Context: an optimization exercise on an open-source flow, tuned for small area, a short achievable clock period and few clock cycles. The choices shown serve that exercise and are no tape-out recipe. RTL that was checked went through simulation tests only; none was proved equivalent to the original. Some runs may be left out. An edit can pass the tests and still lose a function that they never use. The RTL of run 2 was laid out without a check of its function.

Run 1, cell classes on the final placement:
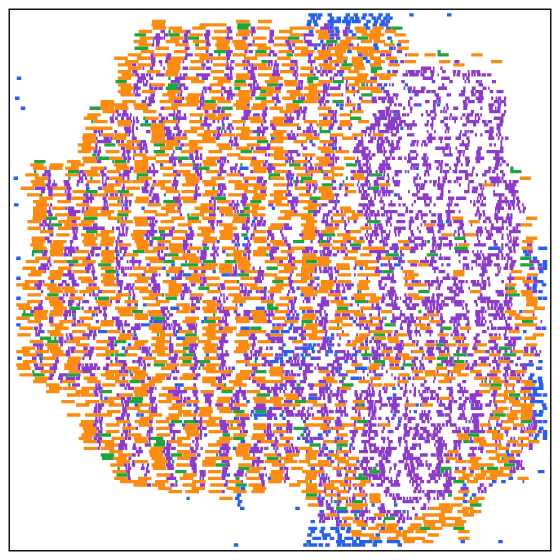
Run 1, congestion heat map:
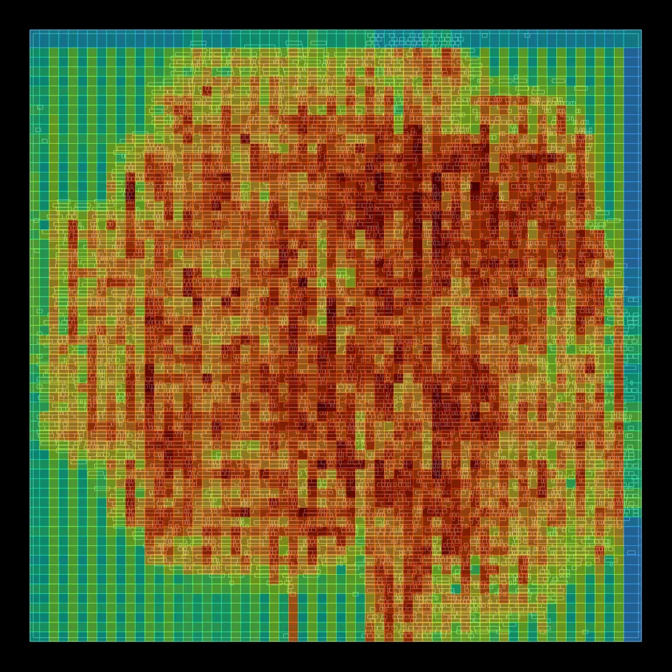
Run 1, register map, names as in the netlist:
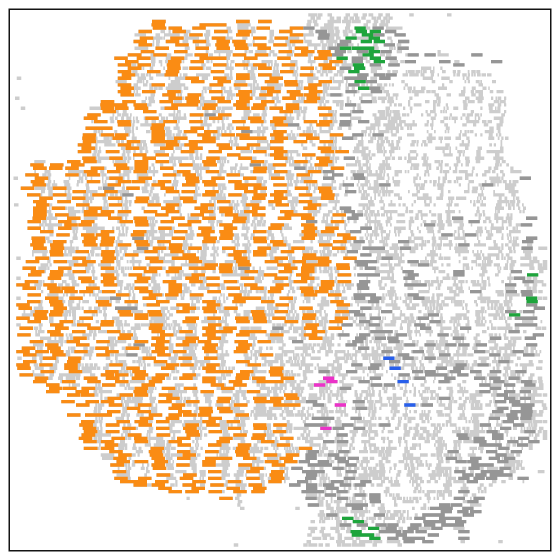
Run 1, metal 2:
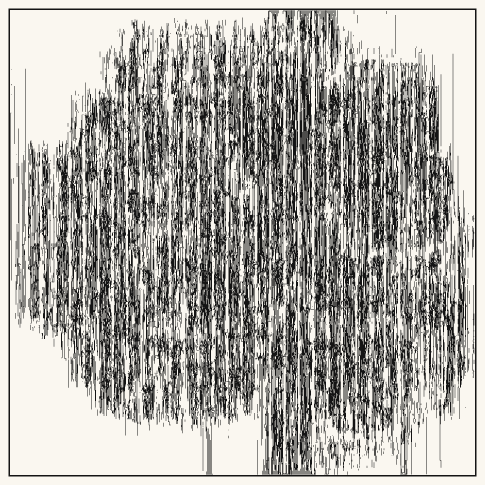
==> design.v <==
module ALU(
    input [31:0]A,
    input [31:0]B,
    input [3:0]op,
    output reg [31:0]result,
    output reg branch
    );
    reg [31:0]temp;
    always@(*)
    begin
        temp = 32'b0;
        branch = 1'b0;
        case(op)
            4'b0000:begin 
                result = A + B;
            end    
            4'b0001:begin 
                result = A - B;
            end
            4'b0010:begin 
                result = A & B;
            end
            4'b0011:begin 
                result = A | B;
            end
            4'b0100:begin 
                result = A ^ B;
            end
            4'b0101:begin 
                temp = B[0]?{A[30:0],1'b0}:A;
                temp = B[1]?{temp[29:0],2'b0}:temp;
                temp = B[2]?{temp[27:0],4'b0}:temp;
                temp = B[3]?{temp[23:0],8'b0}:temp;
                temp = B[4]?{temp[15:0],16'b0}:temp;
                result =temp;
            end
            4'b0110:begin 
                temp = B[0]?{1'b0,A[31:1]}:A;
                temp = B[1]?{2'b0,temp[31:2]}:temp;
                temp = B[2]?{4'b0,temp[31:4]}:temp;
                temp = B[3]?{8'b0,temp[31:8]}:temp;
                temp = B[4]?{16'b0,temp[31:16]}:temp;
                result =temp;
            end
            4'b0111:begin 
                temp = B[0]?{A[31],A[31:1]}:A;
                temp = B[1]?{{2{temp[31]}},temp[31:2]}:temp;
                temp = B[2]?{{4{temp[31]}},temp[31:4]}:temp;
                temp = B[3]?{{8{temp[31]}},temp[31:8]}:temp;
                temp = B[4]?{{16{temp[31]}},temp[31:16]}:temp;
                result =temp;
            end
            4'b1000:begin 
                result = A - B;
                branch = (A == B)?1:0;
            end
            4'b1001:begin 
                result = A - B;
                branch = (A == B)?0:1;
            end
            4'b1010:begin 
                result = A-B;
                if($signed(A) < $signed(B))
                    branch = 1;
                else
                    branch = 0;
            end
            4'b1011:begin 
                result = A-B;
                if($signed(A) < $signed(B))
                    branch = 0;
                else
                    branch = 1;
            end
            4'b1100:begin 
                result = {B[19:0],{12{1'b0}}};
            end
            default : result = 32'b0;
        endcase
    end
endmodule
module NPC(
    input [31:0]cur_pc,          
    input [1:0]pc_sel,           
    input [31:0]pc_imm,          
    input branch,
    input Branch,
    input [31:0 ]rs1,
    output reg [31:0]next_pc,     
    output reg jump
    );
always@(*)begin
    case(pc_sel)
        2'b00:begin
            next_pc = cur_pc+4;
            jump = 0;
        end
        2'b11:begin 
            next_pc = (pc_imm+rs1) & 32'hFFFFFFFE;
            jump = 1;
        end
        2'b01:begin
            if(Branch == 1 && branch == 1) begin
                next_pc = pc_imm;
                jump = 1;
            end
            else begin
                next_pc = cur_pc+4;
                jump = 0;
            end
        end
        2'b10:begin 
            next_pc = pc_imm;
            jump = 1;
        end
        default:begin
            next_pc = 0;
            jump = 0;
        end
    endcase
end
endmodule
module PC(
    input clk,               
    input reset,             
    input [31:0]next_pc,   
    output reg [31:0]cur_pc,     
    input stop,
    input jump
    );
always@(posedge clk or negedge reset)
begin
    if(!reset)
        begin
            cur_pc <= 32'h0000_0000;
        end    
    else
        begin
            if(jump) begin
                cur_pc <= next_pc;
            end    
            else if(stop)
                cur_pc <= cur_pc;
            else begin
                cur_pc <= cur_pc+4;
            end
        end
end    
endmodule
module RF(
        input clk,           
        input reset,
        input [4:0] rR1,     
        input [4:0] rR2,     
        input [4:0] wR,      
        input WE,
        input [31:0] wD,     
        output  [31:0] rD1,   
        output  [31:0] rD2    
    );
    reg [31:0] regfile[1:31];
    assign rD1 = (rR1 == 5'd0) ? 32'd0 : regfile[rR1];
    assign rD2 = (rR2 == 5'd0) ? 32'd0 : regfile[rR2];
    always @ (posedge clk)begin
    if(reset == 1)begin
        if(WE == 1'b1 && wR != 5'd0)begin
            regfile[wR] <= wD;
        end
    end
    end
 endmodule
module controlunit(
    input [6:0]opcode,
    input [2:0]func3,
    input [6:0]func7,
    output reg [1:0] npc_op,
    output reg rf_we,
    output reg [3:0]alu_op,
    output reg alub_sel,
    output reg Branch,
    output reg [2:0]imm_sel,
    output reg dram_we,
    output reg j_type,
    output reg mem2reg,
    output reg id_re1,
    output reg id_re2,
    input jump
    );
    always@(*)begin
    npc_op = 2'b00;
    rf_we = 1'b0;
    alu_op = 4'b0000;
    alub_sel = 1'b0;
    Branch = 1'b0;
    imm_sel = 3'b000;
    dram_we = 1'b0;
    j_type = 1'b0;
    mem2reg = 1'b0;
    id_re1 = 1'b0;
    id_re2 = 1'b0;
    if(jump)begin
        npc_op = 2'b00;
        rf_we = 1'b0;
        alub_sel = 1'b0;
        Branch = 1'b0;
        dram_we = 1'b0;
        mem2reg = 1'b0;
        j_type = 1'b0;
        id_re1 = 1'b0;
        id_re2 = 1'b0;
        alu_op = 4'b0000;
    end
    else begin
        if(opcode == 7'b0110011)begin 
            npc_op = 2'b00;
            rf_we = 1'b1;
            alub_sel = 1'b1;
            Branch = 1'b0;
            dram_we = 1'b0;
            mem2reg = 1'b0;
            j_type = 1'b0;
            id_re1 = 1'b1;
            id_re2 = 1'b1;
            case(func3)
                3'b000: begin 
                    case(func7)
                        7'b0000000:begin
                            alu_op = 4'b0000;
                        end
                        7'b0100000:begin
                            alu_op = 4'b0001;
                        end
                    endcase
                end
                3'b111:begin 
                    alu_op = 4'b0010;
                end
                3'b110:begin 
                    alu_op = 4'b0011;
                end
                3'b100:begin 
                    alu_op = 4'b0100;
                end
                3'b001:begin 
                    alu_op = 4'b0101;
                end
                3'b101:begin
                    case(func7)
                        7'b0000000:begin 
                            alu_op = 4'b0110;
                        end
                        7'b0100000:begin 
                            alu_op = 4'b0111;
                        end
                    endcase
                end
            endcase
        end
        else if(opcode == 7'b0010011) begin 
            npc_op = 2'b00;
            rf_we = 1'b1;
            imm_sel = 3'b000;
            alub_sel = 1'b0;
            Branch = 1'b0;
            dram_we = 1'b0;  
            mem2reg = 1'b0;
            j_type = 1'b0;  
            id_re1 = 1'b1;
            id_re2 = 1'b0;  
            case(func3)
                3'b000: begin 
                    alu_op = 4'b0000;
                end
                3'b111:begin 
                    alu_op = 4'b0010;
                end
                3'b110:begin 
                    alu_op = 4'b0011;
                end
                3'b100:begin
                    alu_op = 4'b0100;
                end
                3'b001:begin
                    alu_op = 4'b0101;
                end
                3'b101:begin
                    case(func7)
                        7'b0000000:begin
                            alu_op = 4'b0110;
                        end
                        7'b0100000:begin
                            alu_op = 4'b0111;
                        end
                    endcase
                end
            endcase
        end
        else if(opcode == 7'b0000011) begin 
            npc_op = 2'b00;
            rf_we = 1'b1;
            imm_sel = 2'b000;
            alub_sel = 1'b0;
            Branch = 1'b0;
            alu_op = 4'b0000;
            dram_we = 1'b0;
            mem2reg = 1'b1;
            j_type = 1'b0;
            id_re1 = 1'b1;
            id_re2 = 1'b0;
        end
        else if(opcode == 7'b1100111) begin 
            npc_op = 2'b11;
            rf_we = 1'b1;
            imm_sel = 2'b000;
            alub_sel = 1'b0;
            Branch = 1'b0;
            alu_op = 4'b0000;
            dram_we = 1'b0;    
            j_type = 1'b1;
            id_re1 = 1'b1;
            id_re2 = 1'b0;        
        end
        else if(opcode == 7'b0100011) begin 
            npc_op = 2'b00;
            rf_we = 1'b0;
            imm_sel = 3'b001;
            alub_sel = 1'b0;
            Branch = 1'b0;
            alu_op = 4'b0000;
            dram_we = 1'b1; 
            mem2reg = 1'b1; 
            j_type = 1'b0;    
            id_re1 = 1'b1;
            id_re2 = 1'b1;      
        end
        else if(opcode == 7'b1100011) begin 
            npc_op = 2'b01;
            rf_we = 1'b0;
            imm_sel = 3'b010;
            alub_sel = 1'b1;
            Branch = 1'b1;
            dram_we = 1'b0;
            id_re1 = 1'b1;
            id_re2 = 1'b1;
            case(func3)
                3'b000:begin 
                    alu_op = 4'b1000;
                end
                3'b001:begin 
                    alu_op = 4'b1001;
                end
                3'b100:begin 
                    alu_op = 4'b1010;
                end
                3'b101:begin 
                    alu_op = 4'b1011;
                end
                default:alu_op = 4'b0000;
            endcase
        end
        else if(opcode == 7'b0110111) begin 
            npc_op = 2'b00;
            rf_we = 1'b1;
            imm_sel = 3'b011;
            Branch = 1'b0;
            dram_we = 1'b0;
            alu_op = 4'b1100;
            mem2reg = 1'b0;
            alub_sel = 1'b0;
            j_type = 1'b0;
            id_re1 = 1'b0;
            id_re2 = 1'b0;
        end
        else if(opcode == 7'b1101111) begin 
            npc_op = 2'b10;
            rf_we = 1'b1;
            imm_sel = 3'b100;
            Branch = 1'b0;
            dram_we = 1'b0;
            alu_op = 4'b0000;
            alub_sel = 1'b0;
            j_type = 1'b1; 
            id_re1 = 1'b0;
            id_re2 = 1'b0;
        end
    end
    end  
endmodule
module imm(
    input [31:0]cur_pc,
    input [31:0]ins,
    input [2:0]imm_sel,
    output reg [31:0]imm_i
    );
    always@(*) begin
        if(imm_sel == 3'b000) begin 
            imm_i = {{20{ins[31]}},ins[31:20]};
        end
        else if(imm_sel == 3'b001)begin 
            imm_i = {{20{ins[31]}},ins[31:25],ins[11:7]};
        end
        else if(imm_sel == 3'b010)begin 
            imm_i = {{19{ins[31]}},ins[31],ins[7],ins[30:25],ins[11:8],1'b0}+cur_pc;
        end
        else if(imm_sel == 3'b011)begin 
            imm_i = {{12{1'b0}},ins[31:12]};
        end
        else if(imm_sel == 3'b100)begin 
            imm_i = {{11{ins[31]}},ins[31],ins[19:12],ins[20],ins[30:21],1'b0}+cur_pc;
        end
        else begin
            imm_i = cur_pc;
        end
    end
endmodule
module ins_cut(
    input [31:0] ins,
    output reg [6:0] opcode,
    output reg [2:0] func3,
    output reg [6:0] func7,
    output reg [4:0] rs1,
    output reg [4:0] rs2,
    output reg [4:0] rd,
    input jump
    );
    always@(*) begin
    opcode = 7'b0;
    func3 = ins[14:12];
    func7 = ins[31:25];
    rs1 = ins[19:15];
    rs2 = ins[24:20];
    rd = ins[11:7];
    if(jump)begin
        opcode = 7'b0;
        func3 = 3'b0;
        func7 = 7'b0;
        rs1 = 5'b0;
        rs2 = 5'b0;
        rd = 5'b0;        
    end
    else begin
        if(ins[6:0] == 7'b0110011) begin 
            opcode = 7'b0110011;
            func3 = ins[14:12];
            func7 = ins[31:25];
            rs1 = ins[19:15];
            rs2 = ins[24:20];
            rd = ins[11:7];
        end
        else if(ins[6:0] == 7'b0010011 || ins[6:0] == 7'b0000011 || ins[6:0] == 7'b1100111) begin 
            opcode = ins[6:0];
            func7 = ins[31:25];
            func3 = ins[14:12];
            rs1 = ins[19:15];
            rd = ins[11:7];
        end
        else if(ins[6:0] == 7'b0100011)begin 
            opcode = 7'b0100011;
            func3 = ins[14:12];
            rs1 = ins[19:15];
            rs2 = ins[24:20];
        end
        else if(ins[6:0] == 7'b1100011)begin 
            opcode = 7'b1100011;
            func3 = ins[14:12];
            rs1 = ins[19:15];
            rs2 = ins[24:20];
        end
        else if(ins[6:0] == 7'b0110111)begin 
            opcode = 7'b0110111;
            rd = ins[11:7];
        end
         else if(ins[6:0] == 7'b1101111)begin 
            opcode = 7'b1101111;
            rd = ins[11:7];
        end
    end
    end
endmodule
module reg_if_id(
    input clk,
    input reset,
    input [31:0]if_pc,
    input [31:0]if_inst,
    output reg [31:0]id_pc,
    output reg [31:0]id_inst,
    input stop,
    input jump,
    output reg id_have_inst
    );
    always @(posedge clk or negedge reset) begin
        if(~reset)
            id_pc <= 32'b0;
        else if(jump)
            id_pc <= 32'b0;
        else if(stop)
            id_pc <= id_pc;
        else
            id_pc <= if_pc;
    end
    always @(posedge clk or negedge reset) begin
        if(~reset)
            id_inst <= 32'b0;
        else if(jump)
            id_inst <= 32'b0;
        else if(stop)
            id_inst <= id_inst;
        else
            id_inst <= if_inst;
    end
    always @(posedge clk or negedge reset) begin
        if(~reset)
            id_have_inst <= 32'b0;
        else if(jump)
            id_have_inst <= 32'b0;
        else if(stop)
            id_have_inst <= id_have_inst;
        else
            id_have_inst <= 1;
    end
endmodule
module reg_id_ex(
    input clk,
    input reset,
    input id_mem2reg,
    input [1:0]id_pc_sel,
    input id_dram_we,
    input id_Branch,
    input [3:0]id_alu_op,
    input [31:0]id_pc,
    input [31:0]id_imm,
    input [31:0]id_rd1,
    input [31:0]id_op_a,
    input [31:0]id_op_b,
    input [31:0]id_rd2,
    input [4:0]id_RD,
    input id_rf_WE,
    output reg ex_mem2reg,
    output reg [1:0]ex_pc_sel,
    output reg ex_dram_we,
    output reg ex_Branch,
    output reg [3:0]ex_alu_op,
    output reg [31:0]ex_pc,
    output reg [31:0]ex_imm,
    output reg [31:0]ex_rd1,
    output reg [31:0]ex_op_a,
    output reg [31:0]ex_op_b,
    output reg [31:0]ex_rd2,
    output reg [4:0]ex_RD,
    output reg ex_rf_WE,
    input stop,
    input jump,
    input id_have_inst,
    output reg ex_have_inst,
    input id_j_type,
    output reg ex_j_type
    );
    always @(posedge clk or negedge reset) begin
        if(~reset)
            ex_mem2reg <= 1'b0;
        else if(jump | stop)
            ex_mem2reg <= 1'b0;
        else
            ex_mem2reg <= id_mem2reg;
    end
    always @(posedge clk or negedge reset) begin
        if(~reset)
            ex_pc_sel <= 2'b0; 
        else if(jump | stop)
            ex_pc_sel <= 2'b0;
        else
            ex_pc_sel <= id_pc_sel;
    end
    always @(posedge clk or negedge reset) begin
        if(~reset)
            ex_dram_we <= 1'b0;
        else if(jump | stop)
            ex_dram_we <= 1'b0;
        else
            ex_dram_we <= id_dram_we;
    end
    always @(posedge clk or negedge reset) begin
        if(~reset)
            ex_Branch <= 1'b0;
        else if(jump | stop)
            ex_Branch <= 1'b0;
        else
            ex_Branch <= id_Branch;
    end
    always @(posedge clk or negedge reset) begin
        if(~reset)
            ex_alu_op <= 4'b0;
        else if(jump | stop)
            ex_alu_op <= 4'b0;
        else
            ex_alu_op <= id_alu_op;
    end
    always @(posedge clk or negedge reset) begin
        if(~reset)
            ex_pc <= 32'b0;
        else if(jump | stop)
            ex_pc <= 32'b0;
        else
            ex_pc <= id_pc;
    end
    always @(posedge clk or negedge reset) begin
        if(~reset)
            ex_imm <= 32'b0;
        else if(jump | stop)
            ex_imm <= 32'b0;
        else
            ex_imm <= id_imm;
    end
    always @(posedge clk or negedge reset) begin
        if(~reset)
            ex_rd1 <= 32'b0;
        else if(jump | stop)
            ex_rd1 <= 32'b0;
        else
            ex_rd1 <= id_rd1;
    end
    always @(posedge clk or negedge reset) begin
        if(~reset)
            ex_op_a <= 32'b0;
        else if(jump | stop)
            ex_op_a <= 32'b0;
        else
            ex_op_a <= id_op_a;
    end
    always @(posedge clk or negedge reset) begin
        if(~reset)
            ex_op_b <= 32'b0;
        else if(jump | stop)
            ex_op_b <= 32'b0;
        else
            ex_op_b <= id_op_b;
    end
    always @(posedge clk or negedge reset) begin
        if(~reset)
            ex_rd2 <= 32'b0;
        else if(jump | stop)
            ex_rd2 <= 32'b0;
        else
            ex_rd2 <= id_rd2;
    end
    always @(posedge clk or negedge reset) begin
        if(~reset)
            ex_RD <= 32'b0;
        else if(jump | stop)
            ex_RD <= 32'b0;
        else
            ex_RD <= id_RD;
    end
    always @(posedge clk or negedge reset) begin
        if(~reset)
            ex_rf_WE <= 1'b0;
        else if(jump | stop)
            ex_rf_WE <= 1'b0;
        else
            ex_rf_WE <= id_rf_WE;
    end
    always @(posedge clk or negedge reset) begin
        if(~reset)
            ex_have_inst <= 1'b0;
        else if(jump | stop)
            ex_have_inst <= 1'b0;
        else
            ex_have_inst <= id_have_inst;
    end
    always @(posedge clk or negedge reset) begin
        if(~reset)
            ex_j_type <= 1'b0;
        else if(jump | stop)
            ex_j_type <= 1'b0;
        else
            ex_j_type <= id_j_type;
    end
endmodule
module reg_ex_mem(
    input ex_mem2reg,
    input ex_dram_we,
    input [31:0]ex_result,
    input [31:0]ex_rd2,
    input ex_rf_WE,
    input clk,
    input reset,
    input [4:0]ex_RD,
    output reg [4:0]mem_RD,
    output reg mem_mem2reg,
    output reg mem_dram_we,
    output reg [31:0]mem_result,
    output reg [31:0]mem_rd2,
    output reg mem_rf_WE,
    input ex_have_inst,
    output reg mem_have_inst,
    input ex_j_type,
    output reg mem_j_type,
    input [31:0]ex_pc,
    output reg [31:0]mem_pc
    );
    always @(posedge clk or negedge reset) begin
        if(~reset)
            mem_mem2reg <= 32'b0;
        else
            mem_mem2reg <= ex_mem2reg;
    end
    always @(posedge clk or negedge reset) begin
        if(~reset)
            mem_RD <= 32'b0;
        else
            mem_RD <= ex_RD;
    end
    always @(posedge clk or negedge reset) begin
        if(~reset)
            mem_dram_we <= 32'b0;
        else
            mem_dram_we <= ex_dram_we;
    end
    always @(posedge clk or negedge reset) begin
        if(~reset)
            mem_result <= 32'b0;
        else
            mem_result <= ex_result;
    end
    always @(posedge clk or negedge reset) begin
        if(~reset)
            mem_rd2 <= 32'b0;
        else
            mem_rd2 <= ex_rd2;
    end
    always @(posedge clk or negedge reset) begin
        if(~reset)
            mem_rf_WE <= 1'b0;
        else
            mem_rf_WE <= ex_rf_WE;
    end
    always @(posedge clk or negedge reset) begin
        if(~reset)
            mem_have_inst <= 1'b0;
        else
            mem_have_inst <= ex_have_inst;
    end
    always @(posedge clk or negedge reset) begin
        if(~reset)
            mem_j_type <= 1'b0;
        else
            mem_j_type <= ex_j_type;
    end
    always @(posedge clk or negedge reset) begin
        if(~reset)
            mem_pc <= 1'b0;
        else
            mem_pc <= ex_pc;
    end
endmodule
module reg_mem_wb(
    input [4:0]mem_RD,
    input [31:0]mem_wreg,
    input mem_rf_WE,
    output reg [31:0]wb_wreg,
    output reg [4:0]wb_RD,
    output reg wb_rf_WE,
    input clk,
    input reset,
    input mem_have_inst,
    output reg wb_have_inst,
    input mem_j_type,
    output reg wb_j_type,
    input [31:0]mem_pc,
    output reg [31:0]wb_pc
    );
    always @(posedge clk or negedge reset) begin
        if(~reset)
            wb_RD <= 32'b0;
        else
            wb_RD <= mem_RD;
    end
    always @(posedge clk or negedge reset) begin
        if(~reset)
            wb_wreg <= 32'b0;
        else
            wb_wreg <= mem_wreg;
    end
    always @(posedge clk or negedge reset) begin
        if(~reset)
            wb_rf_WE <= 1'b0;
        else
            wb_rf_WE <= mem_rf_WE;
    end
    always @(posedge clk or negedge reset) begin
        if(~reset)
            wb_have_inst <= 1'b0;
        else
            wb_have_inst <= mem_have_inst;
    end
    always @(posedge clk or negedge reset) begin
        if(~reset)
            wb_j_type <= 1'b0;
        else
            wb_j_type <= mem_j_type;
    end
    always @(posedge clk or negedge reset) begin
        if(~reset)
            wb_pc <= 1'b0;
        else
            wb_pc <= mem_pc;
    end
endmodule
module test_hazard(
    input [4:0]id_rs1,
    input [4:0]id_rs2,
    input [4:0]ex_RD,
    input [4:0]mem_RD,
    input [4:0]wb_RD,
    input ex_rf_WE,
    input mem_rf_WE,
    input wb_rf_WE,
    input id_re1,
    input id_re2,
    output stop
    );
    wire stop_id_ex_1;
    assign stop_id_ex_1 = ((id_rs1 == ex_RD) & ex_rf_WE & id_re1) &&id_rs1;
    wire stop_id_ex_2;
    assign stop_id_ex_2 = ((id_rs2 == ex_RD) & ex_rf_WE & id_re2) &&id_rs2;
    wire stop_id_mem_1;
    assign stop_id_mem_1 = ((id_rs1 == mem_RD) & mem_rf_WE & id_re1) &&id_rs1;
    wire stop_id_mem_2;
    assign stop_id_mem_2 = ((id_rs2 == mem_RD) & mem_rf_WE & id_re2) &&id_rs2;
    wire stop_id_wb_1;
    assign stop_id_wb_1 = ((id_rs1 == wb_RD) & wb_rf_WE & id_re1) &&id_rs1;
    wire stop_id_wb_2;
    assign stop_id_wb_2 = ((id_rs2 == wb_RD) & wb_rf_WE & id_re2) &&id_rs2;
    assign stop = stop_id_ex_1 | stop_id_ex_2 | stop_id_mem_1 | stop_id_mem_2 | stop_id_wb_1 | stop_id_wb_2;
endmodule
module mini_rv(
    input clk,
    input reset,
    input [31:0]mem_rdata,
    input [31:0]if_inst,
    output [31:0]mem_result,
    output mem_dram_we,    
    output [31:0] mem_rd2,
    output [31:0] wb_pc,
    output debug_wb_have_inst,
    output wb_rf_WE,
    output [4:0]wb_RD,
    output [31:0]wb_data,
    output [31:0]if_pc
    );
    wire stop;
    wire jump;
    wire id_re1;
    wire id_re2;
    wire [31:0]next_pc;
    PC pc(
        .clk(clk),               
        .reset(reset),             
        .next_pc(next_pc),   
        .cur_pc(if_pc),     
        .stop(stop),
        .jump(jump)
    );
    wire id_rf_WE;
    wire [4:0]wR;
    wire [6:0]op;
    wire [2:0]func3;
    wire [6:0]func7;
    wire [4:0]rR1;
    wire [4:0]rR2;
    wire [3:0]alu_op;
    wire alub_sel;
    wire id_j_type;
    wire [2:0] imm_sel;
    wire [4:0]id_RD;
    wire [31:0]id_inst;
    wire [31:0]id_pc;
    wire [31:0]id_op_a;
    wire [31:0]id_op_b;
    wire [31:0]id_imm;
    wire [31:0]id_rd1;
    wire [31:0]id_rd2;
    wire [1:0]id_pc_sel;
    wire [3:0]id_alu_op;
    wire id_Branch;
    wire id_dram_we;
    wire id_mem2reg;
    wire id_have_inst;
    assign id_op_a = id_rd1;
    assign id_op_b = alub_sel ? id_rd2:id_imm;
    assign id_RD = wR;
    reg_if_id IF_ID(
    .clk(clk),
    .reset(reset),
    .if_pc(if_pc),
    .if_inst(if_inst),
    .id_pc(id_pc),
    .id_inst(id_inst),
    .stop(stop),
    .jump(jump),
    .id_have_inst(id_have_inst)
    );
    imm IMM(
        .cur_pc(id_pc),
        .ins(id_inst),
        .imm_sel(imm_sel),
        .imm_i(id_imm)
    );
    ins_cut CUT(
        .ins(id_inst),
        .opcode(op),
        .func3(func3),
        .func7(func7),
        .rs1(rR1),
        .rs2(rR2),
        .rd(wR),
        .jump(jump)
    );
    controlunit control(
        .opcode(op),
        .func3(func3),
        .func7(func7),
        .npc_op(id_pc_sel),
        .rf_we(id_rf_WE),
        .alu_op(id_alu_op),
        .alub_sel(alub_sel),
        .Branch(id_Branch),
        .imm_sel(imm_sel),
        .dram_we(id_dram_we),
        .j_type(id_j_type),
        .mem2reg(id_mem2reg),
        .id_re1(id_re1),
        .id_re2(id_re2),
        .jump(jump)
    );
    wire ex_mem2reg;
    wire [1:0]ex_pc_sel;
    wire ex_dram_we;
    wire ex_Branch;
    wire [3:0]ex_alu_op;
    wire [31:0]ex_pc;
    wire [31:0]ex_imm;
    wire [31:0]ex_rd1;
    wire [31:0]ex_rd2;
    wire [4:0]ex_RD;
    wire branch;
    wire [31:0]ex_op_a;
    wire [31:0]ex_op_b;
    wire [31:0]ex_result;
    wire ex_rf_WE;
    wire ex_have_inst;
    wire ex_j_type;
    reg_id_ex ID_EX(
        .clk(clk),
        .reset(reset),
        .id_mem2reg(id_mem2reg),
        .id_pc_sel(id_pc_sel),
        .id_dram_we(id_dram_we),
        .id_Branch(id_Branch),
        .id_alu_op(id_alu_op),
        .id_pc(id_pc),
        .id_imm(id_imm),
        .id_rd1(id_rd1),
        .id_op_a(id_op_a),
        .id_op_b(id_op_b),
        .id_rd2(id_rd2),
        .id_RD(id_RD),
        .id_rf_WE(id_rf_WE),
        .ex_mem2reg(ex_mem2reg),
        .ex_pc_sel(ex_pc_sel),
        .ex_dram_we(ex_dram_we),
        .ex_Branch(ex_Branch),
        .ex_alu_op(ex_alu_op),
        .ex_pc(ex_pc),
        .ex_imm(ex_imm),
        .ex_rd1(ex_rd1),
        .ex_op_a(ex_op_a),
        .ex_op_b(ex_op_b),
        .ex_rd2(ex_rd2),
        .ex_RD(ex_RD),
        .ex_rf_WE(ex_rf_WE),
        .stop(stop),
        .jump(jump),
        .ex_have_inst(ex_have_inst),
        .id_have_inst(id_have_inst),
        .id_j_type(id_j_type),
        .ex_j_type(ex_j_type)
    );
    ALU alu(
        .A(ex_op_a),
        .B(ex_op_b),
        .op(ex_alu_op),
        .result(ex_result),
        .branch(branch)
    );
    NPC npc(
        .cur_pc(ex_pc),
        .pc_sel(ex_pc_sel),
        .pc_imm(ex_imm),
        .branch(branch),
        .Branch(ex_Branch),
        .rs1(ex_rd1),
        .next_pc(next_pc),
        .jump(jump)
    );
    wire [4:0]mem_RD;
    wire mem_mem2reg;
    wire [31:0]mem_wreg;
    wire mem_rf_WE;
    wire mem_have_inst;
    wire mem_j_type;
    wire [31:0]mem_pc;
    assign mem_wreg = mem_mem2reg?mem_rdata:mem_result;
    reg_ex_mem EX_MEM(
        .ex_mem2reg(ex_mem2reg),
        .ex_dram_we(ex_dram_we),
        .ex_result(ex_result),
        .ex_rd2(ex_rd2),
        .ex_rf_WE(ex_rf_WE),
        .clk(clk),
        .reset(reset),
        .ex_RD(ex_RD),
        .mem_RD(mem_RD),
        .mem_mem2reg(mem_mem2reg),
        .mem_dram_we(mem_dram_we),
        .mem_result(mem_result),
        .mem_rd2(mem_rd2),
        .mem_rf_WE(mem_rf_WE),
        .ex_have_inst(ex_have_inst),
        .mem_have_inst(mem_have_inst),
        .ex_j_type(ex_j_type),
        .mem_j_type(mem_j_type),
        .ex_pc(ex_pc),
        .mem_pc(mem_pc)
    );
    wire [31:0]wb_wreg;
    wire wb_j_type;
    assign wb_data = wb_j_type?wb_pc+4:wb_wreg;
    reg_mem_wb MEM_WB(
        .mem_RD(mem_RD),
        .mem_wreg(mem_wreg),
        .mem_rf_WE(mem_rf_WE),
        .wb_wreg(wb_wreg),
        .wb_RD(wb_RD),
        .wb_rf_WE(wb_rf_WE),
        .clk(clk),
        .reset(reset),
        .mem_have_inst(mem_have_inst),
        .wb_have_inst(debug_wb_have_inst),
        .mem_j_type(mem_j_type),
        .wb_j_type(wb_j_type),
        .mem_pc(mem_pc),
        .wb_pc(wb_pc)
    );
    RF regfile(
        .clk(clk),
        .reset(reset),
        .rR1(rR1),
        .rR2(rR2),
        .wR(wb_RD),
        .WE(wb_rf_WE),
        .wD(wb_data),
        .rD1(id_rd1),
        .rD2(id_rd2)
    );
    test_hazard test(
        .id_rs1(rR1),
        .id_rs2(rR2),
        .ex_RD(ex_RD),
        .mem_RD(mem_RD),
        .wb_RD(wb_RD),
        .ex_rf_WE(ex_rf_WE),
        .mem_rf_WE(mem_rf_WE),
        .wb_rf_WE(wb_rf_WE),
        .id_re1(id_re1),
        .id_re2(id_re2),
        .stop(stop)
    );
endmodule
/*verilator lint_off UNOPTFLAT*/
module pipelined_cpu(
    input clk,
    input rst_n,
    output [15:0]imem_addr,
    input [31:0]imem_rdata,
    output [15:0]dmem_addr,
    output dmem_we,
    output [31:0]dmem_wdata,
    input [31:0]dmem_rdata,
    output debug_wb_have_inst,
    output [31:0]debug_wb_pc,
    output debug_wb_ena,
    output [4:0]debug_wb_reg,
    output [31:0]debug_wb_value
    );
   wire [31:0]ins;
   wire [31:0]result;
   wire dram_we;
   wire [31:0]rD2;
   wire [31:0]RD;
   wire [31:0]if_pc;
   mini_rv mini_rv_u(
    .clk(clk),
    .reset(rst_n),
    .mem_rdata(RD),
    .if_inst(ins),
    .mem_result(result),
    .mem_dram_we(dram_we),
    .mem_rd2(rD2),
    .wb_pc(debug_wb_pc),
    .debug_wb_have_inst(debug_wb_have_inst),
    .wb_rf_WE(debug_wb_ena),
    .wb_RD(debug_wb_reg),
    .wb_data(debug_wb_value),
    .if_pc(if_pc)
   );
    assign imem_addr = if_pc[17:2];
    assign ins = imem_rdata;
    assign dmem_addr = result[17:2];
    assign dmem_we = dram_we;
    assign dmem_wdata = rD2;
    assign RD = dmem_rdata;
endmodule
==> run.sh <==
#!/bin/bash
# synth_recipe.tcl (not shown) runs the flow's synth.tcl, then flattens the netlist and writes it again
# the make line also repeats each setting of config.mk as NAME=value (left out here)
make -C /OpenROAD-flow-scripts/flow DESIGN_CONFIG=/design/flow/config.mk WORK_HOME=/design/flow/orfs CLKGATE_MAP_FILE= SYNTH_SCRIPT=/design/flow/synth_recipe.tcl finish
==> config.mk <==
export PLATFORM = sky130hd
export DESIGN_NAME = pipelined_cpu
export DESIGN_NICKNAME = pipelined_cpu
export VERILOG_FILES = /design/flow/design.v
export SDC_FILE = /design/flow/constraint.sdc
export NUM_CORES = 8
export LEC_CHECK = 0
export CAP_MARGIN = 20
export CORE_MARGIN = 2
export CORE_UTILIZATION = 40
export SLEW_MARGIN = 20
==> constraint.sdc <==
create_clock -name core_clock -period 9.0 [get_ports {clk}]
set_input_delay 1.8000 -clock core_clock [delete_from_list [all_inputs] [get_ports {clk}]]
set_output_delay 1.8000 -clock core_clock [all_outputs]
set_load 0.01 [all_outputs]
==> impl_metrics.toml, run 1 <==
[global_routing]
grt_max_degree = 152
grt_pass1_vias = 63204
track_usage_pct = 33.74

[sta]
fin_skew_ps = 54.75
setup_ws_ps = 1344
grt_setup_unrepaired = "false"
finalSetupViolations = 0

[synth]
synth.top_cells.by_area = "edfxtp_1 (39%), dfrtp_1 (15%), a21oi_1 (5.1%)"
ys_seq_elements = 1443
synth_edf_count = 992
synth_top_area_share_pct = 39.08
ys_seq_area_share_pct = 53.89
yosys.area_share.adder_pct = 2.955
synth.avg_cell_area_um2 = 10.50

[layout]
seq_area_share_pct = 47.50
clk_share_pct = 6.108
stdcell_count = 9856
clock_buffers = 213
multi_input_area_mm2 = 0.03256
nonClockInverterCount = 144
mostFrequentLayoutCells = "edfxtp_1 (992), a21oi_1 (748), nand2_1 (698), nor2_1 (536), dfrtp_1 (443)"
diodes = 8

[power_and_ir_drop]
internal_power_mw = 13.52
p_comb_share_pct = 24.7
p_sw_share_pct = 33.85
p_leak_nw = 31.38
seq_power_mw = 8.68
powerDensity_mw_per_mm2 = 236.3

[worst_setup_path]
worstPathMaxFanout = 17
crit_path_cell_trace = "inv_1, ha_1, inv_1, a21oi_1, a21oi_1, a2111oi_0, a311oi_2, o21a_2, nor3_4, nand2_1, nand2_1, buf_4, o32ai_1, a221o_1, or3_1, a22oi_1"
critical-path-top-delay-family = "compound AO/OA/AOI/OAI gates"

[placement]
place_area_mm2 = 0.08117
gp_congestion = 0.9870
dp_hpwl_um = 217800

[cts]
cts_setup_buffers = 0

[routing]
drtAntennaViolNets = 0

[outcome]
status = "complete, no violations"

[floorplanning]
pin_count = 202
taps = 2511
die_w_um = 440.5
Testbench counts for the RTL of run 1, summed over its fixed seeds: cycles 188,018.
Notes on 'cell classes on the final placement' above:
- flip-flops: orange (cells 1,443)
- other buffers and delay cells: blue (cells 413)
- all other logic: purple (cells 5,187)
- clock drivers and dummy loads: green (cells 294)

Notes on 'congestion heat map' above:
met3 global-route usage: 8.178%
met1 Use GR: 42.50%
GR peak layer: met2
routed wire length per instance: 34.03 um
GR Util met2: 50.97%

Notes on 'register map, names as in the netlist' above:
- mini_rv_u.ID_EX.ex_alu_op: blue (flops 4)
- mini_rv_u.EX_MEM.mem_rd2: green (flops 32)
- mini_rv_u.regfile.regfile: orange (flops 992)
- mini_rv_u.EX_MEM.mem_RD: magenta (flops 5)
- not coloured: 410

Notes on 'metal 2' above:
- main direction: vertical
- longest straight run: 130 um
- nets with wire on the layer: 6,185
- wire length on this layer: 146 mm
- share of all routed wire: 43%

## Run 2: files that changed since run 1, shown whole
==> design.v <==
module pipelined_cpu(
    input clk,
    input rst_n,
    output [15:0]imem_addr,
    input [31:0]imem_rdata,
    output [15:0]dmem_addr,
    output dmem_we,
    output [31:0]dmem_wdata,
    input [31:0]dmem_rdata,
    output reg debug_wb_have_inst,
    output reg [31:0]debug_wb_pc,
    output reg debug_wb_ena,
    output reg [4:0]debug_wb_reg,
    output reg [31:0]debug_wb_value
    );
    reg [31:0] pc;       
    reg [31:7] ir;       
    reg        v;        
    reg [31:0] ra;       
    reg [31:0] rb;       
    reg        fa;       
    reg        fb;       
    reg is_lw, is_jalr, is_sw, is_br, is_jal, is_link, is_alu, is_rr;
    reg wr_kind, xwe, sub, sra;
    reg s_add, s_sll, s_xor, s_sr, s_or, s_and;
    wire wb_we = debug_wb_ena & (debug_wb_reg != 5'd0);
    wire [31:0] q [0:31];
    assign q[0] = 32'd0;
    genvar gi;
    generate
        for (gi = 1; gi < 32; gi = gi + 1) begin : R
            reg [31:0] r;
            always @(posedge clk) begin
                if (wb_we && debug_wb_reg == gi) r <= debug_wb_value;
            end
            assign q[gi] = r;
        end
    endgenerate
    wire [2:0] f3 = ir[14:12];
    wire [4:0] rd = ir[11:7];
    wire [31:0] imm_i = {{20{ir[31]}}, ir[31:20]};
    wire [31:0] imm_s = {{20{ir[31]}}, ir[31:25], ir[11:7]};
    wire [31:0] imm_b = {{20{ir[31]}}, ir[7], ir[30:25], ir[11:8], 1'b0};
    wire [31:0] imm_j = {{12{ir[31]}}, ir[19:12], ir[20], ir[30:21], 1'b0};
    wire [31:0] a = fa ? debug_wb_value : ra;
    wire [31:0] b = fb ? debug_wb_value : rb;
    wire [31:0] opb = is_rr ? b : (is_sw ? imm_s : imm_i);
    wire [31:0] sum = a + (sub ? ~opb : opb) + {31'b0, sub};
    wire [4:0] sh = is_rr ? b[4:0] : ir[24:20];
    wire [31:0] a_rev;
    wire [31:0] shin;
    wire [31:0] shout;
    wire [31:0] sll;
    genvar gj;
    generate
        for (gj = 0; gj < 32; gj = gj + 1) begin : REV
            assign a_rev[gj] = a[31 - gj];
            assign sll[gj] = shout[31 - gj];
        end
    endgenerate
    assign shin = s_sll ? a_rev : a;
    assign shout = $signed({sra & a[31], shin}) >>> sh;
    wire [31:0] srx = shout;
    wire [31:0] alu = ({32{s_add}} & sum) | ({32{s_sll}} & sll) |
                      ({32{s_xor}} & (a ^ opb)) | ({32{s_sr}} & srx) |
                      ({32{s_or}} & (a | opb)) | ({32{s_and}} & (a & opb));
    wire [31:0] pc4 = pc + 32'd4;
    wire [31:0] other = is_lw ? dmem_rdata : is_link ? pc4 : {ir[31:12], 12'b0};
    wire [31:0] result = is_alu ? alu : other;
    wire eq = a == b;
    wire lt = $signed(a) < $signed(b);
    wire cond = f3[2] ? (lt ^ f3[0]) : (eq ^ f3[0]);
    wire taken = (is_br & cond) | is_jal;
    wire [31:0] tgt = pc + (is_jal ? imm_j : imm_b);
    wire [31:0] next_pc = is_jalr ? {sum[31:1], 1'b0} : taken ? tgt : pc4;
    assign dmem_addr = sum[17:2];
    assign dmem_we = is_sw;
    assign dmem_wdata = b;
    assign imem_addr = next_pc[17:2];
    wire [31:0] fi = imem_rdata;
    wire [4:0] rs1 = fi[19:15];
    wire [4:0] rs2 = fi[24:20];
    wire [4:0] fop = fi[6:2];
    wire [2:0] ff3 = fi[14:12];
    wire f_r    = fop == 5'b01100;
    wire f_i    = fop == 5'b00100;
    wire f_lw   = fop == 5'b00000;
    wire f_jalr = fop == 5'b11001;
    wire f_sw   = fop == 5'b01000;
    wire f_br   = fop == 5'b11000;
    wire f_lui  = fop == 5'b01101;
    wire f_jal  = fop == 5'b11011;
    wire f_alu  = f_r | f_i;
    wire f_wr   = f_alu | f_lw | f_lui | f_jal | f_jalr;
    reg [31:0] rf1, rf2;
    integer k;
    always @(*) begin
        rf1 = 32'd0;
        rf2 = 32'd0;
        for (k = 1; k < 32; k = k + 1) begin
            rf1 = rf1 | (q[k] & {32{rs1 == k}});
            rf2 = rf2 | (q[k] & {32{rs2 == k}});
        end
    end
    always @(posedge clk) begin
        ra <= (wb_we && debug_wb_reg == rs1) ? debug_wb_value : rf1;
        rb <= (wb_we && debug_wb_reg == rs2) ? debug_wb_value : rf2;
        fa <= xwe && rd == rs1;
        fb <= xwe && rd == rs2;
        ir <= fi[31:7];
        sub <= f_r & fi[30];
        sra <= fi[30];
        s_add <= ff3 == 3'b000;
        s_sll <= ff3 == 3'b001;
        s_xor <= ff3 == 3'b100;
        s_sr  <= ff3 == 3'b101;
        s_or  <= ff3 == 3'b110;
        s_and <= ff3 == 3'b111;
        is_rr <= f_r;
    end
    always @(posedge clk or negedge rst_n) begin
        if (!rst_n) begin
            pc <= 32'hFFFF_FFFC;
            v <= 1'b0;
            is_lw <= 1'b0;
            is_jalr <= 1'b0;
            is_sw <= 1'b0;
            is_br <= 1'b0;
            is_jal <= 1'b0;
            is_link <= 1'b0;
            is_alu <= 1'b0;
            wr_kind <= 1'b0;
            xwe <= 1'b0;
        end else begin
            pc <= next_pc;
            v <= 1'b1;
            is_lw <= f_lw;
            is_jalr <= f_jalr;
            is_sw <= f_sw;
            is_br <= f_br;
            is_jal <= f_jal;
            is_link <= f_jal | f_jalr;
            is_alu <= f_alu;
            wr_kind <= f_wr;
            xwe <= f_wr & (fi[11:7] != 5'd0);
        end
    end
    always @(posedge clk or negedge rst_n) begin
        if (!rst_n) begin
            debug_wb_have_inst <= 1'b0;
            debug_wb_ena <= 1'b0;
        end else begin
            debug_wb_have_inst <= v;
            debug_wb_ena <= wr_kind;
        end
    end
    always @(posedge clk) begin
        debug_wb_pc <= pc;
        debug_wb_reg <= rd;
        debug_wb_value <= result;
    end
endmodule
==> config.mk <==
export PLATFORM = sky130hd
export DESIGN_NAME = pipelined_cpu
export DESIGN_NICKNAME = pipelined_cpu
export VERILOG_FILES = /design/flow/design.v
export SDC_FILE = /design/flow/constraint.sdc
export NUM_CORES = 8
export LEC_CHECK = 0
export CAP_MARGIN = 20
export CORE_MARGIN = 2
export CORE_UTILIZATION = 55
export SETUP_SLACK_MARGIN = 4.5
export SLEW_MARGIN = 20
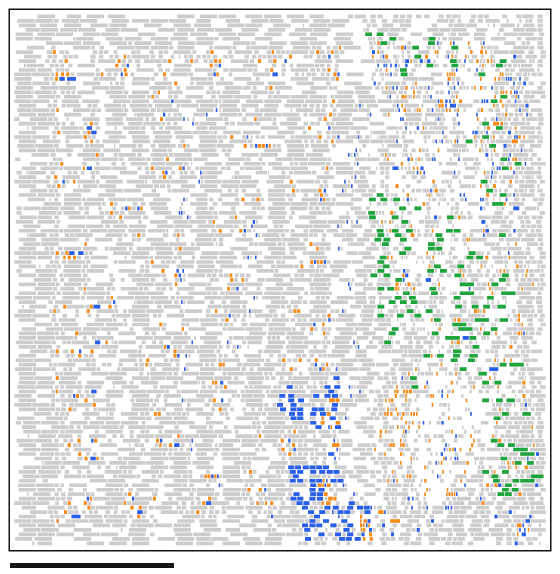
Run 2: gate families picked out
Scale bar: 100 um.
- NAND gates: orange (cells 500; most used nand2_1; where spread over the die)
- NOR gates: blue (cells 397; most used nor2_1)
- adder and majority cells: green (cells 159; most used ha_1; where a column on the right)

==> impl_metrics.toml, run 2 <==
[synth]
synth_edf_count = 992
synth_compound_area_share_pct = 20.80
async_flop_share_pct = 3.577
ys.flop_type = "edfxtp_1"
synthSimpleGateAreaFrac_pct = 7.703
synth_top_family_by_area = "compound AO/OA/AOI/OAI gates"
synth.top_cells.by_area = "edfxtp_1 (51%), dfxtp_1 (5.8%), a22oi_1 (5.6%)"
synth_top_area_share_pct = 51.30
synthCells = 4705
ys_types = 83
synth_top_area_cell = "edfxtp_1"
ys_seq_area_share_pct = 58.97
ys_seq_elements = 1202
synth.most_common_cell = "edfxtp_1"
yosys.area_share.adder_pct = 3.452
synth.avg_cell_area_um2 = 12.34

[sta]
setup_ws_ps = 2571
grt_setup_unrepaired = "true"
fin_setup_tns_ps = 0
fmax_mhz = 155.6
hold_slack_ps = 349.2
fin_skew_ps = 80.88
finalSetupViolations = 0
worst_pin_slew_ps = 1184

[routing]
drtAntennaViolNets = 0
wl_per_cell_um = 45.05
num_vias = 53430

[worst_setup_path]
max_stage_delay_ps = 390
r2r_cells = 18
critical-path-top-delay-family = "compound AO/OA/AOI/OAI gates"
critPathSlowestCell = "o211ai_1"
crit_path_cell_trace = "buf_4, buf_12, mux2i_1, buf_4, clkinvlp_4, ha_1, nor2b_1, o211ai_1, a21o_1, a31oi_2, o21ai_2, xor2_2, buf_6, a21o_4, buf_6, buf_12, o21ai_4, o21ai_2, o21ai_2, buf_2"
worstPathMaxFanout = 8
worst_ep_required_time_ps = 7200
worst-path-stages = 20
cp-start-kind = "register"
cp-startpoint = "fa$_DFF_P_"

[power_and_ir_drop]
seq_power_mw = 6.71
switchingPower_mw = 4.925
comb_power_mw = 3.75
p_sw_share_pct = 31.37
p_leak_nw = 24.37
power_frac_seq_pct = 42.7
powerDensity_mw_per_mm2 = 224.1
internal_power_mw = 10.77
p_comb_share_pct = 23.9

[placement]
dp_hpwl_um = 172200
gp_congestion = 1.021
dp_cells = 6142
place_area_mm2 = 0.06294

[floorplanning]
row_count = 119
initial_core_util_pct = 55.32
dieArea_mm2 = 0.1082
taps = 1391
die_w_um = 328.9
pin_count = 202
core-area_mm2 = 0.1050

[outcome]
status = "complete, no violations"

[layout]
seqCellArea_mm2 = 0.03431
nonClkBufAreaFrac_pct = 7.631
seq_area_share_pct = 48.97
multi_input_area_mm2 = 0.02405
mostFrequentLayoutCells = "edfxtp_1 (992), a22oi_1 (434), buf_4 (314), a221oi_1 (268), a22o_1 (241)"
top_register = "R.r"
clock_buffers = 150
nonClockInverterCount = 127
diodes = 18
final_common_cell = "edfxtp_1"
final_layout_size_suffix_gt1_share_pct = 19.55
stdcell_count = 6576
clk_share_pct = 5.838

[global_routing]
grt_max_degree = 57
grt_pass1_vias = 48856
use_met2_pct = 75.01
top_usage_layer = "met2"
met1_usage_pct = 62.38
track_usage_pct = 53.41
met3_usage_pct = 25.71

[worst_hold_path]
min_path_type = "reg2reg"
min_path_cells = 0

[cts]
cts_setup_buffers = 113
clock_latency_ps = 790
cts_tree = "done"
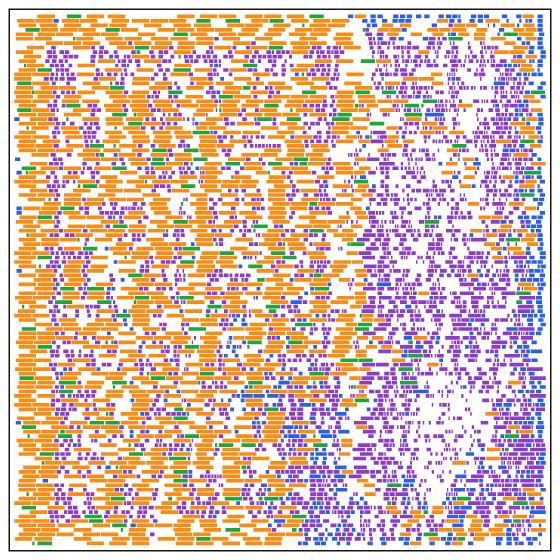
Run 2: cell classes on the final placement
- all other logic: purple (cells 3,158)
- other buffers and delay cells: blue (cells 579)
- clock drivers and dummy loads: green (cells 228)
- flip-flops: orange (cells 1,202)

Run 2, metal 2:
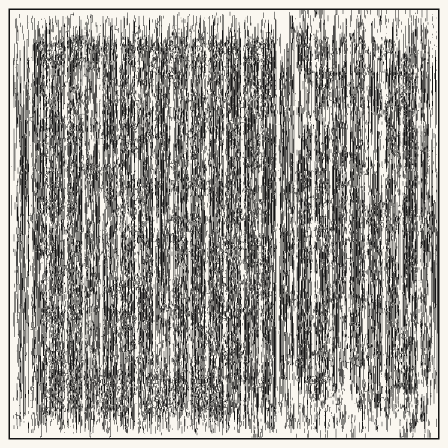

==> run 2 -> run 3 <==
==> design.v (replaced) <==
module pipelined_cpu(
    input clk,
    input rst_n,
    output [15:0]imem_addr,
    input [31:0]imem_rdata,
    output [15:0]dmem_addr,
    output dmem_we,
    output [31:0]dmem_wdata,
    input [31:0]dmem_rdata,
    output reg debug_wb_have_inst,
    output reg [31:0]debug_wb_pc,
    output reg debug_wb_ena,
    output reg [4:0]debug_wb_reg,
    output reg [31:0]debug_wb_value
    );
    reg [31:0] pc;       
    reg [31:0] ir;       
    reg        v;        
    reg [31:0] ra;       
    reg [31:0] rb;       
    reg [31:0] rf [1:31];
    wire [4:0] opc = ir[6:2];
    wire is_r    = opc == 5'b01100;
    wire is_i    = opc == 5'b00100;
    wire is_lw   = opc == 5'b00000;
    wire is_jalr = opc == 5'b11001;
    wire is_sw   = opc == 5'b01000;
    wire is_br   = opc == 5'b11000;
    wire is_lui  = opc == 5'b01101;
    wire is_jal  = opc == 5'b11011;
    wire [2:0] f3 = ir[14:12];
    wire [4:0] rd = ir[11:7];
    wire wr_kind = is_r | is_i | is_lw | is_lui | is_jal | is_jalr;
    wire [31:0] imm_i = {{20{ir[31]}}, ir[31:20]};
    wire [31:0] imm_s = {{20{ir[31]}}, ir[31:25], ir[11:7]};
    wire [31:0] imm_b = {{20{ir[31]}}, ir[7], ir[30:25], ir[11:8], 1'b0};
    wire [31:0] imm_j = {{12{ir[31]}}, ir[19:12], ir[20], ir[30:21], 1'b0};
    wire [31:0] opb = is_r ? rb : imm_i;
    wire sub = is_r & ir[30];
    wire [31:0] sum = ra + (sub ? ~opb : opb) + {31'b0, sub};
    wire [4:0] sh = opb[4:0];
    wire [31:0] sll = ra << sh;
    wire [31:0] srx = $signed({ir[30] & ra[31], ra}) >>> sh;
    reg [31:0] alu;
    always @(*) begin
        case (f3)
            3'b000: alu = sum;
            3'b001: alu = sll;
            3'b100: alu = ra ^ opb;
            3'b101: alu = srx;
            3'b110: alu = ra | opb;
            3'b111: alu = ra & opb;
            default: alu = sum;
        endcase
    end
    wire [31:0] pc4 = pc + 32'd4;
    wire [31:0] result = is_lw ? dmem_rdata :
                         (is_jal | is_jalr) ? pc4 :
                         is_lui ? {ir[31:12], 12'b0} : alu;
    wire eq = ra == rb;
    wire lt = $signed(ra) < $signed(rb);
    wire cond = f3[2] ? (lt ^ f3[0]) : (eq ^ f3[0]);
    wire taken = (is_br & cond) | is_jal;
    wire [31:0] tgt = pc + (is_jal ? imm_j : imm_b);
    wire [31:0] next_pc = is_jalr ? {sum[31:1], 1'b0} : taken ? tgt : pc4;
    wire [31:0] maddr = ra + (is_sw ? imm_s : imm_i);
    assign dmem_addr = maddr[17:2];
    assign dmem_we = is_sw;
    assign dmem_wdata = rb;
    assign imem_addr = next_pc[17:2];
    wire we = wr_kind & (rd != 5'd0);
    always @(posedge clk) begin
        if (we) rf[rd] <= result;
    end
    wire [4:0] rs1 = imem_rdata[19:15];
    wire [4:0] rs2 = imem_rdata[24:20];
    wire [31:0] rf1 = (rs1 == 5'd0) ? 32'd0 : rf[rs1];
    wire [31:0] rf2 = (rs2 == 5'd0) ? 32'd0 : rf[rs2];
    always @(posedge clk) begin
        ra <= (we && rd == rs1) ? result : rf1;
        rb <= (we && rd == rs2) ? result : rf2;
        ir[31:7] <= imem_rdata[31:7];
    end
    always @(posedge clk or negedge rst_n) begin
        if (!rst_n) begin
            pc <= 32'hFFFF_FFFC;
            ir[6:0] <= 7'b0000111;    
            v <= 1'b0;
        end else begin
            pc <= next_pc;
            ir[6:0] <= imem_rdata[6:0];
            v <= 1'b1;
        end
    end
    always @(posedge clk or negedge rst_n) begin
        if (!rst_n)
            debug_wb_have_inst <= 1'b0;
        else
            debug_wb_have_inst <= v;
    end
    always @(posedge clk) begin
        debug_wb_pc <= pc;
        debug_wb_ena <= wr_kind;
        debug_wb_reg <= rd;
        debug_wb_value <= result;
    end
endmodule
--- a/config.mk
+++ b/config.mk
@@ -7,6 +7,5 @@
 export LEC_CHECK = 0
 export CAP_MARGIN = 20
 export CORE_MARGIN = 2
-export CORE_UTILIZATION = 55
-export SETUP_SLACK_MARGIN = 4.5
+export CORE_UTILIZATION = 40
 export SLEW_MARGIN = 20
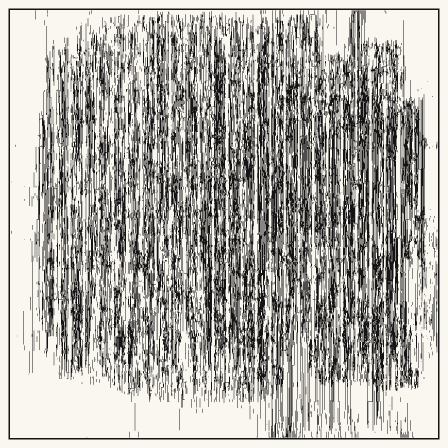
Run 3: metal 2
- share of all routed wire: 46%
- longest straight run: 155 um
- nets with wire on the layer: 4,469
- wire length on this layer: 120 mm

==> impl_metrics.toml, run 3 <==
[outcome]
status = "complete, no violations"

[layout]
multi_input_area_mm2 = 0.02882
seq_area_share_pct = 46.08
diodes = 2
clk_share_pct = 5.828
final_layout_size_suffix_gt1_share_pct = 19.70
stdcell_count = 7207
top_register = "rf"
nonClkBufAreaFrac_pct = 4.525
clock_buffers = 174
mostFrequentLayoutCells = "edfxtp_1 (992), mux4_2 (459), a21oi_1 (323), nand2_1 (293), mux2i_1 (261)"
final_common_cell = "edfxtp_1"
seqCellArea_mm2 = 0.03394

[worst_setup_path]
worst-path-stages = 16
critPathSlowestCell = "a21oi_1"
critical-path-top-delay-family = "compound AO/OA/AOI/OAI gates"
cp-startpoint = "ir[3]$_DFF_PN0_"
worstPathMaxFanout = 19
worst_ep_required_time_ps = 7200
cp.arrival_ps = 6550
cp-start-kind = "register"
max_stage_delay_ps = 830
r2r_cells = 17
crit_path_cell_trace = "and3b_1, nand2_1, buf_4, nor2_1, a21oi_1, xor2_1, ha_1, a21oi_1, o21ai_0, a2111oi_0, a21oi_1, nor2_1, xnor2_1, nor2_1, a21oi_1, clkdlybuf4s50_1"

[floorplanning]
die_w_um = 405.5
taps = 2160
row_count = 147
dieArea_mm2 = 0.1644
initial_core_util_pct = 40.20
core-area_mm2 = 0.1604

[sta]
hold_slack_ps = 348.6
finalSetupViolations = 0
worst_pin_slew_ps = 1287
grt_setup_unrepaired = "false"
fin_setup_tns_ps = 0
fmax_mhz = 119.8
slew_headroom_pct = 13.57
setup_ws_ps = 653.0
fin_skew_ps = 31.40

[routing]
num_vias = 47189
drc = 0
wl_per_cell_um = 36.08
drtAntennaViolNets = 0

[synth]
synth.avg_cell_area_um2 = 13.44
async_flop_share_pct = 3.199
synth_top_family_by_area = "multiplexers"
synth_top_area_cell = "edfxtp_1"
ys.flop_type = "edfxtp_1"
synth.top_cells.by_area = "edfxtp_1 (46%), mux4_2 (16%), dfxtp_1 (4.9%)"
yosys.area_share.adder_pct = 3.497
ys_seq_area_share_pct = 52.65
synth.most_common_cell = "edfxtp_1"
ys_types = 102
synth_compound_area_share_pct = 11.78
syn_area_mm2 = 0.06447
synthCells = 4797
ys_seq_elements = 1188
synth_edf_count = 992
synth_top_area_share_pct = 46.20
synthSimpleGateAreaFrac_pct = 6.439

[worst_hold_path]
whs_endpoint = "debug_wb_have_inst$_DFF_PN0_"
min_path_type = "reg2reg"
min_path_cells = 0

[placement]
place_area_mm2 = 0.06935
dp_cells = 6963
dp_hpwl_um = 166900

[global_routing]
track_usage_pct = 31.25
grt_pass1_vias = 45650
grt_max_degree = 121
met1_usage_pct = 40.13
top_usage_layer = "met2"
met3_usage_pct = 6.341
use_met2_pct = 49.46

[power_and_ir_drop]
p_comb_share_pct = 25.0
clock_power_mw = 5.38
p_sw_share_pct = 32.20
p_leak_nw = 25.59
internal_power_mw = 11.08
power_frac_seq_pct = 42.1
switchingPower_mw = 5.261
seq_power_mw = 6.89

[cts]
cts_tree = "done"
cts_setup_buffers = 0
clock_latency_ps = 790
clockRootBuffer = "clkbuf_16"
Testbench counts for the RTL of run 3, summed over its fixed seeds: cycles 81,550.
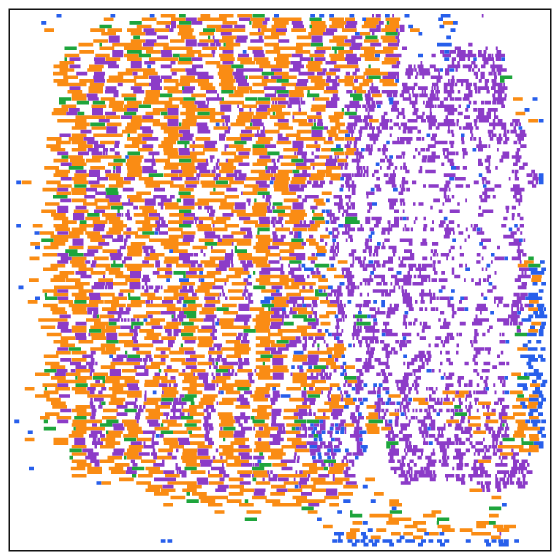
Run 3: cell classes on the final placement
- flip-flops: orange (cells 1,188)
- all other logic: purple (cells 3,248)
- clock drivers and dummy loads: green (cells 242)
- other buffers and delay cells: blue (cells 367)

Run 3, gate families picked out:
Scale bar: 100 um.
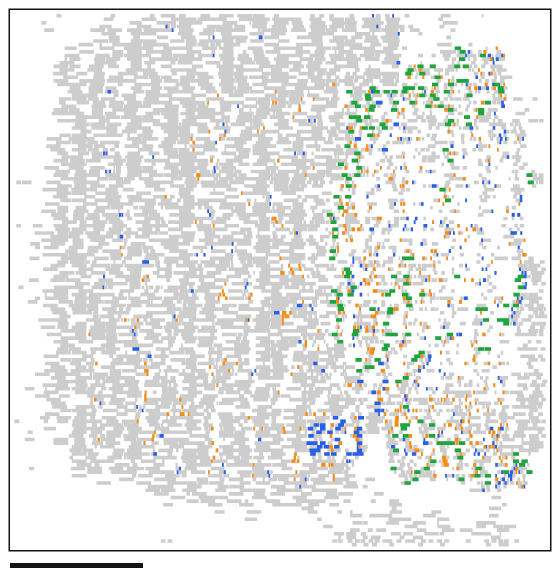

## Run 4: files that changed since run 3, shown whole
removed: run.sh
==> design.v <==
module pipelined_cpu(
    input clk,
    input rst_n,
    output [15:0]imem_addr,
    input [31:0]imem_rdata,
    output [15:0]dmem_addr,
    output dmem_we,
    output [31:0]dmem_wdata,
    input [31:0]dmem_rdata,
    output reg debug_wb_have_inst,
    output reg [31:0]debug_wb_pc,
    output reg debug_wb_ena,
    output reg [4:0]debug_wb_reg,
    output reg [31:0]debug_wb_value
    );
    reg [31:0] fpc;      
    reg [31:0] pc;       
    reg [31:0] alt;      
    reg [31:7] ir;
    reg [31:0] ra;       
    reg [31:0] rb;       
    reg        fam;      
    reg        fbm;      
    reg        fbm_r;    
    reg        v;        
    reg        kill;     
    reg is_lw, is_jalr, is_sw, is_br, is_link, is_lui, is_rr, pred;
    reg wr_kind, xwe, sub, sra;
    reg s_add, s_sll, s_xor, s_sr, s_or, s_and;
    reg        m_v;
    reg [31:0] m_pc;
    reg [31:0] m_res;    
    reg [31:0] m_data;   
    reg [4:0]  m_rd;
    reg        m_wr, m_we, m_lw, m_sw;
    wire [31:0] q [0:31];
    assign q[0] = 32'd0;
    genvar gi;
    generate
        for (gi = 1; gi < 32; gi = gi + 1) begin : R
            reg [31:0] r;
            always @(posedge clk) begin
                if (m_we && m_rd == gi) r <= m_val;
            end
            assign q[gi] = r;
        end
    endgenerate
    wire [2:0] f3 = ir[14:12];
    wire [4:0] rd = ir[11:7];
    wire x_we = xwe & ~kill;
    wire [31:0] a = fam ? m_res : ra;
    wire [31:0] b = fbm ? m_res : rb;
    wire [31:0] imm = is_sw ? {{20{ir[31]}}, ir[31:25], ir[11:7]} : {{20{ir[31]}}, ir[31:20]};
    wire [31:0] rb_imm = is_rr ? rb : imm;
    wire [31:0] opb = fbm_r ? m_res : rb_imm;
    wire [31:0] sum = a + (sub ? ~opb : opb) + {31'b0, sub};
    wire [4:0] sh = is_rr ? b[4:0] : ir[24:20];
    wire [31:0] a_rev;
    wire [31:0] shout;
    wire [31:0] sll;
    genvar gj;
    generate
        for (gj = 0; gj < 32; gj = gj + 1) begin : REV
            assign a_rev[gj] = a[31 - gj];
            assign sll[gj] = shout[31 - gj];
        end
    endgenerate
    wire [31:0] shin = s_sll ? a_rev : a;
    assign shout = $signed({sra & a[31], shin}) >>> sh;
    wire [31:0] early = ({32{s_xor}} & (a ^ opb)) | ({32{s_or}} & (a | opb)) |
                        ({32{s_and}} & (a & opb)) |
                        ({32{is_link}} & alt) | ({32{is_lui}} & {ir[31:12], 12'b0});
    wire [31:0] xres = ({32{s_add}} & sum) | ({32{s_sll}} & sll) |
                       ({32{s_sr}} & shout) | early;
    wire eq = a == b;
    wire lt = $signed(a) < $signed(b);
    wire cond = f3[2] ? (lt ^ f3[0]) : (eq ^ f3[0]);
    wire redirect = ~kill & (is_jalr | (is_br & (cond ^ pred)));
    wire [31:0] jt = a + {{20{ir[31]}}, ir[31:20]};
    wire [31:0] redirect_pc = is_jalr ? {jt[31:1], 1'b0} : alt;
    assign dmem_addr = m_res[17:2];
    assign dmem_we = m_sw;
    assign dmem_wdata = m_data;
    wire [31:0] m_val = m_lw ? dmem_rdata : m_res;
    assign imem_addr = fpc[17:2];
    wire [31:0] fi = imem_rdata;
    wire [4:0] rs1 = fi[19:15];
    wire [4:0] rs2 = fi[24:20];
    wire [4:0] fop = fi[6:2];
    wire [2:0] ff3 = fi[14:12];
    wire f_jal  = fi[6] & fi[3];
    wire f_jalr = fi[6] & fi[2] & ~fi[3];
    wire f_br   = fi[6] & ~fi[2];
    wire f_lui  = ~fi[6] & fi[2];
    wire f_r    = ~fi[6] & fi[5] & fi[4] & ~fi[2];
    wire f_i    = ~fi[6] & ~fi[5] & fi[4];
    wire f_lw   = ~fi[6] & ~fi[5] & ~fi[4];
    wire f_sw   = ~fi[6] & fi[5] & ~fi[4];
    wire f_alu  = f_r | f_i;
    wire f_wr   = f_alu | f_lw | f_lui | f_jal | f_jalr;
    wire f_use1 = ~(f_lui | f_jal);
    wire f_use2 = f_r | f_sw | f_br;
    wire [31:0] f_imm = fi[3] ? {{12{fi[31]}}, fi[19:12], fi[20], fi[30:21], 1'b0}
                              : {{20{fi[31]}}, fi[7], fi[30:25], fi[11:8], 1'b0};
    wire [31:0] f_tgt = fpc + f_imm;
    wire [31:0] f_pc4 = fpc + 32'd4;
    wire f_pred = f_jal | (f_br & fi[31]);
    wire f_fwd_br = f_br & ~fi[31];
    wire stall = is_lw && x_we && ((f_use1 && rd == rs1) || (f_use2 && rd == rs2));
    wire [31:0] fpc_f = ({32{f_pred & ~stall}} & f_tgt) | ({32{~f_pred & ~stall}} & f_pc4) |
                        ({32{stall}} & fpc);
    always @(posedge clk or negedge rst_n) begin
        if (!rst_n)
            fpc <= 32'd0;
        else
            fpc <= redirect ? redirect_pc : fpc_f;
    end
    reg [31:0] rf1, rf2;
    integer k;
    always @(*) begin
        rf1 = 32'd0;
        rf2 = 32'd0;
        for (k = 1; k < 32; k = k + 1) begin
            rf1 = rf1 | (q[k] & {32{rs1 == k}});
            rf2 = rf2 | (q[k] & {32{rs2 == k}});
        end
    end
    always @(posedge clk) begin
        ra <= (m_we && m_rd == rs1) ? m_val : rf1;
        rb <= (m_we && m_rd == rs2) ? m_val : rf2;
        fam <= x_we && rd == rs1;
        fbm <= x_we && rd == rs2;
        fbm_r <= x_we && rd == rs2 && f_r;
        ir <= fi[31:7];
        pc <= fpc;
        alt <= f_fwd_br ? f_tgt : f_pc4;
        pred <= f_pred;
        sub <= f_r & fi[30];
        sra <= fi[30];
        s_add <= (f_alu & ff3 == 3'b000) | f_lw | f_sw;
        s_sll <= f_alu & ff3 == 3'b001;
        s_xor <= f_alu & ff3 == 3'b100;
        s_sr  <= f_alu & ff3 == 3'b101;
        s_or  <= f_alu & ff3 == 3'b110;
        s_and <= f_alu & ff3 == 3'b111;
        is_rr <= f_r;
        is_lui <= f_lui;
        is_link <= f_jal | f_jalr;
    end
    always @(posedge clk or negedge rst_n) begin
        if (!rst_n) begin
            v <= 1'b0;
            kill <= 1'b0;
            is_lw <= 1'b0;
            is_jalr <= 1'b0;
            is_sw <= 1'b0;
            is_br <= 1'b0;
            wr_kind <= 1'b0;
            xwe <= 1'b0;
        end else begin
            v <= 1'b1;
            kill <= redirect | stall;
            is_lw <= f_lw;
            is_jalr <= f_jalr;
            is_sw <= f_sw;
            is_br <= f_br;
            wr_kind <= f_wr;
            xwe <= f_wr & (fi[11:7] != 5'd0);
        end
    end
    always @(posedge clk or negedge rst_n) begin
        if (!rst_n) begin
            m_v <= 1'b0;
            m_wr <= 1'b0;
            m_we <= 1'b0;
            m_sw <= 1'b0;
        end else begin
            m_v <= v & ~kill;
            m_wr <= wr_kind & ~kill;
            m_we <= x_we;
            m_sw <= is_sw & ~kill;
        end
    end
    always @(posedge clk) begin
        m_pc <= pc;
        m_res <= xres;
        m_data <= b;
        m_rd <= rd;
        m_lw <= is_lw;
    end
    always @(posedge clk or negedge rst_n) begin
        if (!rst_n) begin
            debug_wb_have_inst <= 1'b0;
            debug_wb_ena <= 1'b0;
        end else begin
            debug_wb_have_inst <= m_v;
            debug_wb_ena <= m_wr;
        end
    end
    always @(posedge clk) begin
        debug_wb_pc <= m_pc;
        debug_wb_reg <= m_rd;
        debug_wb_value <= m_val;
    end
endmodule
==> flow/run.sh <==
#!/bin/bash
# The standard layout (standard.sh), with one change: the port buffers that
# buffer_ports inserts are sky130_fd_sc_hd__buf_2 instead of the delay cell it
# picks by default. Every port still gets its buffer. make's output goes to
# make_finish.log; each tool's full log stays in orfs/logs/.
set -euo pipefail
bash standard.sh "BUFFER_PORTS_ARGS=-buffer_cell sky130_fd_sc_hd__buf_2" finish > make_finish.log 2>&1
test -f out/final.def
==> standard.sh <==
#!/bin/bash
# synth_recipe.tcl (not shown) runs the flow's synth.tcl, then flattens the netlist and writes it again
# the make line also repeats each setting of config.mk as NAME=value (left out here)
make -C /OpenROAD-flow-scripts/flow DESIGN_CONFIG=/design/flow/config.mk WORK_HOME=/design/flow/orfs CLKGATE_MAP_FILE= SYNTH_SCRIPT=/design/flow/synth_recipe.tcl "${@:-finish}"
==> config.mk <==
export PLATFORM = sky130hd
export DESIGN_NAME = pipelined_cpu
export DESIGN_NICKNAME = pipelined_cpu
export VERILOG_FILES = /design/flow/design.v
export SDC_FILE = /design/flow/constraint.sdc
export NUM_CORES = 8
export LEC_CHECK = 0
export CAP_MARGIN = 20
export CORE_MARGIN = 2
export CORE_UTILIZATION = 40
export CTS_CLUSTER_DIAMETER = 80
export CTS_CLUSTER_SIZE = 25
export SETUP_SLACK_MARGIN = 5
export SLEW_MARGIN = 20
export TNS_END_PERCENT = 10
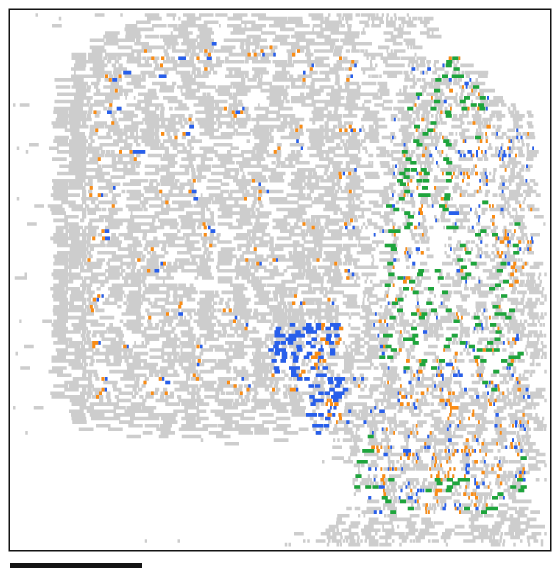
Run 4: gate families picked out
Scale bar: 100 um.
- NAND gates: orange (cells 444; most used nand2_1; where spread over the die)
- NOR gates: blue (cells 407; most used nor2_1)
- adder and majority cells: green (cells 190; most used ha_1; where a column on the right)

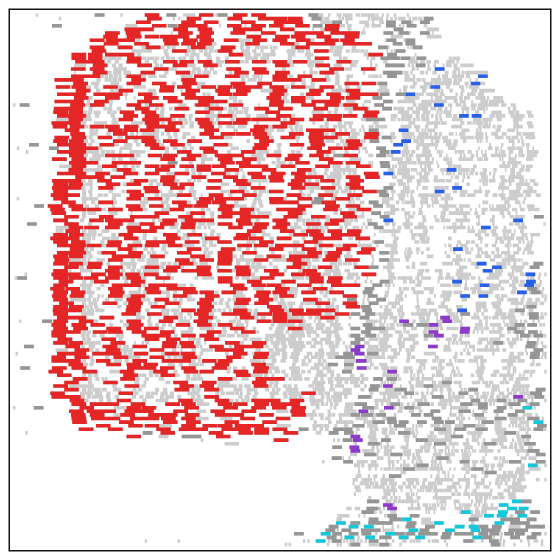
Run 4: register map, names as in the netlist
- R.r: red (flops 992)
- pc: cyan (flops 31; where south-east)
- ir: purple (flops 25)
- m_res: blue (flops 32)
- not coloured: 295

==> impl_metrics.toml, run 4 <==
[worst_setup_path]
crit_type = "in2reg"
worst-path-stages = 9
r2r_cells = 13
endpoint = "ra[27]$_DFF_P_"
cp-startpoint = "imem_rdata[15]"
crit_path_cell_trace = "buf_2, nand3b_1, nor2_4, buf_4, a22o_1, a221oi_1, nand4_1, nor3_1, a21oi_1"
worst_setup_path_end_kind = "register"
worstPathMaxFanout = 24
cp.arrival_ps = 5070
critical-path-top-delay-family = "simple AND/OR/NAND/NOR gates"
critPathSlowestCell = "nor2_4"
worst_ep_required_time_ps = 9600
cp-start-kind = "input port"
max_stage_delay_ps = 650

[floorplanning]
initial_core_util_pct = 40.18
dieArea_mm2 = 0.1662
die_h_um = 407.7
die_w_um = 407.7
pin_count = 202
taps = 2175
row_count = 148
core-area_mm2 = 0.1622

[outcome]
status = "complete, no violations"

[global_routing]
grt_pass1_vias = 51929
top_usage_layer = "met2"
use_met2_pct = 53.37
met1_usage_pct = 44.31
met3_usage_pct = 16.07
track_usage_pct = 36.89
grt_max_degree = 66

[synth]
synth.most_common_cell = "edfxtp_1"
synthSimpleGateAreaFrac_pct = 6.970
ys_seq_area_share_pct = 57.81
synth_top_area_share_pct = 45.70
synthCells = 5225
synth_top_area_cell = "edfxtp_1"
ys_seq_elements = 1375
synth_edf_count = 992
synth.avg_cell_area_um2 = 12.48
ys.flop_type = "edfxtp_1"
synth_compound_area_share_pct = 20.92
synth.top_cells.by_area = "edfxtp_1 (46%), dfxtp_1 (10%), a221oi_1 (6.3%)"
synth_top_family_by_area = "compound AO/OA/AOI/OAI gates"
syn_area_mm2 = 0.06519
async_flop_share_pct = 3.345
ys_types = 100
yosys.area_share.adder_pct = 3.682

[power_and_ir_drop]
power_frac_seq_pct = 48.0
switchingPower_mw = 6.440
p_comb_share_pct = 26.5
powerDensity_mw_per_mm2 = 241.7
comb_power_mw = 4.74
p_leak_nw = 26.04
clock_power_mw = 4.57
seq_power_mw = 8.60
internal_power_mw = 11.47
p_sw_share_pct = 35.96

[sta]
grt_setup_unrepaired = "true"
hold_slack_ps = 313.3
fin_skew_ps = 45.88
setup_ws_ps = 4525
worst_pin_slew_ps = 1245
finalHoldViolCount = 0
fin_setup_tns_ps = 0
fmax_mhz = 223.5
slew_headroom_pct = 14.60
finalSetupViolations = 0

[worst_hold_path]
min_path_type = "reg2reg"
min_path_cells = 0
whs_endpoint = "debug_wb_pc[12]$_DFF_P_"

[cts]
htreeDepth = 3
cts_tree = "done"
clockRootBuffer = "clkbuf_16"
cts-resized-gates = 136
cts_setup_buffers = 58
clock_latency_ps = 780

[layout]
nonClkBufAreaFrac_pct = 4.646
seq_area_share_pct = 50.87
clock_buffers = 103
mostFrequentLayoutCells = "edfxtp_1 (992), a221oi_1 (465), a22o_1 (451), dfxtp_1 (328), a21oi_1 (272)"
multi_input_area_mm2 = 0.02650
final_common_cell = "edfxtp_1"
final_util_pct = 45.69
final_layout_size_suffix_gt1_share_pct = 17.37
stdcell_count = 7651
diodes = 12
clk_share_pct = 4.118
nonClockInverterCount = 174
top_register = "R.r"
seqCellArea_mm2 = 0.03770

[placement]
dp_cells = 7389
gp_congestion = 1.002
place_area_mm2 = 0.06926
dp_hpwl_um = 189100

[routing]
drtAntennaViolNets = 0
drc = 0
num_vias = 55929
wl_per_cell_um = 41.55
wl_met3_um = 51730
Testbench counts for the RTL of run 4, summed over its fixed seeds: cycles 91,727.
Run 4, congestion heat map:
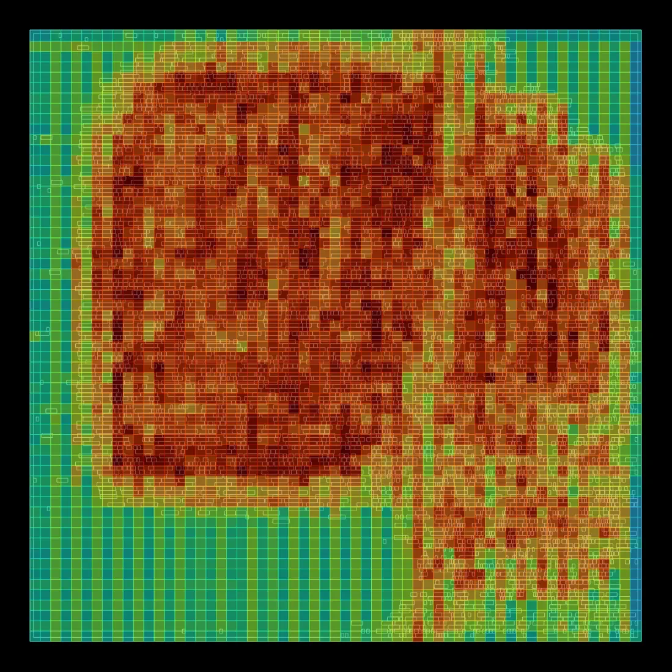

==> run 4 -> run 5 <==
--- a/design.v
+++ b/design.v
@@ -8,14 +8,16 @@
     output [31:0]dmem_wdata,
     input [31:0]dmem_rdata,
     output reg debug_wb_have_inst,
-    output reg [31:0]debug_wb_pc,
+    output [31:0]debug_wb_pc,
     output reg debug_wb_ena,
     output reg [4:0]debug_wb_reg,
     output reg [31:0]debug_wb_value
     );
-    reg [31:0] fpc;      
-    reg [31:0] pc;       
-    reg [31:0] alt;      
+    reg [31:2] fpc_q;    
+    wire [31:0] fpc = {fpc_q, 2'b00};
+    reg [31:2] pc;       
+    reg [31:2] alt_q;    
+    wire [31:0] alt = {alt_q, 2'b00};
     reg [31:7] ir;
     reg [31:0] ra;       
     reg [31:0] rb;       
@@ -28,7 +30,7 @@
     reg wr_kind, xwe, sub, sra;
     reg s_add, s_sll, s_xor, s_sr, s_or, s_and;
     reg        m_v;
-    reg [31:0] m_pc;
+    reg [31:2] m_pc;
     reg [31:0] m_res;    
     reg [31:0] m_data;   
     reg [4:0]  m_rd;
@@ -111,9 +113,9 @@
                         ({32{stall}} & fpc);
     always @(posedge clk or negedge rst_n) begin
         if (!rst_n)
-            fpc <= 32'd0;
+            fpc_q <= 30'd0;
         else
-            fpc <= redirect ? redirect_pc : fpc_f;
+            fpc_q <= redirect ? redirect_pc[31:2] : fpc_f[31:2];
     end
     reg [31:0] rf1, rf2;
     integer k;
@@ -132,8 +134,8 @@
         fbm <= x_we && rd == rs2;
         fbm_r <= x_we && rd == rs2 && f_r;
         ir <= fi[31:7];
-        pc <= fpc;
-        alt <= f_fwd_br ? f_tgt : f_pc4;
+        pc <= fpc_q;
+        alt_q <= f_fwd_br ? f_tgt[31:2] : f_pc4[31:2];
         pred <= f_pred;
         sub <= f_r & fi[30];
         sra <= fi[30];
@@ -188,6 +190,8 @@
         m_rd <= rd;
         m_lw <= is_lw;
     end
+    reg [31:2] wb_pc;
+    assign debug_wb_pc = {wb_pc, 2'b00};
     always @(posedge clk or negedge rst_n) begin
         if (!rst_n) begin
             debug_wb_have_inst <= 1'b0;
@@ -198,7 +202,7 @@
         end
     end
     always @(posedge clk) begin
-        debug_wb_pc <= m_pc;
+        wb_pc <= m_pc;
         debug_wb_reg <= m_rd;
         debug_wb_value <= m_val;
     end
--- a/config.mk
+++ b/config.mk
@@ -6,10 +6,11 @@
 export NUM_CORES = 8
 export LEC_CHECK = 0
 export CAP_MARGIN = 20
+export CELL_PAD_IN_SITES_DETAIL_PLACEMENT = 1
 export CORE_MARGIN = 2
 export CORE_UTILIZATION = 40
 export CTS_CLUSTER_DIAMETER = 80
 export CTS_CLUSTER_SIZE = 25
 export SETUP_SLACK_MARGIN = 5
 export SLEW_MARGIN = 20
-export TNS_END_PERCENT = 10
+export TNS_END_PERCENT = 30
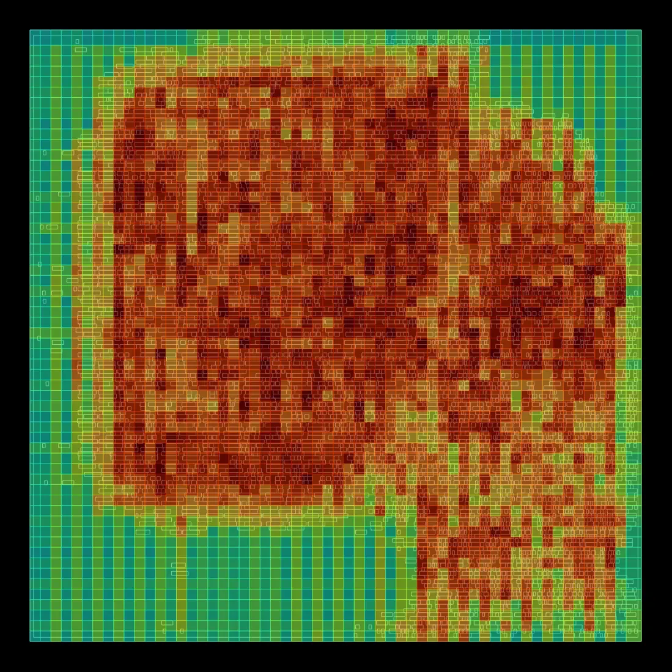
Run 5: congestion heat map
met1 Use GR: 44.85%
routed wire length per instance: 42.35 um
Tot GR Track Use: 37.68%
Final Util: 46.14%

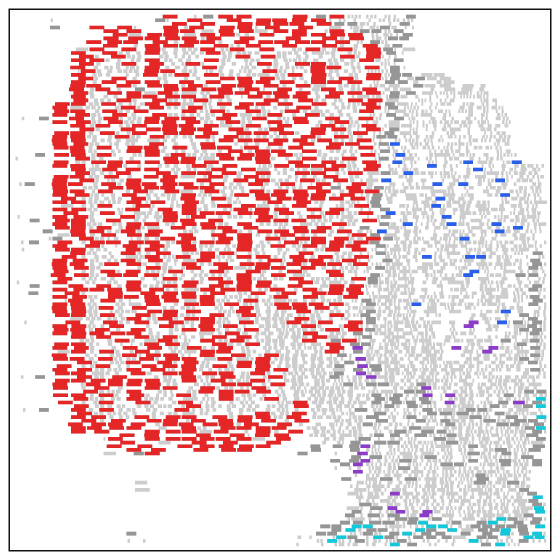
Run 5: register map, names as in the netlist
- R.r: red (flops 992)
- wb_pc: cyan (flops 30)
- ir: purple (flops 25)
- m_res: blue (flops 32)
- not coloured: 287

==> impl_metrics.toml, run 5 <==
[outcome]
status = "complete, no violations"

[layout]
seqCellArea_mm2 = 0.03752
seq_area_share_pct = 51.34
diodes = 12
final_layout_size_suffix_gt1_share_pct = 18.67
top_register = "R.r"
final_common_cell = "edfxtp_1"
stdcell_count = 7527
nonClkBufAreaFrac_pct = 4.893

[worst_setup_path]
max_stage_delay_ps = 710
cp-start-kind = "input port"
worstPathMaxFanout = 20
r2r_cells = 12
worst_ep_required_time_ps = 9640
cp.arrival_ps = 4930
worst_setup_path_end_kind = "register"
worst-path-stages = 10

[power_and_ir_drop]
powerDensity_mw_per_mm2 = 240.7
switchingPower_mw = 6.279
internal_power_mw = 11.31

[placement]
place_area_mm2 = 0.06794
dp_hpwl_um = 190200

[synth]
synth_edf_count = 992
synth_compound_area_share_pct = 20.21
async_flop_share_pct = 3.221
ys_seq_area_share_pct = 58.77
synthCells = 5207
synth_top_family_by_area = "compound AO/OA/AOI/OAI gates"
synth.avg_cell_area_um2 = 12.25
syn_area_mm2 = 0.06380
synthSimpleGateAreaFrac_pct = 7.538

[worst_hold_path]
whs_endpoint = "wb_pc[13]$_DFF_P_"
min_path_cells = 0

[cts]
htreeDepth = 3
cts_tree = "done"
clock_latency_ps = 780

[sta]
fin_setup_tns_ps = 0
hold_slack_ps = 331.0
worst_pin_slew_ps = 1178
finalSetupViolations = 0
setup_ws_ps = 4710
finalHoldViolCount = 0

[floorplanning]
pin_count = 202
die_w_um = 403.4
row_count = 146

[global_routing]
top_usage_layer = "met2"
grt_pass1_vias = 53566
grt_max_degree = 65
use_met2_pct = 54.78

[routing]
num_vias = 55721
Testbench counts for the RTL of run 5, summed over its fixed seeds: cycles 91,727.
Run 5, metal 2:
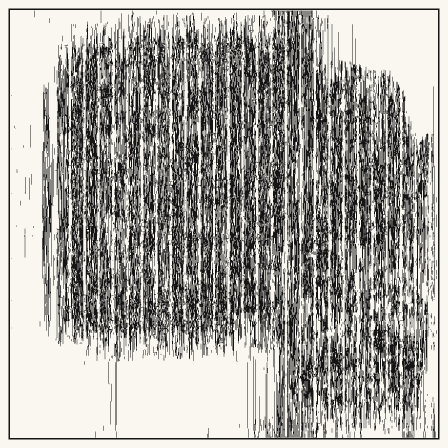

==> run 5 -> run 6 <==
--- a/design.v
+++ b/design.v
@@ -15,6 +15,7 @@
     );
     reg [31:2] fpc_q;    
     wire [31:0] fpc = {fpc_q, 2'b00};
+    reg [1:0] bc0, bc1;
     reg [31:2] pc;       
     reg [31:2] alt_q;    
     wire [31:0] alt = {alt_q, 2'b00};
@@ -80,6 +81,19 @@
     wire redirect = ~kill & (is_jalr | (is_br & (cond ^ pred)));
     wire [31:0] jt = a + {{20{ir[31]}}, ir[31:20]};
     wire [31:0] redirect_pc = is_jalr ? {jt[31:1], 1'b0} : alt;
+    wire [1:0] bcx = pc[2] ? bc1 : bc0;
+    wire x_dis = cond ^ ir[31];
+    wire [1:0] bcn = x_dis ? ((bcx == 2'b11) ? 2'b11 : bcx + 2'b01)
+                           : ((bcx == 2'b00) ? 2'b00 : bcx - 2'b01);
+    always @(posedge clk or negedge rst_n) begin
+        if (!rst_n) begin
+            bc0 <= 2'b00;
+            bc1 <= 2'b00;
+        end else if (is_br & ~kill) begin
+            if (pc[2]) bc1 <= bcn;
+            else bc0 <= bcn;
+        end
+    end
     assign dmem_addr = m_res[17:2];
     assign dmem_we = m_sw;
     assign dmem_wdata = m_data;
@@ -106,8 +120,9 @@
                               : {{20{fi[31]}}, fi[7], fi[30:25], fi[11:8], 1'b0};
     wire [31:0] f_tgt = fpc + f_imm;
     wire [31:0] f_pc4 = fpc + 32'd4;
-    wire f_pred = f_jal | (f_br & fi[31]);
-    wire f_fwd_br = f_br & ~fi[31];
+    wire f_flip = fpc[2] ? bc1[1] : bc0[1];
+    wire f_pred = f_jal | (f_br & (fi[31] ^ f_flip));
+    wire f_fwd_br = f_br & ~(fi[31] ^ f_flip);
     wire stall = is_lw && x_we && ((f_use1 && rd == rs1) || (f_use2 && rd == rs2));
     wire [31:0] fpc_f = ({32{f_pred & ~stall}} & f_tgt) | ({32{~f_pred & ~stall}} & f_pc4) |
                         ({32{stall}} & fpc);
--- a/config.mk
+++ b/config.mk
@@ -13,4 +13,4 @@
 export CTS_CLUSTER_SIZE = 25
 export SETUP_SLACK_MARGIN = 5
 export SLEW_MARGIN = 20
-export TNS_END_PERCENT = 30
+export TNS_END_PERCENT = 100
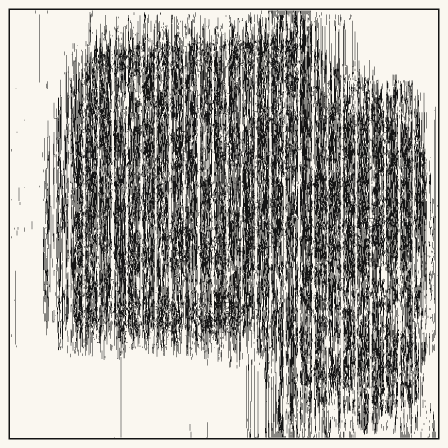
Run 6: metal 2
- longest straight run: 216 um
- nets with wire on the layer: 5,210
- share of all routed wire: 41%
- main direction: vertical

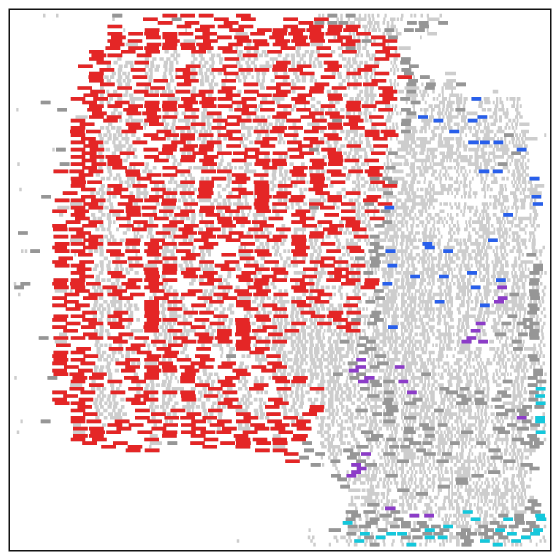
Run 6: register map, names as in the netlist
- wb_pc: cyan (flops 30)
- m_res: blue (flops 32)
- R.r: red (flops 992)
- ir: purple (flops 25)
- not coloured: 291

==> impl_metrics.toml, run 6 <==
[layout]
final_util_pct = 46.93
nonClockInverterCount = 179
final_layout_size_suffix_gt1_share_pct = 21.30
top_register = "R.r"
mostFrequentLayoutCells = "edfxtp_1 (992), a221oi_1 (357), a22o_1 (341), dfxtp_1 (315), buf_4 (279)"
multi_input_area_mm2 = 0.02688
seq_area_share_pct = 50.04
stdcell_count = 7683
diodes = 16

[worst_setup_path]
max_stage_delay_ps = 810
worst-path-stages = 14
cp-start-kind = "register"
worstPathMaxFanout = 7
cp.arrival_ps = 5010
crit_type = "reg2reg"
worst_setup_path_end_kind = "register"
r2r_cells = 14
worst_ep_required_time_ps = 9670
critical-path-top-delay-family = "compound AO/OA/AOI/OAI gates"

[sta]
setup_ws_ps = 4664
finalSetupViolations = 0
slew_headroom_pct = 21.56
fmax_mhz = 230.7
fin_skew_ps = 49.07
fin_setup_tns_ps = 0
finalHoldViolCount = 0
hold_slack_ps = 328.7
worst_pin_slew_ps = 1177

[global_routing]
met1_usage_pct = 45.17
grt_pass1_vias = 56054
met3_usage_pct = 16.44
grt_max_degree = 65
track_usage_pct = 39.11
use_met2_pct = 56.23

[cts]
clockRootBuffer = "clkbuf_16"
cts-resized-gates = 308
cts_tree = "done"
cts_setup_buffers = 114
clock_latency_ps = 790

[placement]
gp_congestion = 1.008
place_area_mm2 = 0.06874
dp_cells = 7340

[worst_hold_path]
min_path_cells = 0
min_path_type = "reg2reg"
whs_endpoint = "m_pc[6]$_DFF_P_"

[power_and_ir_drop]
internal_power_mw = 11.58
p_leak_nw = 26.24
comb_power_mw = 5.06
power_frac_seq_pct = 47.4
seq_power_mw = 8.60

[synth]
synth_top_area_cell = "edfxtp_1"
yosys.area_share.adder_pct = 3.704
synth.most_common_cell = "edfxtp_1"
ys_seq_area_share_pct = 58.34
synth_edf_count = 992
ys_types = 95
async_flop_share_pct = 3.504
synthCells = 5195
ys_seq_elements = 1370
synth.avg_cell_area_um2 = 12.41
synth_top_area_share_pct = 46.22

[routing]
wl_per_cell_um = 43.09
drc = 0
wl_met3_um = 52590
num_vias = 57136

[floorplanning]
dieArea_mm2 = 0.1643
initial_core_util_pct = 40.23
core-area_mm2 = 0.1602
taps = 2160
pin_count = 202
die_w_um = 405.4
row_count = 147
die_h_um = 405.4

[outcome]
status = "complete, no violations"
Testbench counts for the RTL of run 6, summed over its fixed seeds: cycles 90,510.
Run 6, gate families picked out:
Scale bar: 100 um.
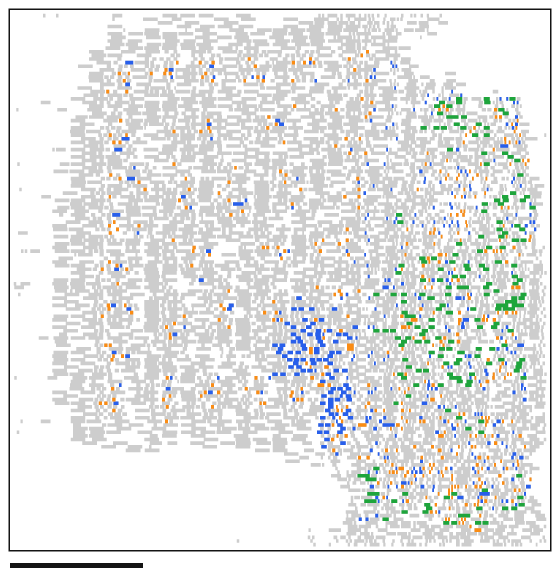

==> run 6 -> run 7 <==
--- a/config.mk
+++ b/config.mk
@@ -13,4 +13,4 @@
 export CTS_CLUSTER_SIZE = 25
 export SETUP_SLACK_MARGIN = 5
 export SLEW_MARGIN = 20
-export TNS_END_PERCENT = 100
+export TNS_END_PERCENT = 30
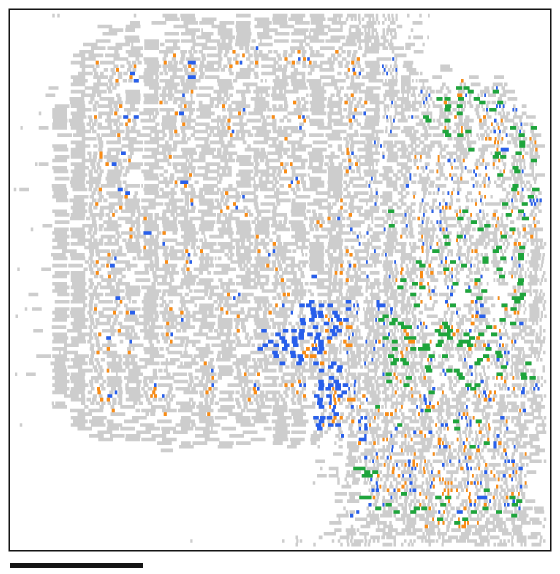
Run 7: gate families picked out
Scale bar: 100 um.
- NOR gates: blue (cells 429; most used nor2_1)
- NAND gates: orange (cells 461; most used nand2_1; where spread over the die)
- adder and majority cells: green (cells 190; most used ha_1; where a column on the right)

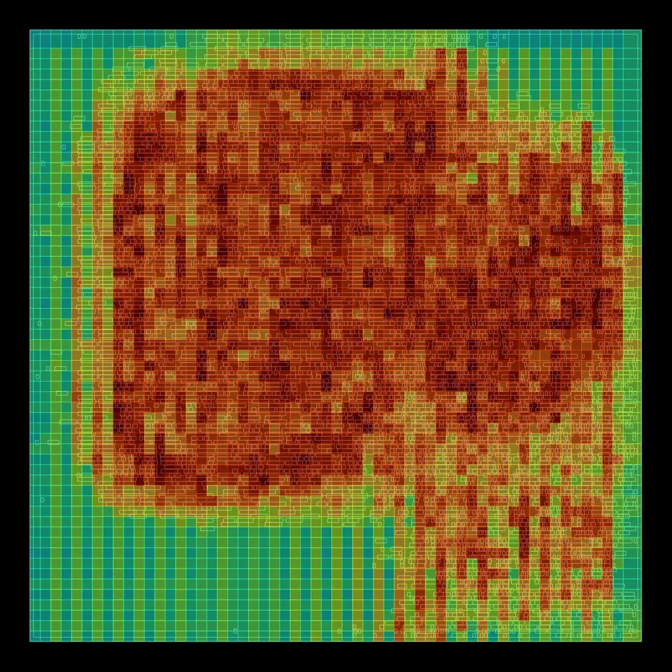
Run 7: congestion heat map
Final Util: 46.09%
GR Util met2: 55.90%
met3 global-route usage: 15.10%
routed wire length per instance: 42.75 um
Tot GR Track Use: 38.40%

==> impl_metrics.toml, run 7 <==
[power_and_ir_drop]
internal_power_mw = 11.30
clock_power_mw = 4.40
p_comb_share_pct = 26.6
powerDensity_mw_per_mm2 = 239.4
power_frac_seq_pct = 48.5
seq_power_mw = 8.58
comb_power_mw = 4.70
p_sw_share_pct = 36.09
switchingPower_mw = 6.378
p_leak_nw = 25.71

[floorplanning]
dieArea_mm2 = 0.1643
row_count = 147
taps = 2160
core-area_mm2 = 0.1602
initial_core_util_pct = 40.23
pin_count = 202
die_w_um = 405.4
die_h_um = 405.4

[synth]
ys_seq_area_share_pct = 58.34
async_flop_share_pct = 3.504
ys_types = 95
yosys.area_share.adder_pct = 3.704
synth_top_family_by_area = "compound AO/OA/AOI/OAI gates"
synth_edf_count = 992
synthCells = 5195
ys_seq_elements = 1370
synth.avg_cell_area_um2 = 12.41
synth.top_cells.by_area = "edfxtp_1 (46%), dfxtp_1 (10%), a221oi_1 (4.9%)"
synth.most_common_cell = "edfxtp_1"
syn_area_mm2 = 0.06444
synthTopCellsByCount = "edfxtp_1 (992), a221oi_1 (361), a22o_1 (341), dfxtp_1 (330), clkbuf_1 (292)"
ys.flop_type = "edfxtp_1"
synth_top_area_cell = "edfxtp_1"
synth_top_area_share_pct = 46.22

[routing]
drtAntennaViolNets = 0
wl_met3_um = 50750
num_vias = 56430

[layout]
nonClockInverterCount = 179
largest_register_ff_count = 992
seq_area_share_pct = 50.96
post-route-cell-area_mm2 = 0.07383
final_layout_size_suffix_gt1_share_pct = 18.87
multi_input_area_mm2 = 0.02626
mostFrequentLayoutCells = "edfxtp_1 (992), a221oi_1 (358), a22o_1 (341), dfxtp_1 (319), a21oi_1 (256)"
final_common_cell = "edfxtp_1"
nonClkBufAreaFrac_pct = 4.974
clock_buffers = 110
top_register = "R.r"
stdcell_count = 7628
diodes = 20
clk_share_pct = 3.839

[worst_setup_path]
worst-path-stages = 9
critPathSlowestCell = "nor2_4"
critical-path-top-delay-family = "simple AND/OR/NAND/NOR gates"
worst_ep_required_time_ps = 9570
r2r-end = "fpc_q[14]$_DFF_PN0_"
crit_path_cell_trace = "buf_2, nand3b_1, nor2_4, buf_4, a22o_1, a221oi_1, nand4_1, nor3_1, a21oi_1"
crit_type = "in2reg"
endpoint = "rb[22]$_DFF_P_"
cp-start-kind = "input port"
worst_setup_path_end_kind = "register"
worstPathMaxFanout = 15

[placement]
dp_hpwl_um = 195100
gp_congestion = 1.018
place_area_mm2 = 0.06876
dp_cells = 7347
post-place-ws_ps = 2991

[global_routing]
top_usage_layer = "met2"
met1_usage_pct = 45.39
grt_max_degree = 65
grt_pass1_vias = 54414

[sta]
finalHoldViolCount = 0
fmax_mhz = 220.6
fin_skew_ps = 51.81
grt_setup_unrepaired = "true"
setup_ws_ps = 4467
hold_slack_ps = 327.4
fin_setup_tns_ps = 0
slew_headroom_pct = 20.25
finalSetupViolations = 0
worst_pin_slew_ps = 1187

[worst_hold_path]
min_path_cells = 0
whs_endpoint = "wb_pc[3]$_DFF_P_"
min_path_type = "reg2reg"

[cts]
clockRootBuffer = "clkbuf_16"
cts-resized-gates = 194
cts_setup_buffers = 55
cts_tree = "done"
clock_latency_ps = 760
ctsHoldBuffers = 0
htreeDepth = 3

[outcome]
status = "complete, no violations"
Run 7, cell classes on the final placement:
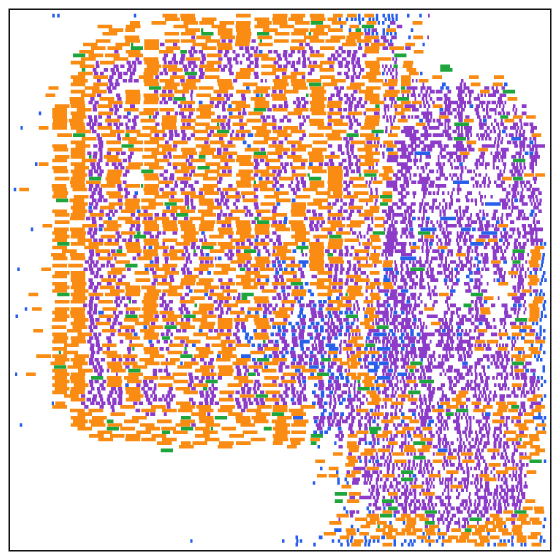

==> run 7 -> run 8 <==
--- a/design.v
+++ b/design.v
@@ -19,7 +19,8 @@
     reg [31:2] pc;       
     reg [31:2] alt_q;    
     wire [31:0] alt = {alt_q, 2'b00};
-    reg [31:7] ir;
+    reg [14:7] ir;       
+    reg [31:0] immq;     
     reg [31:0] ra;       
     reg [31:0] rb;       
     reg        fam;      
@@ -53,11 +54,11 @@
     wire x_we = xwe & ~kill;
     wire [31:0] a = fam ? m_res : ra;
     wire [31:0] b = fbm ? m_res : rb;
-    wire [31:0] imm = is_sw ? {{20{ir[31]}}, ir[31:25], ir[11:7]} : {{20{ir[31]}}, ir[31:20]};
+    wire [31:0] imm = immq;
     wire [31:0] rb_imm = is_rr ? rb : imm;
     wire [31:0] opb = fbm_r ? m_res : rb_imm;
     wire [31:0] sum = a + (sub ? ~opb : opb) + {31'b0, sub};
-    wire [4:0] sh = is_rr ? b[4:0] : ir[24:20];
+    wire [4:0] sh = is_rr ? b[4:0] : immq[4:0];
     wire [31:0] a_rev;
     wire [31:0] shout;
     wire [31:0] sll;
@@ -72,17 +73,17 @@
     assign shout = $signed({sra & a[31], shin}) >>> sh;
     wire [31:0] early = ({32{s_xor}} & (a ^ opb)) | ({32{s_or}} & (a | opb)) |
                         ({32{s_and}} & (a & opb)) |
-                        ({32{is_link}} & alt) | ({32{is_lui}} & {ir[31:12], 12'b0});
+                        ({32{is_link}} & alt) | ({32{is_lui}} & immq);
     wire [31:0] xres = ({32{s_add}} & sum) | ({32{s_sll}} & sll) |
                        ({32{s_sr}} & shout) | early;
     wire eq = a == b;
     wire lt = $signed(a) < $signed(b);
     wire cond = f3[2] ? (lt ^ f3[0]) : (eq ^ f3[0]);
     wire redirect = ~kill & (is_jalr | (is_br & (cond ^ pred)));
-    wire [31:0] jt = a + {{20{ir[31]}}, ir[31:20]};
+    wire [31:0] jt = a + immq;
     wire [31:0] redirect_pc = is_jalr ? {jt[31:1], 1'b0} : alt;
     wire [1:0] bcx = pc[2] ? bc1 : bc0;
-    wire x_dis = cond ^ ir[31];
+    wire x_dis = cond ^ immq[31];
     wire [1:0] bcn = x_dis ? ((bcx == 2'b11) ? 2'b11 : bcx + 2'b01)
                            : ((bcx == 2'b00) ? 2'b00 : bcx - 2'b01);
     always @(posedge clk or negedge rst_n) begin
@@ -148,7 +149,9 @@
         fam <= x_we && rd == rs1;
         fbm <= x_we && rd == rs2;
         fbm_r <= x_we && rd == rs2 && f_r;
-        ir <= fi[31:7];
+        ir <= fi[14:7];
+        immq <= f_sw ? {{20{fi[31]}}, fi[31:25], fi[11:7]} :
+                f_lui ? {fi[31:12], 12'b0} : {{20{fi[31]}}, fi[31:20]};
         pc <= fpc_q;
         alt_q <= f_fwd_br ? f_tgt[31:2] : f_pc4[31:2];
         pred <= f_pred;
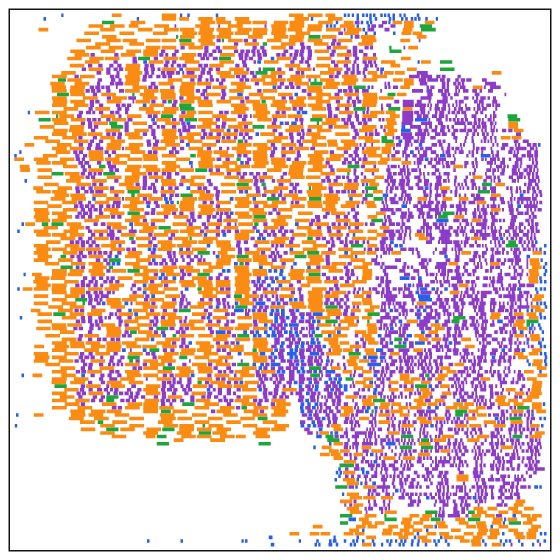
Run 8: cell classes on the final placement
- clock drivers and dummy loads: green (cells 167)
- flip-flops: orange (cells 1,385)
- all other logic: purple (cells 3,490)
- other buffers and delay cells: blue (cells 473)

==> impl_metrics.toml, run 8 <==
[placement]
dp_cells = 7419
place_area_mm2 = 0.06955
gp_congestion = 1.009

[worst_setup_path]
max_stage_delay_ps = 670
crit_path_cell_trace = "buf_2, nand2b_2, nor2_4, buf_12, a22o_1, a221oi_1, nand4_1, nor3_2, a21oi_1"
r2r_cells = 15
r2r-end = "fpc_q[7]$_DFF_PN0_"
cp-startpoint = "imem_rdata[24]"
worst_ep_required_time_ps = 9540
worst_setup_path_end_kind = "register"
endpoint = "rb[20]$_DFF_P_"

[synth]
ys_seq_area_share_pct = 58.08
synthSimpleGateAreaFrac_pct = 7.306
synth_top_area_share_pct = 45.65
synth.avg_cell_area_um2 = 12.39
ys_types = 87
synthTopCellsByCount = "edfxtp_1 (992), a221oi_1 (456), a22o_1 (449), dfxtp_1 (345), clkbuf_1 (312)"
async_flop_share_pct = 3.466
synth_compound_area_share_pct = 21.04

[sta]
finalHoldViolCount = 0
slew_headroom_pct = 11.36
fin_skew_ps = 45.69
finalSetupViolations = 0
setup_ws_ps = 4685

[cts]
cts-resized-gates = 120
htreeDepth = 3

[power_and_ir_drop]
p_comb_share_pct = 26.2
p_leak_nw = 26.40
internal_power_mw = 11.61
switchingPower_mw = 6.693
seq_power_mw = 8.74
powerDensity_mw_per_mm2 = 244.8
power_frac_seq_pct = 47.7
clock_power_mw = 4.77

[global_routing]
grt_pass1_vias = 55437

[routing]
drtAntennaViolNets = 0
drc = 0
wl_per_cell_um = 43.15

[layout]
final_util_pct = 46.04
top_register = "R.r"
final_layout_size_suffix_gt1_share_pct = 17.88
post-route-cell-area_mm2 = 0.07476
final_common_cell = "edfxtp_1"
clock_buffers = 110
multi_input_area_mm2 = 0.02677
stdcell_count = 7700

[floorplanning]
initial_core_util_pct = 40.18
core-area_mm2 = 0.1624
taps = 2175

[outcome]
status = "complete, no violations"

[worst_hold_path]
whs_endpoint = "m_pc[25]$_DFF_P_"
Testbench counts for the RTL of run 8, summed over its fixed seeds: cycles 90,510.
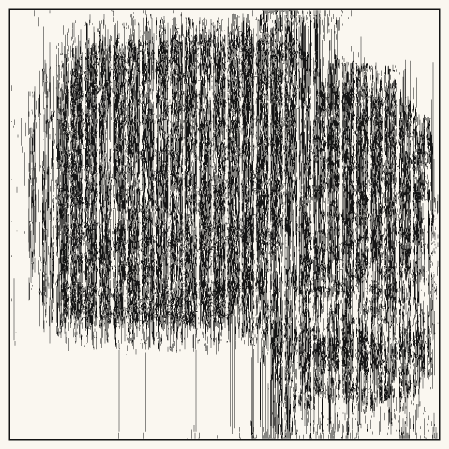
Run 8: metal 2
- main direction: vertical
- wire length on this layer: 137 mm
- share of all routed wire: 41%
- longest straight run: 167 um

Run 8, gate families picked out:
Scale bar: 100 um.
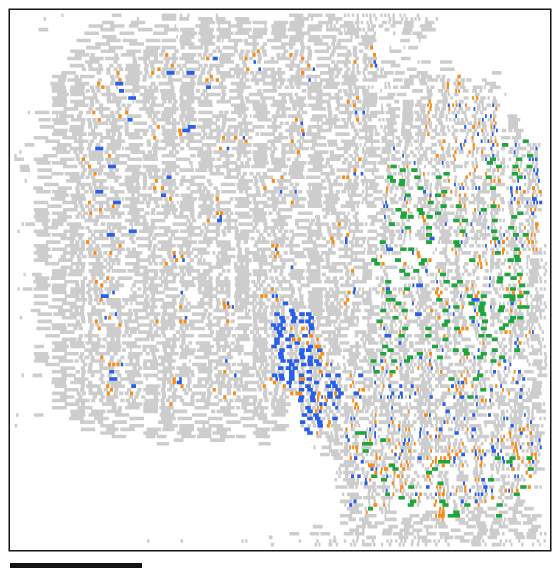

==> run 8 -> run 9 <==
--- a/design.v
+++ b/design.v
@@ -29,6 +29,7 @@
     reg        v;        
     reg        kill;     
     reg is_lw, is_jalr, is_sw, is_br, is_link, is_lui, is_rr, pred;
+    reg k_eq, k_ne, k_lt, k_ge;   
     reg wr_kind, xwe, sub, sra;
     reg s_add, s_sll, s_xor, s_sr, s_or, s_and;
     reg        m_v;
@@ -79,7 +80,7 @@
     wire eq = a == b;
     wire lt = $signed(a) < $signed(b);
     wire cond = f3[2] ? (lt ^ f3[0]) : (eq ^ f3[0]);
-    wire redirect = ~kill & (is_jalr | (is_br & (cond ^ pred)));
+    wire redirect = ~kill & (is_jalr | (is_br & ((eq & k_eq) | (~eq & k_ne) | (lt & k_lt) | (~lt & k_ge))));
     wire [31:0] jt = a + immq;
     wire [31:0] redirect_pc = is_jalr ? {jt[31:1], 1'b0} : alt;
     wire [1:0] bcx = pc[2] ? bc1 : bc0;
@@ -155,6 +156,10 @@
         pc <= fpc_q;
         alt_q <= f_fwd_br ? f_tgt[31:2] : f_pc4[31:2];
         pred <= f_pred;
+        k_eq <= (ff3 == 3'b000 & ~f_pred) | (ff3 == 3'b001 & f_pred);
+        k_ne <= (ff3 == 3'b000 & f_pred) | (ff3 == 3'b001 & ~f_pred);
+        k_lt <= (ff3 == 3'b100 & ~f_pred) | (ff3 == 3'b101 & f_pred);
+        k_ge <= (ff3 == 3'b100 & f_pred) | (ff3 == 3'b101 & ~f_pred);
         sub <= f_r & fi[30];
         sra <= fi[30];
         s_add <= (f_alu & ff3 == 3'b000) | f_lw | f_sw;
==> flow/run.sh (replaced) <==
#!/bin/bash
# The standard layout (standard.sh), with one change: the port buffers that
# buffer_ports inserts are sky130_fd_sc_hd__buf_4 instead of the delay cell it
# picks by default. Every port still gets its buffer. make's output goes to
# make_finish.log; each tool's full log stays in orfs/logs/.
set -euo pipefail
bash standard.sh "BUFFER_PORTS_ARGS=-buffer_cell sky130_fd_sc_hd__buf_4" finish > make_finish.log 2>&1
test -f out/final.def
--- a/config.mk
+++ b/config.mk
@@ -13,4 +13,4 @@
 export CTS_CLUSTER_SIZE = 25
 export SETUP_SLACK_MARGIN = 5
 export SLEW_MARGIN = 20
-export TNS_END_PERCENT = 30
+export TNS_END_PERCENT = 100
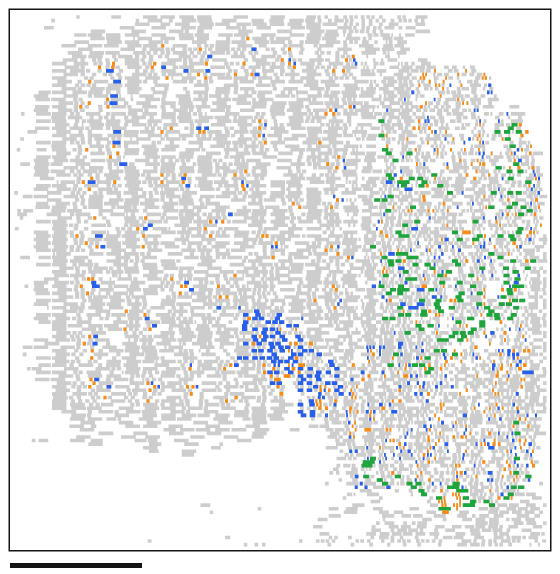
Run 9: gate families picked out
Scale bar: 100 um.
- NAND gates: orange (cells 474; most used nand2_1; where spread over the die)
- NOR gates: blue (cells 425; most used nor2_1)
- adder and majority cells: green (cells 188; most used ha_1)

==> impl_metrics.toml, run 9 <==
[worst_setup_path]
critPathSlowestCell = "dfxtp_1"
worstPathMaxFanout = 7
worst-path-stages = 15
cp.arrival_ps = 4950
max_stage_delay_ps = 960
cp-startpoint = "m_res[10]$_DFF_P_"
crit_path_cell_trace = "mux2i_1, ha_1, nand4_1, or4_4, nor2_4, a21boi_2, a311o_1, a2111oi_4, buf_6, a211oi_4, buf_6, buf_12, buf_6, buf_16, a21o_1"
endpoint = "fpc_q[20]$_DFF_PN0_"
r2r_cells = 15
worst_ep_required_time_ps = 9650
crit_type = "reg2reg"
cp-start-kind = "register"

[synth]
ys_seq_area_share_pct = 57.79
synthCells = 5308
synth.top_cells.by_area = "edfxtp_1 (45%), dfxtp_1 (11%), a221oi_1 (6.1%)"
synth.avg_cell_area_um2 = 12.37
synth_top_family_by_area = "compound AO/OA/AOI/OAI gates"
ys_seq_elements = 1388
ys_types = 95
yosys.area_share.adder_pct = 3.604
synth_compound_area_share_pct = 21.01
ys.flop_type = "edfxtp_1"
syn_area_mm2 = 0.06568

[power_and_ir_drop]
p_comb_share_pct = 28.8
power_frac_seq_pct = 46.4
powerDensity_mw_per_mm2 = 248.2
switchingPower_mw = 7.035
comb_power_mw = 5.49

[floorplanning]
core-area_mm2 = 0.1630
dieArea_mm2 = 0.1675
die_w_um = 409.2
initial_core_util_pct = 40.31
pin_count = 202
row_count = 148
die_h_um = 409.2

[cts]
cts-resized-gates = 222
ctsHoldBuffers = 0
clockRootBuffer = "clkbuf_16"
clock_latency_ps = 790
cts_setup_buffers = 66
htreeDepth = 3

[placement]
place_area_mm2 = 0.07028
post-place-ws_ps = 3267
dp_cells = 7445
gp_congestion = 1.028

[layout]
mostFrequentLayoutCells = "edfxtp_1 (992), a221oi_1 (457), a22o_1 (448), buf_4 (447), dfxtp_1 (334)"
seq_area_share_pct = 49.44
final_layout_size_suffix_gt1_share_pct = 19.77
nonClockInverterCount = 169
final_common_cell = "edfxtp_1"
multi_input_area_mm2 = 0.02784
stdcell_count = 7767
clock_buffers = 107
largest_register_ff_count = 992

[sta]
fmax_mhz = 232.6
slew_headroom_pct = 12.00
fin_setup_tns_ps = 0
worst_pin_slew_ps = 1317
setup_ws_ps = 4702
finalHoldViolCount = 0
grt_setup_unrepaired = "true"

[routing]
num_vias = 57771

[global_routing]
met1_usage_pct = 44.79
top_usage_layer = "met2"
met3_usage_pct = 16.68
grt_max_degree = 66
grt_pass1_vias = 56359

[outcome]
status = "complete, no violations"
Testbench counts for the RTL of run 9, summed over its fixed seeds: cycles 90,510.
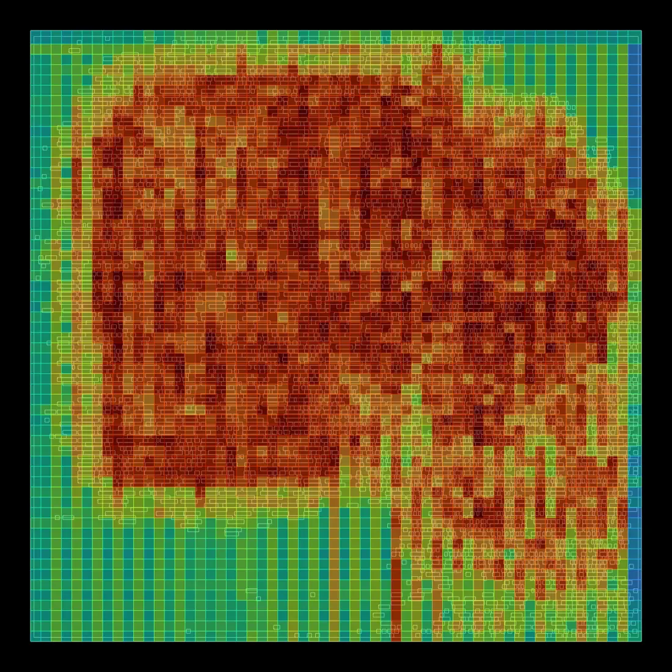
Run 9: congestion heat map
Tot GR Track Use: 38.44%
GR Util met2: 55.57%
routed wire length per instance: 43.21 um
Final Util: 47.14%


## Gallery

Congestion heat map.
(a)
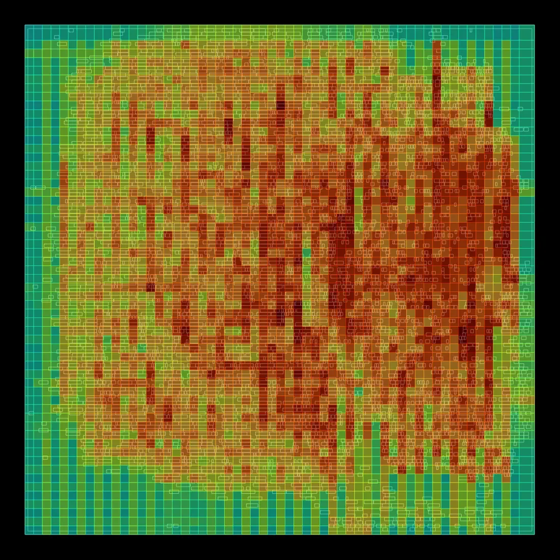
(b)
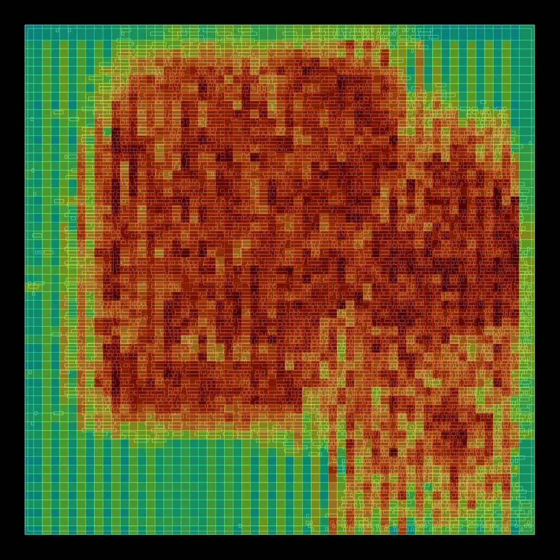
(c)
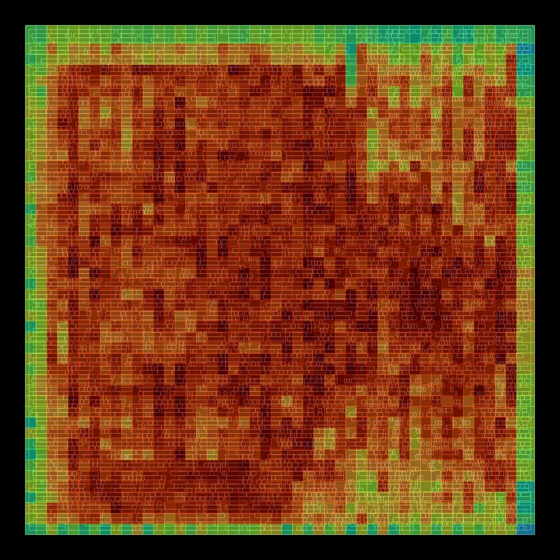
(b) comes from run 6.
(c) comes from run 2.
(a) comes from run 3.

separate check: timing with driven ports:
No port has a modelled driver above. Below, the same layouts with a new extraction and two added sets of constraints.
Step 1, drivers: a clkbuf_16 drives clk and a buf_2 each remaining input, both assumed.
Step 2 also shifts input and output timing later by t, the mid clock arrival at the registers, as if the neighbouring blocks saw the same clock.
a / b / c = ideal / step 1 / step 2; a / b = the first two.
run | t (ns) | slack for setup (ns) | worst data-port slew with drivers (ns)
run 1 | 0.930 | 1.344 / 1.344 / 1.344 | 0.06
run 2 | 0.831 | 2.571 / 2.492 / 3.323 | 0.09
run 3 | 0.861 | 0.653 / 0.565 / 1.426 | 0.07
run 4 | 0.849 | 4.525 / 4.596 / 3.747 | 0.11
run 5 | 0.843 | 4.710 / 4.765 / 3.922 | 0.09
run 6 | 0.843 | 4.664 / 4.664 / 3.984 | 0.10
run 7 | 0.826 | 4.467 / 4.536 / 3.710 | 0.09
run 8 | 0.833 | 4.685 / 4.723 / 3.890 | 0.08
run 9 | 0.844 | 4.702 / 4.702 / 3.966 | 0.10
After both steps every run listed still meets setup and hold. The setup slack of run 8, which loses most, moves by +0.038 ns with the drivers and by -0.795 ns with both steps.
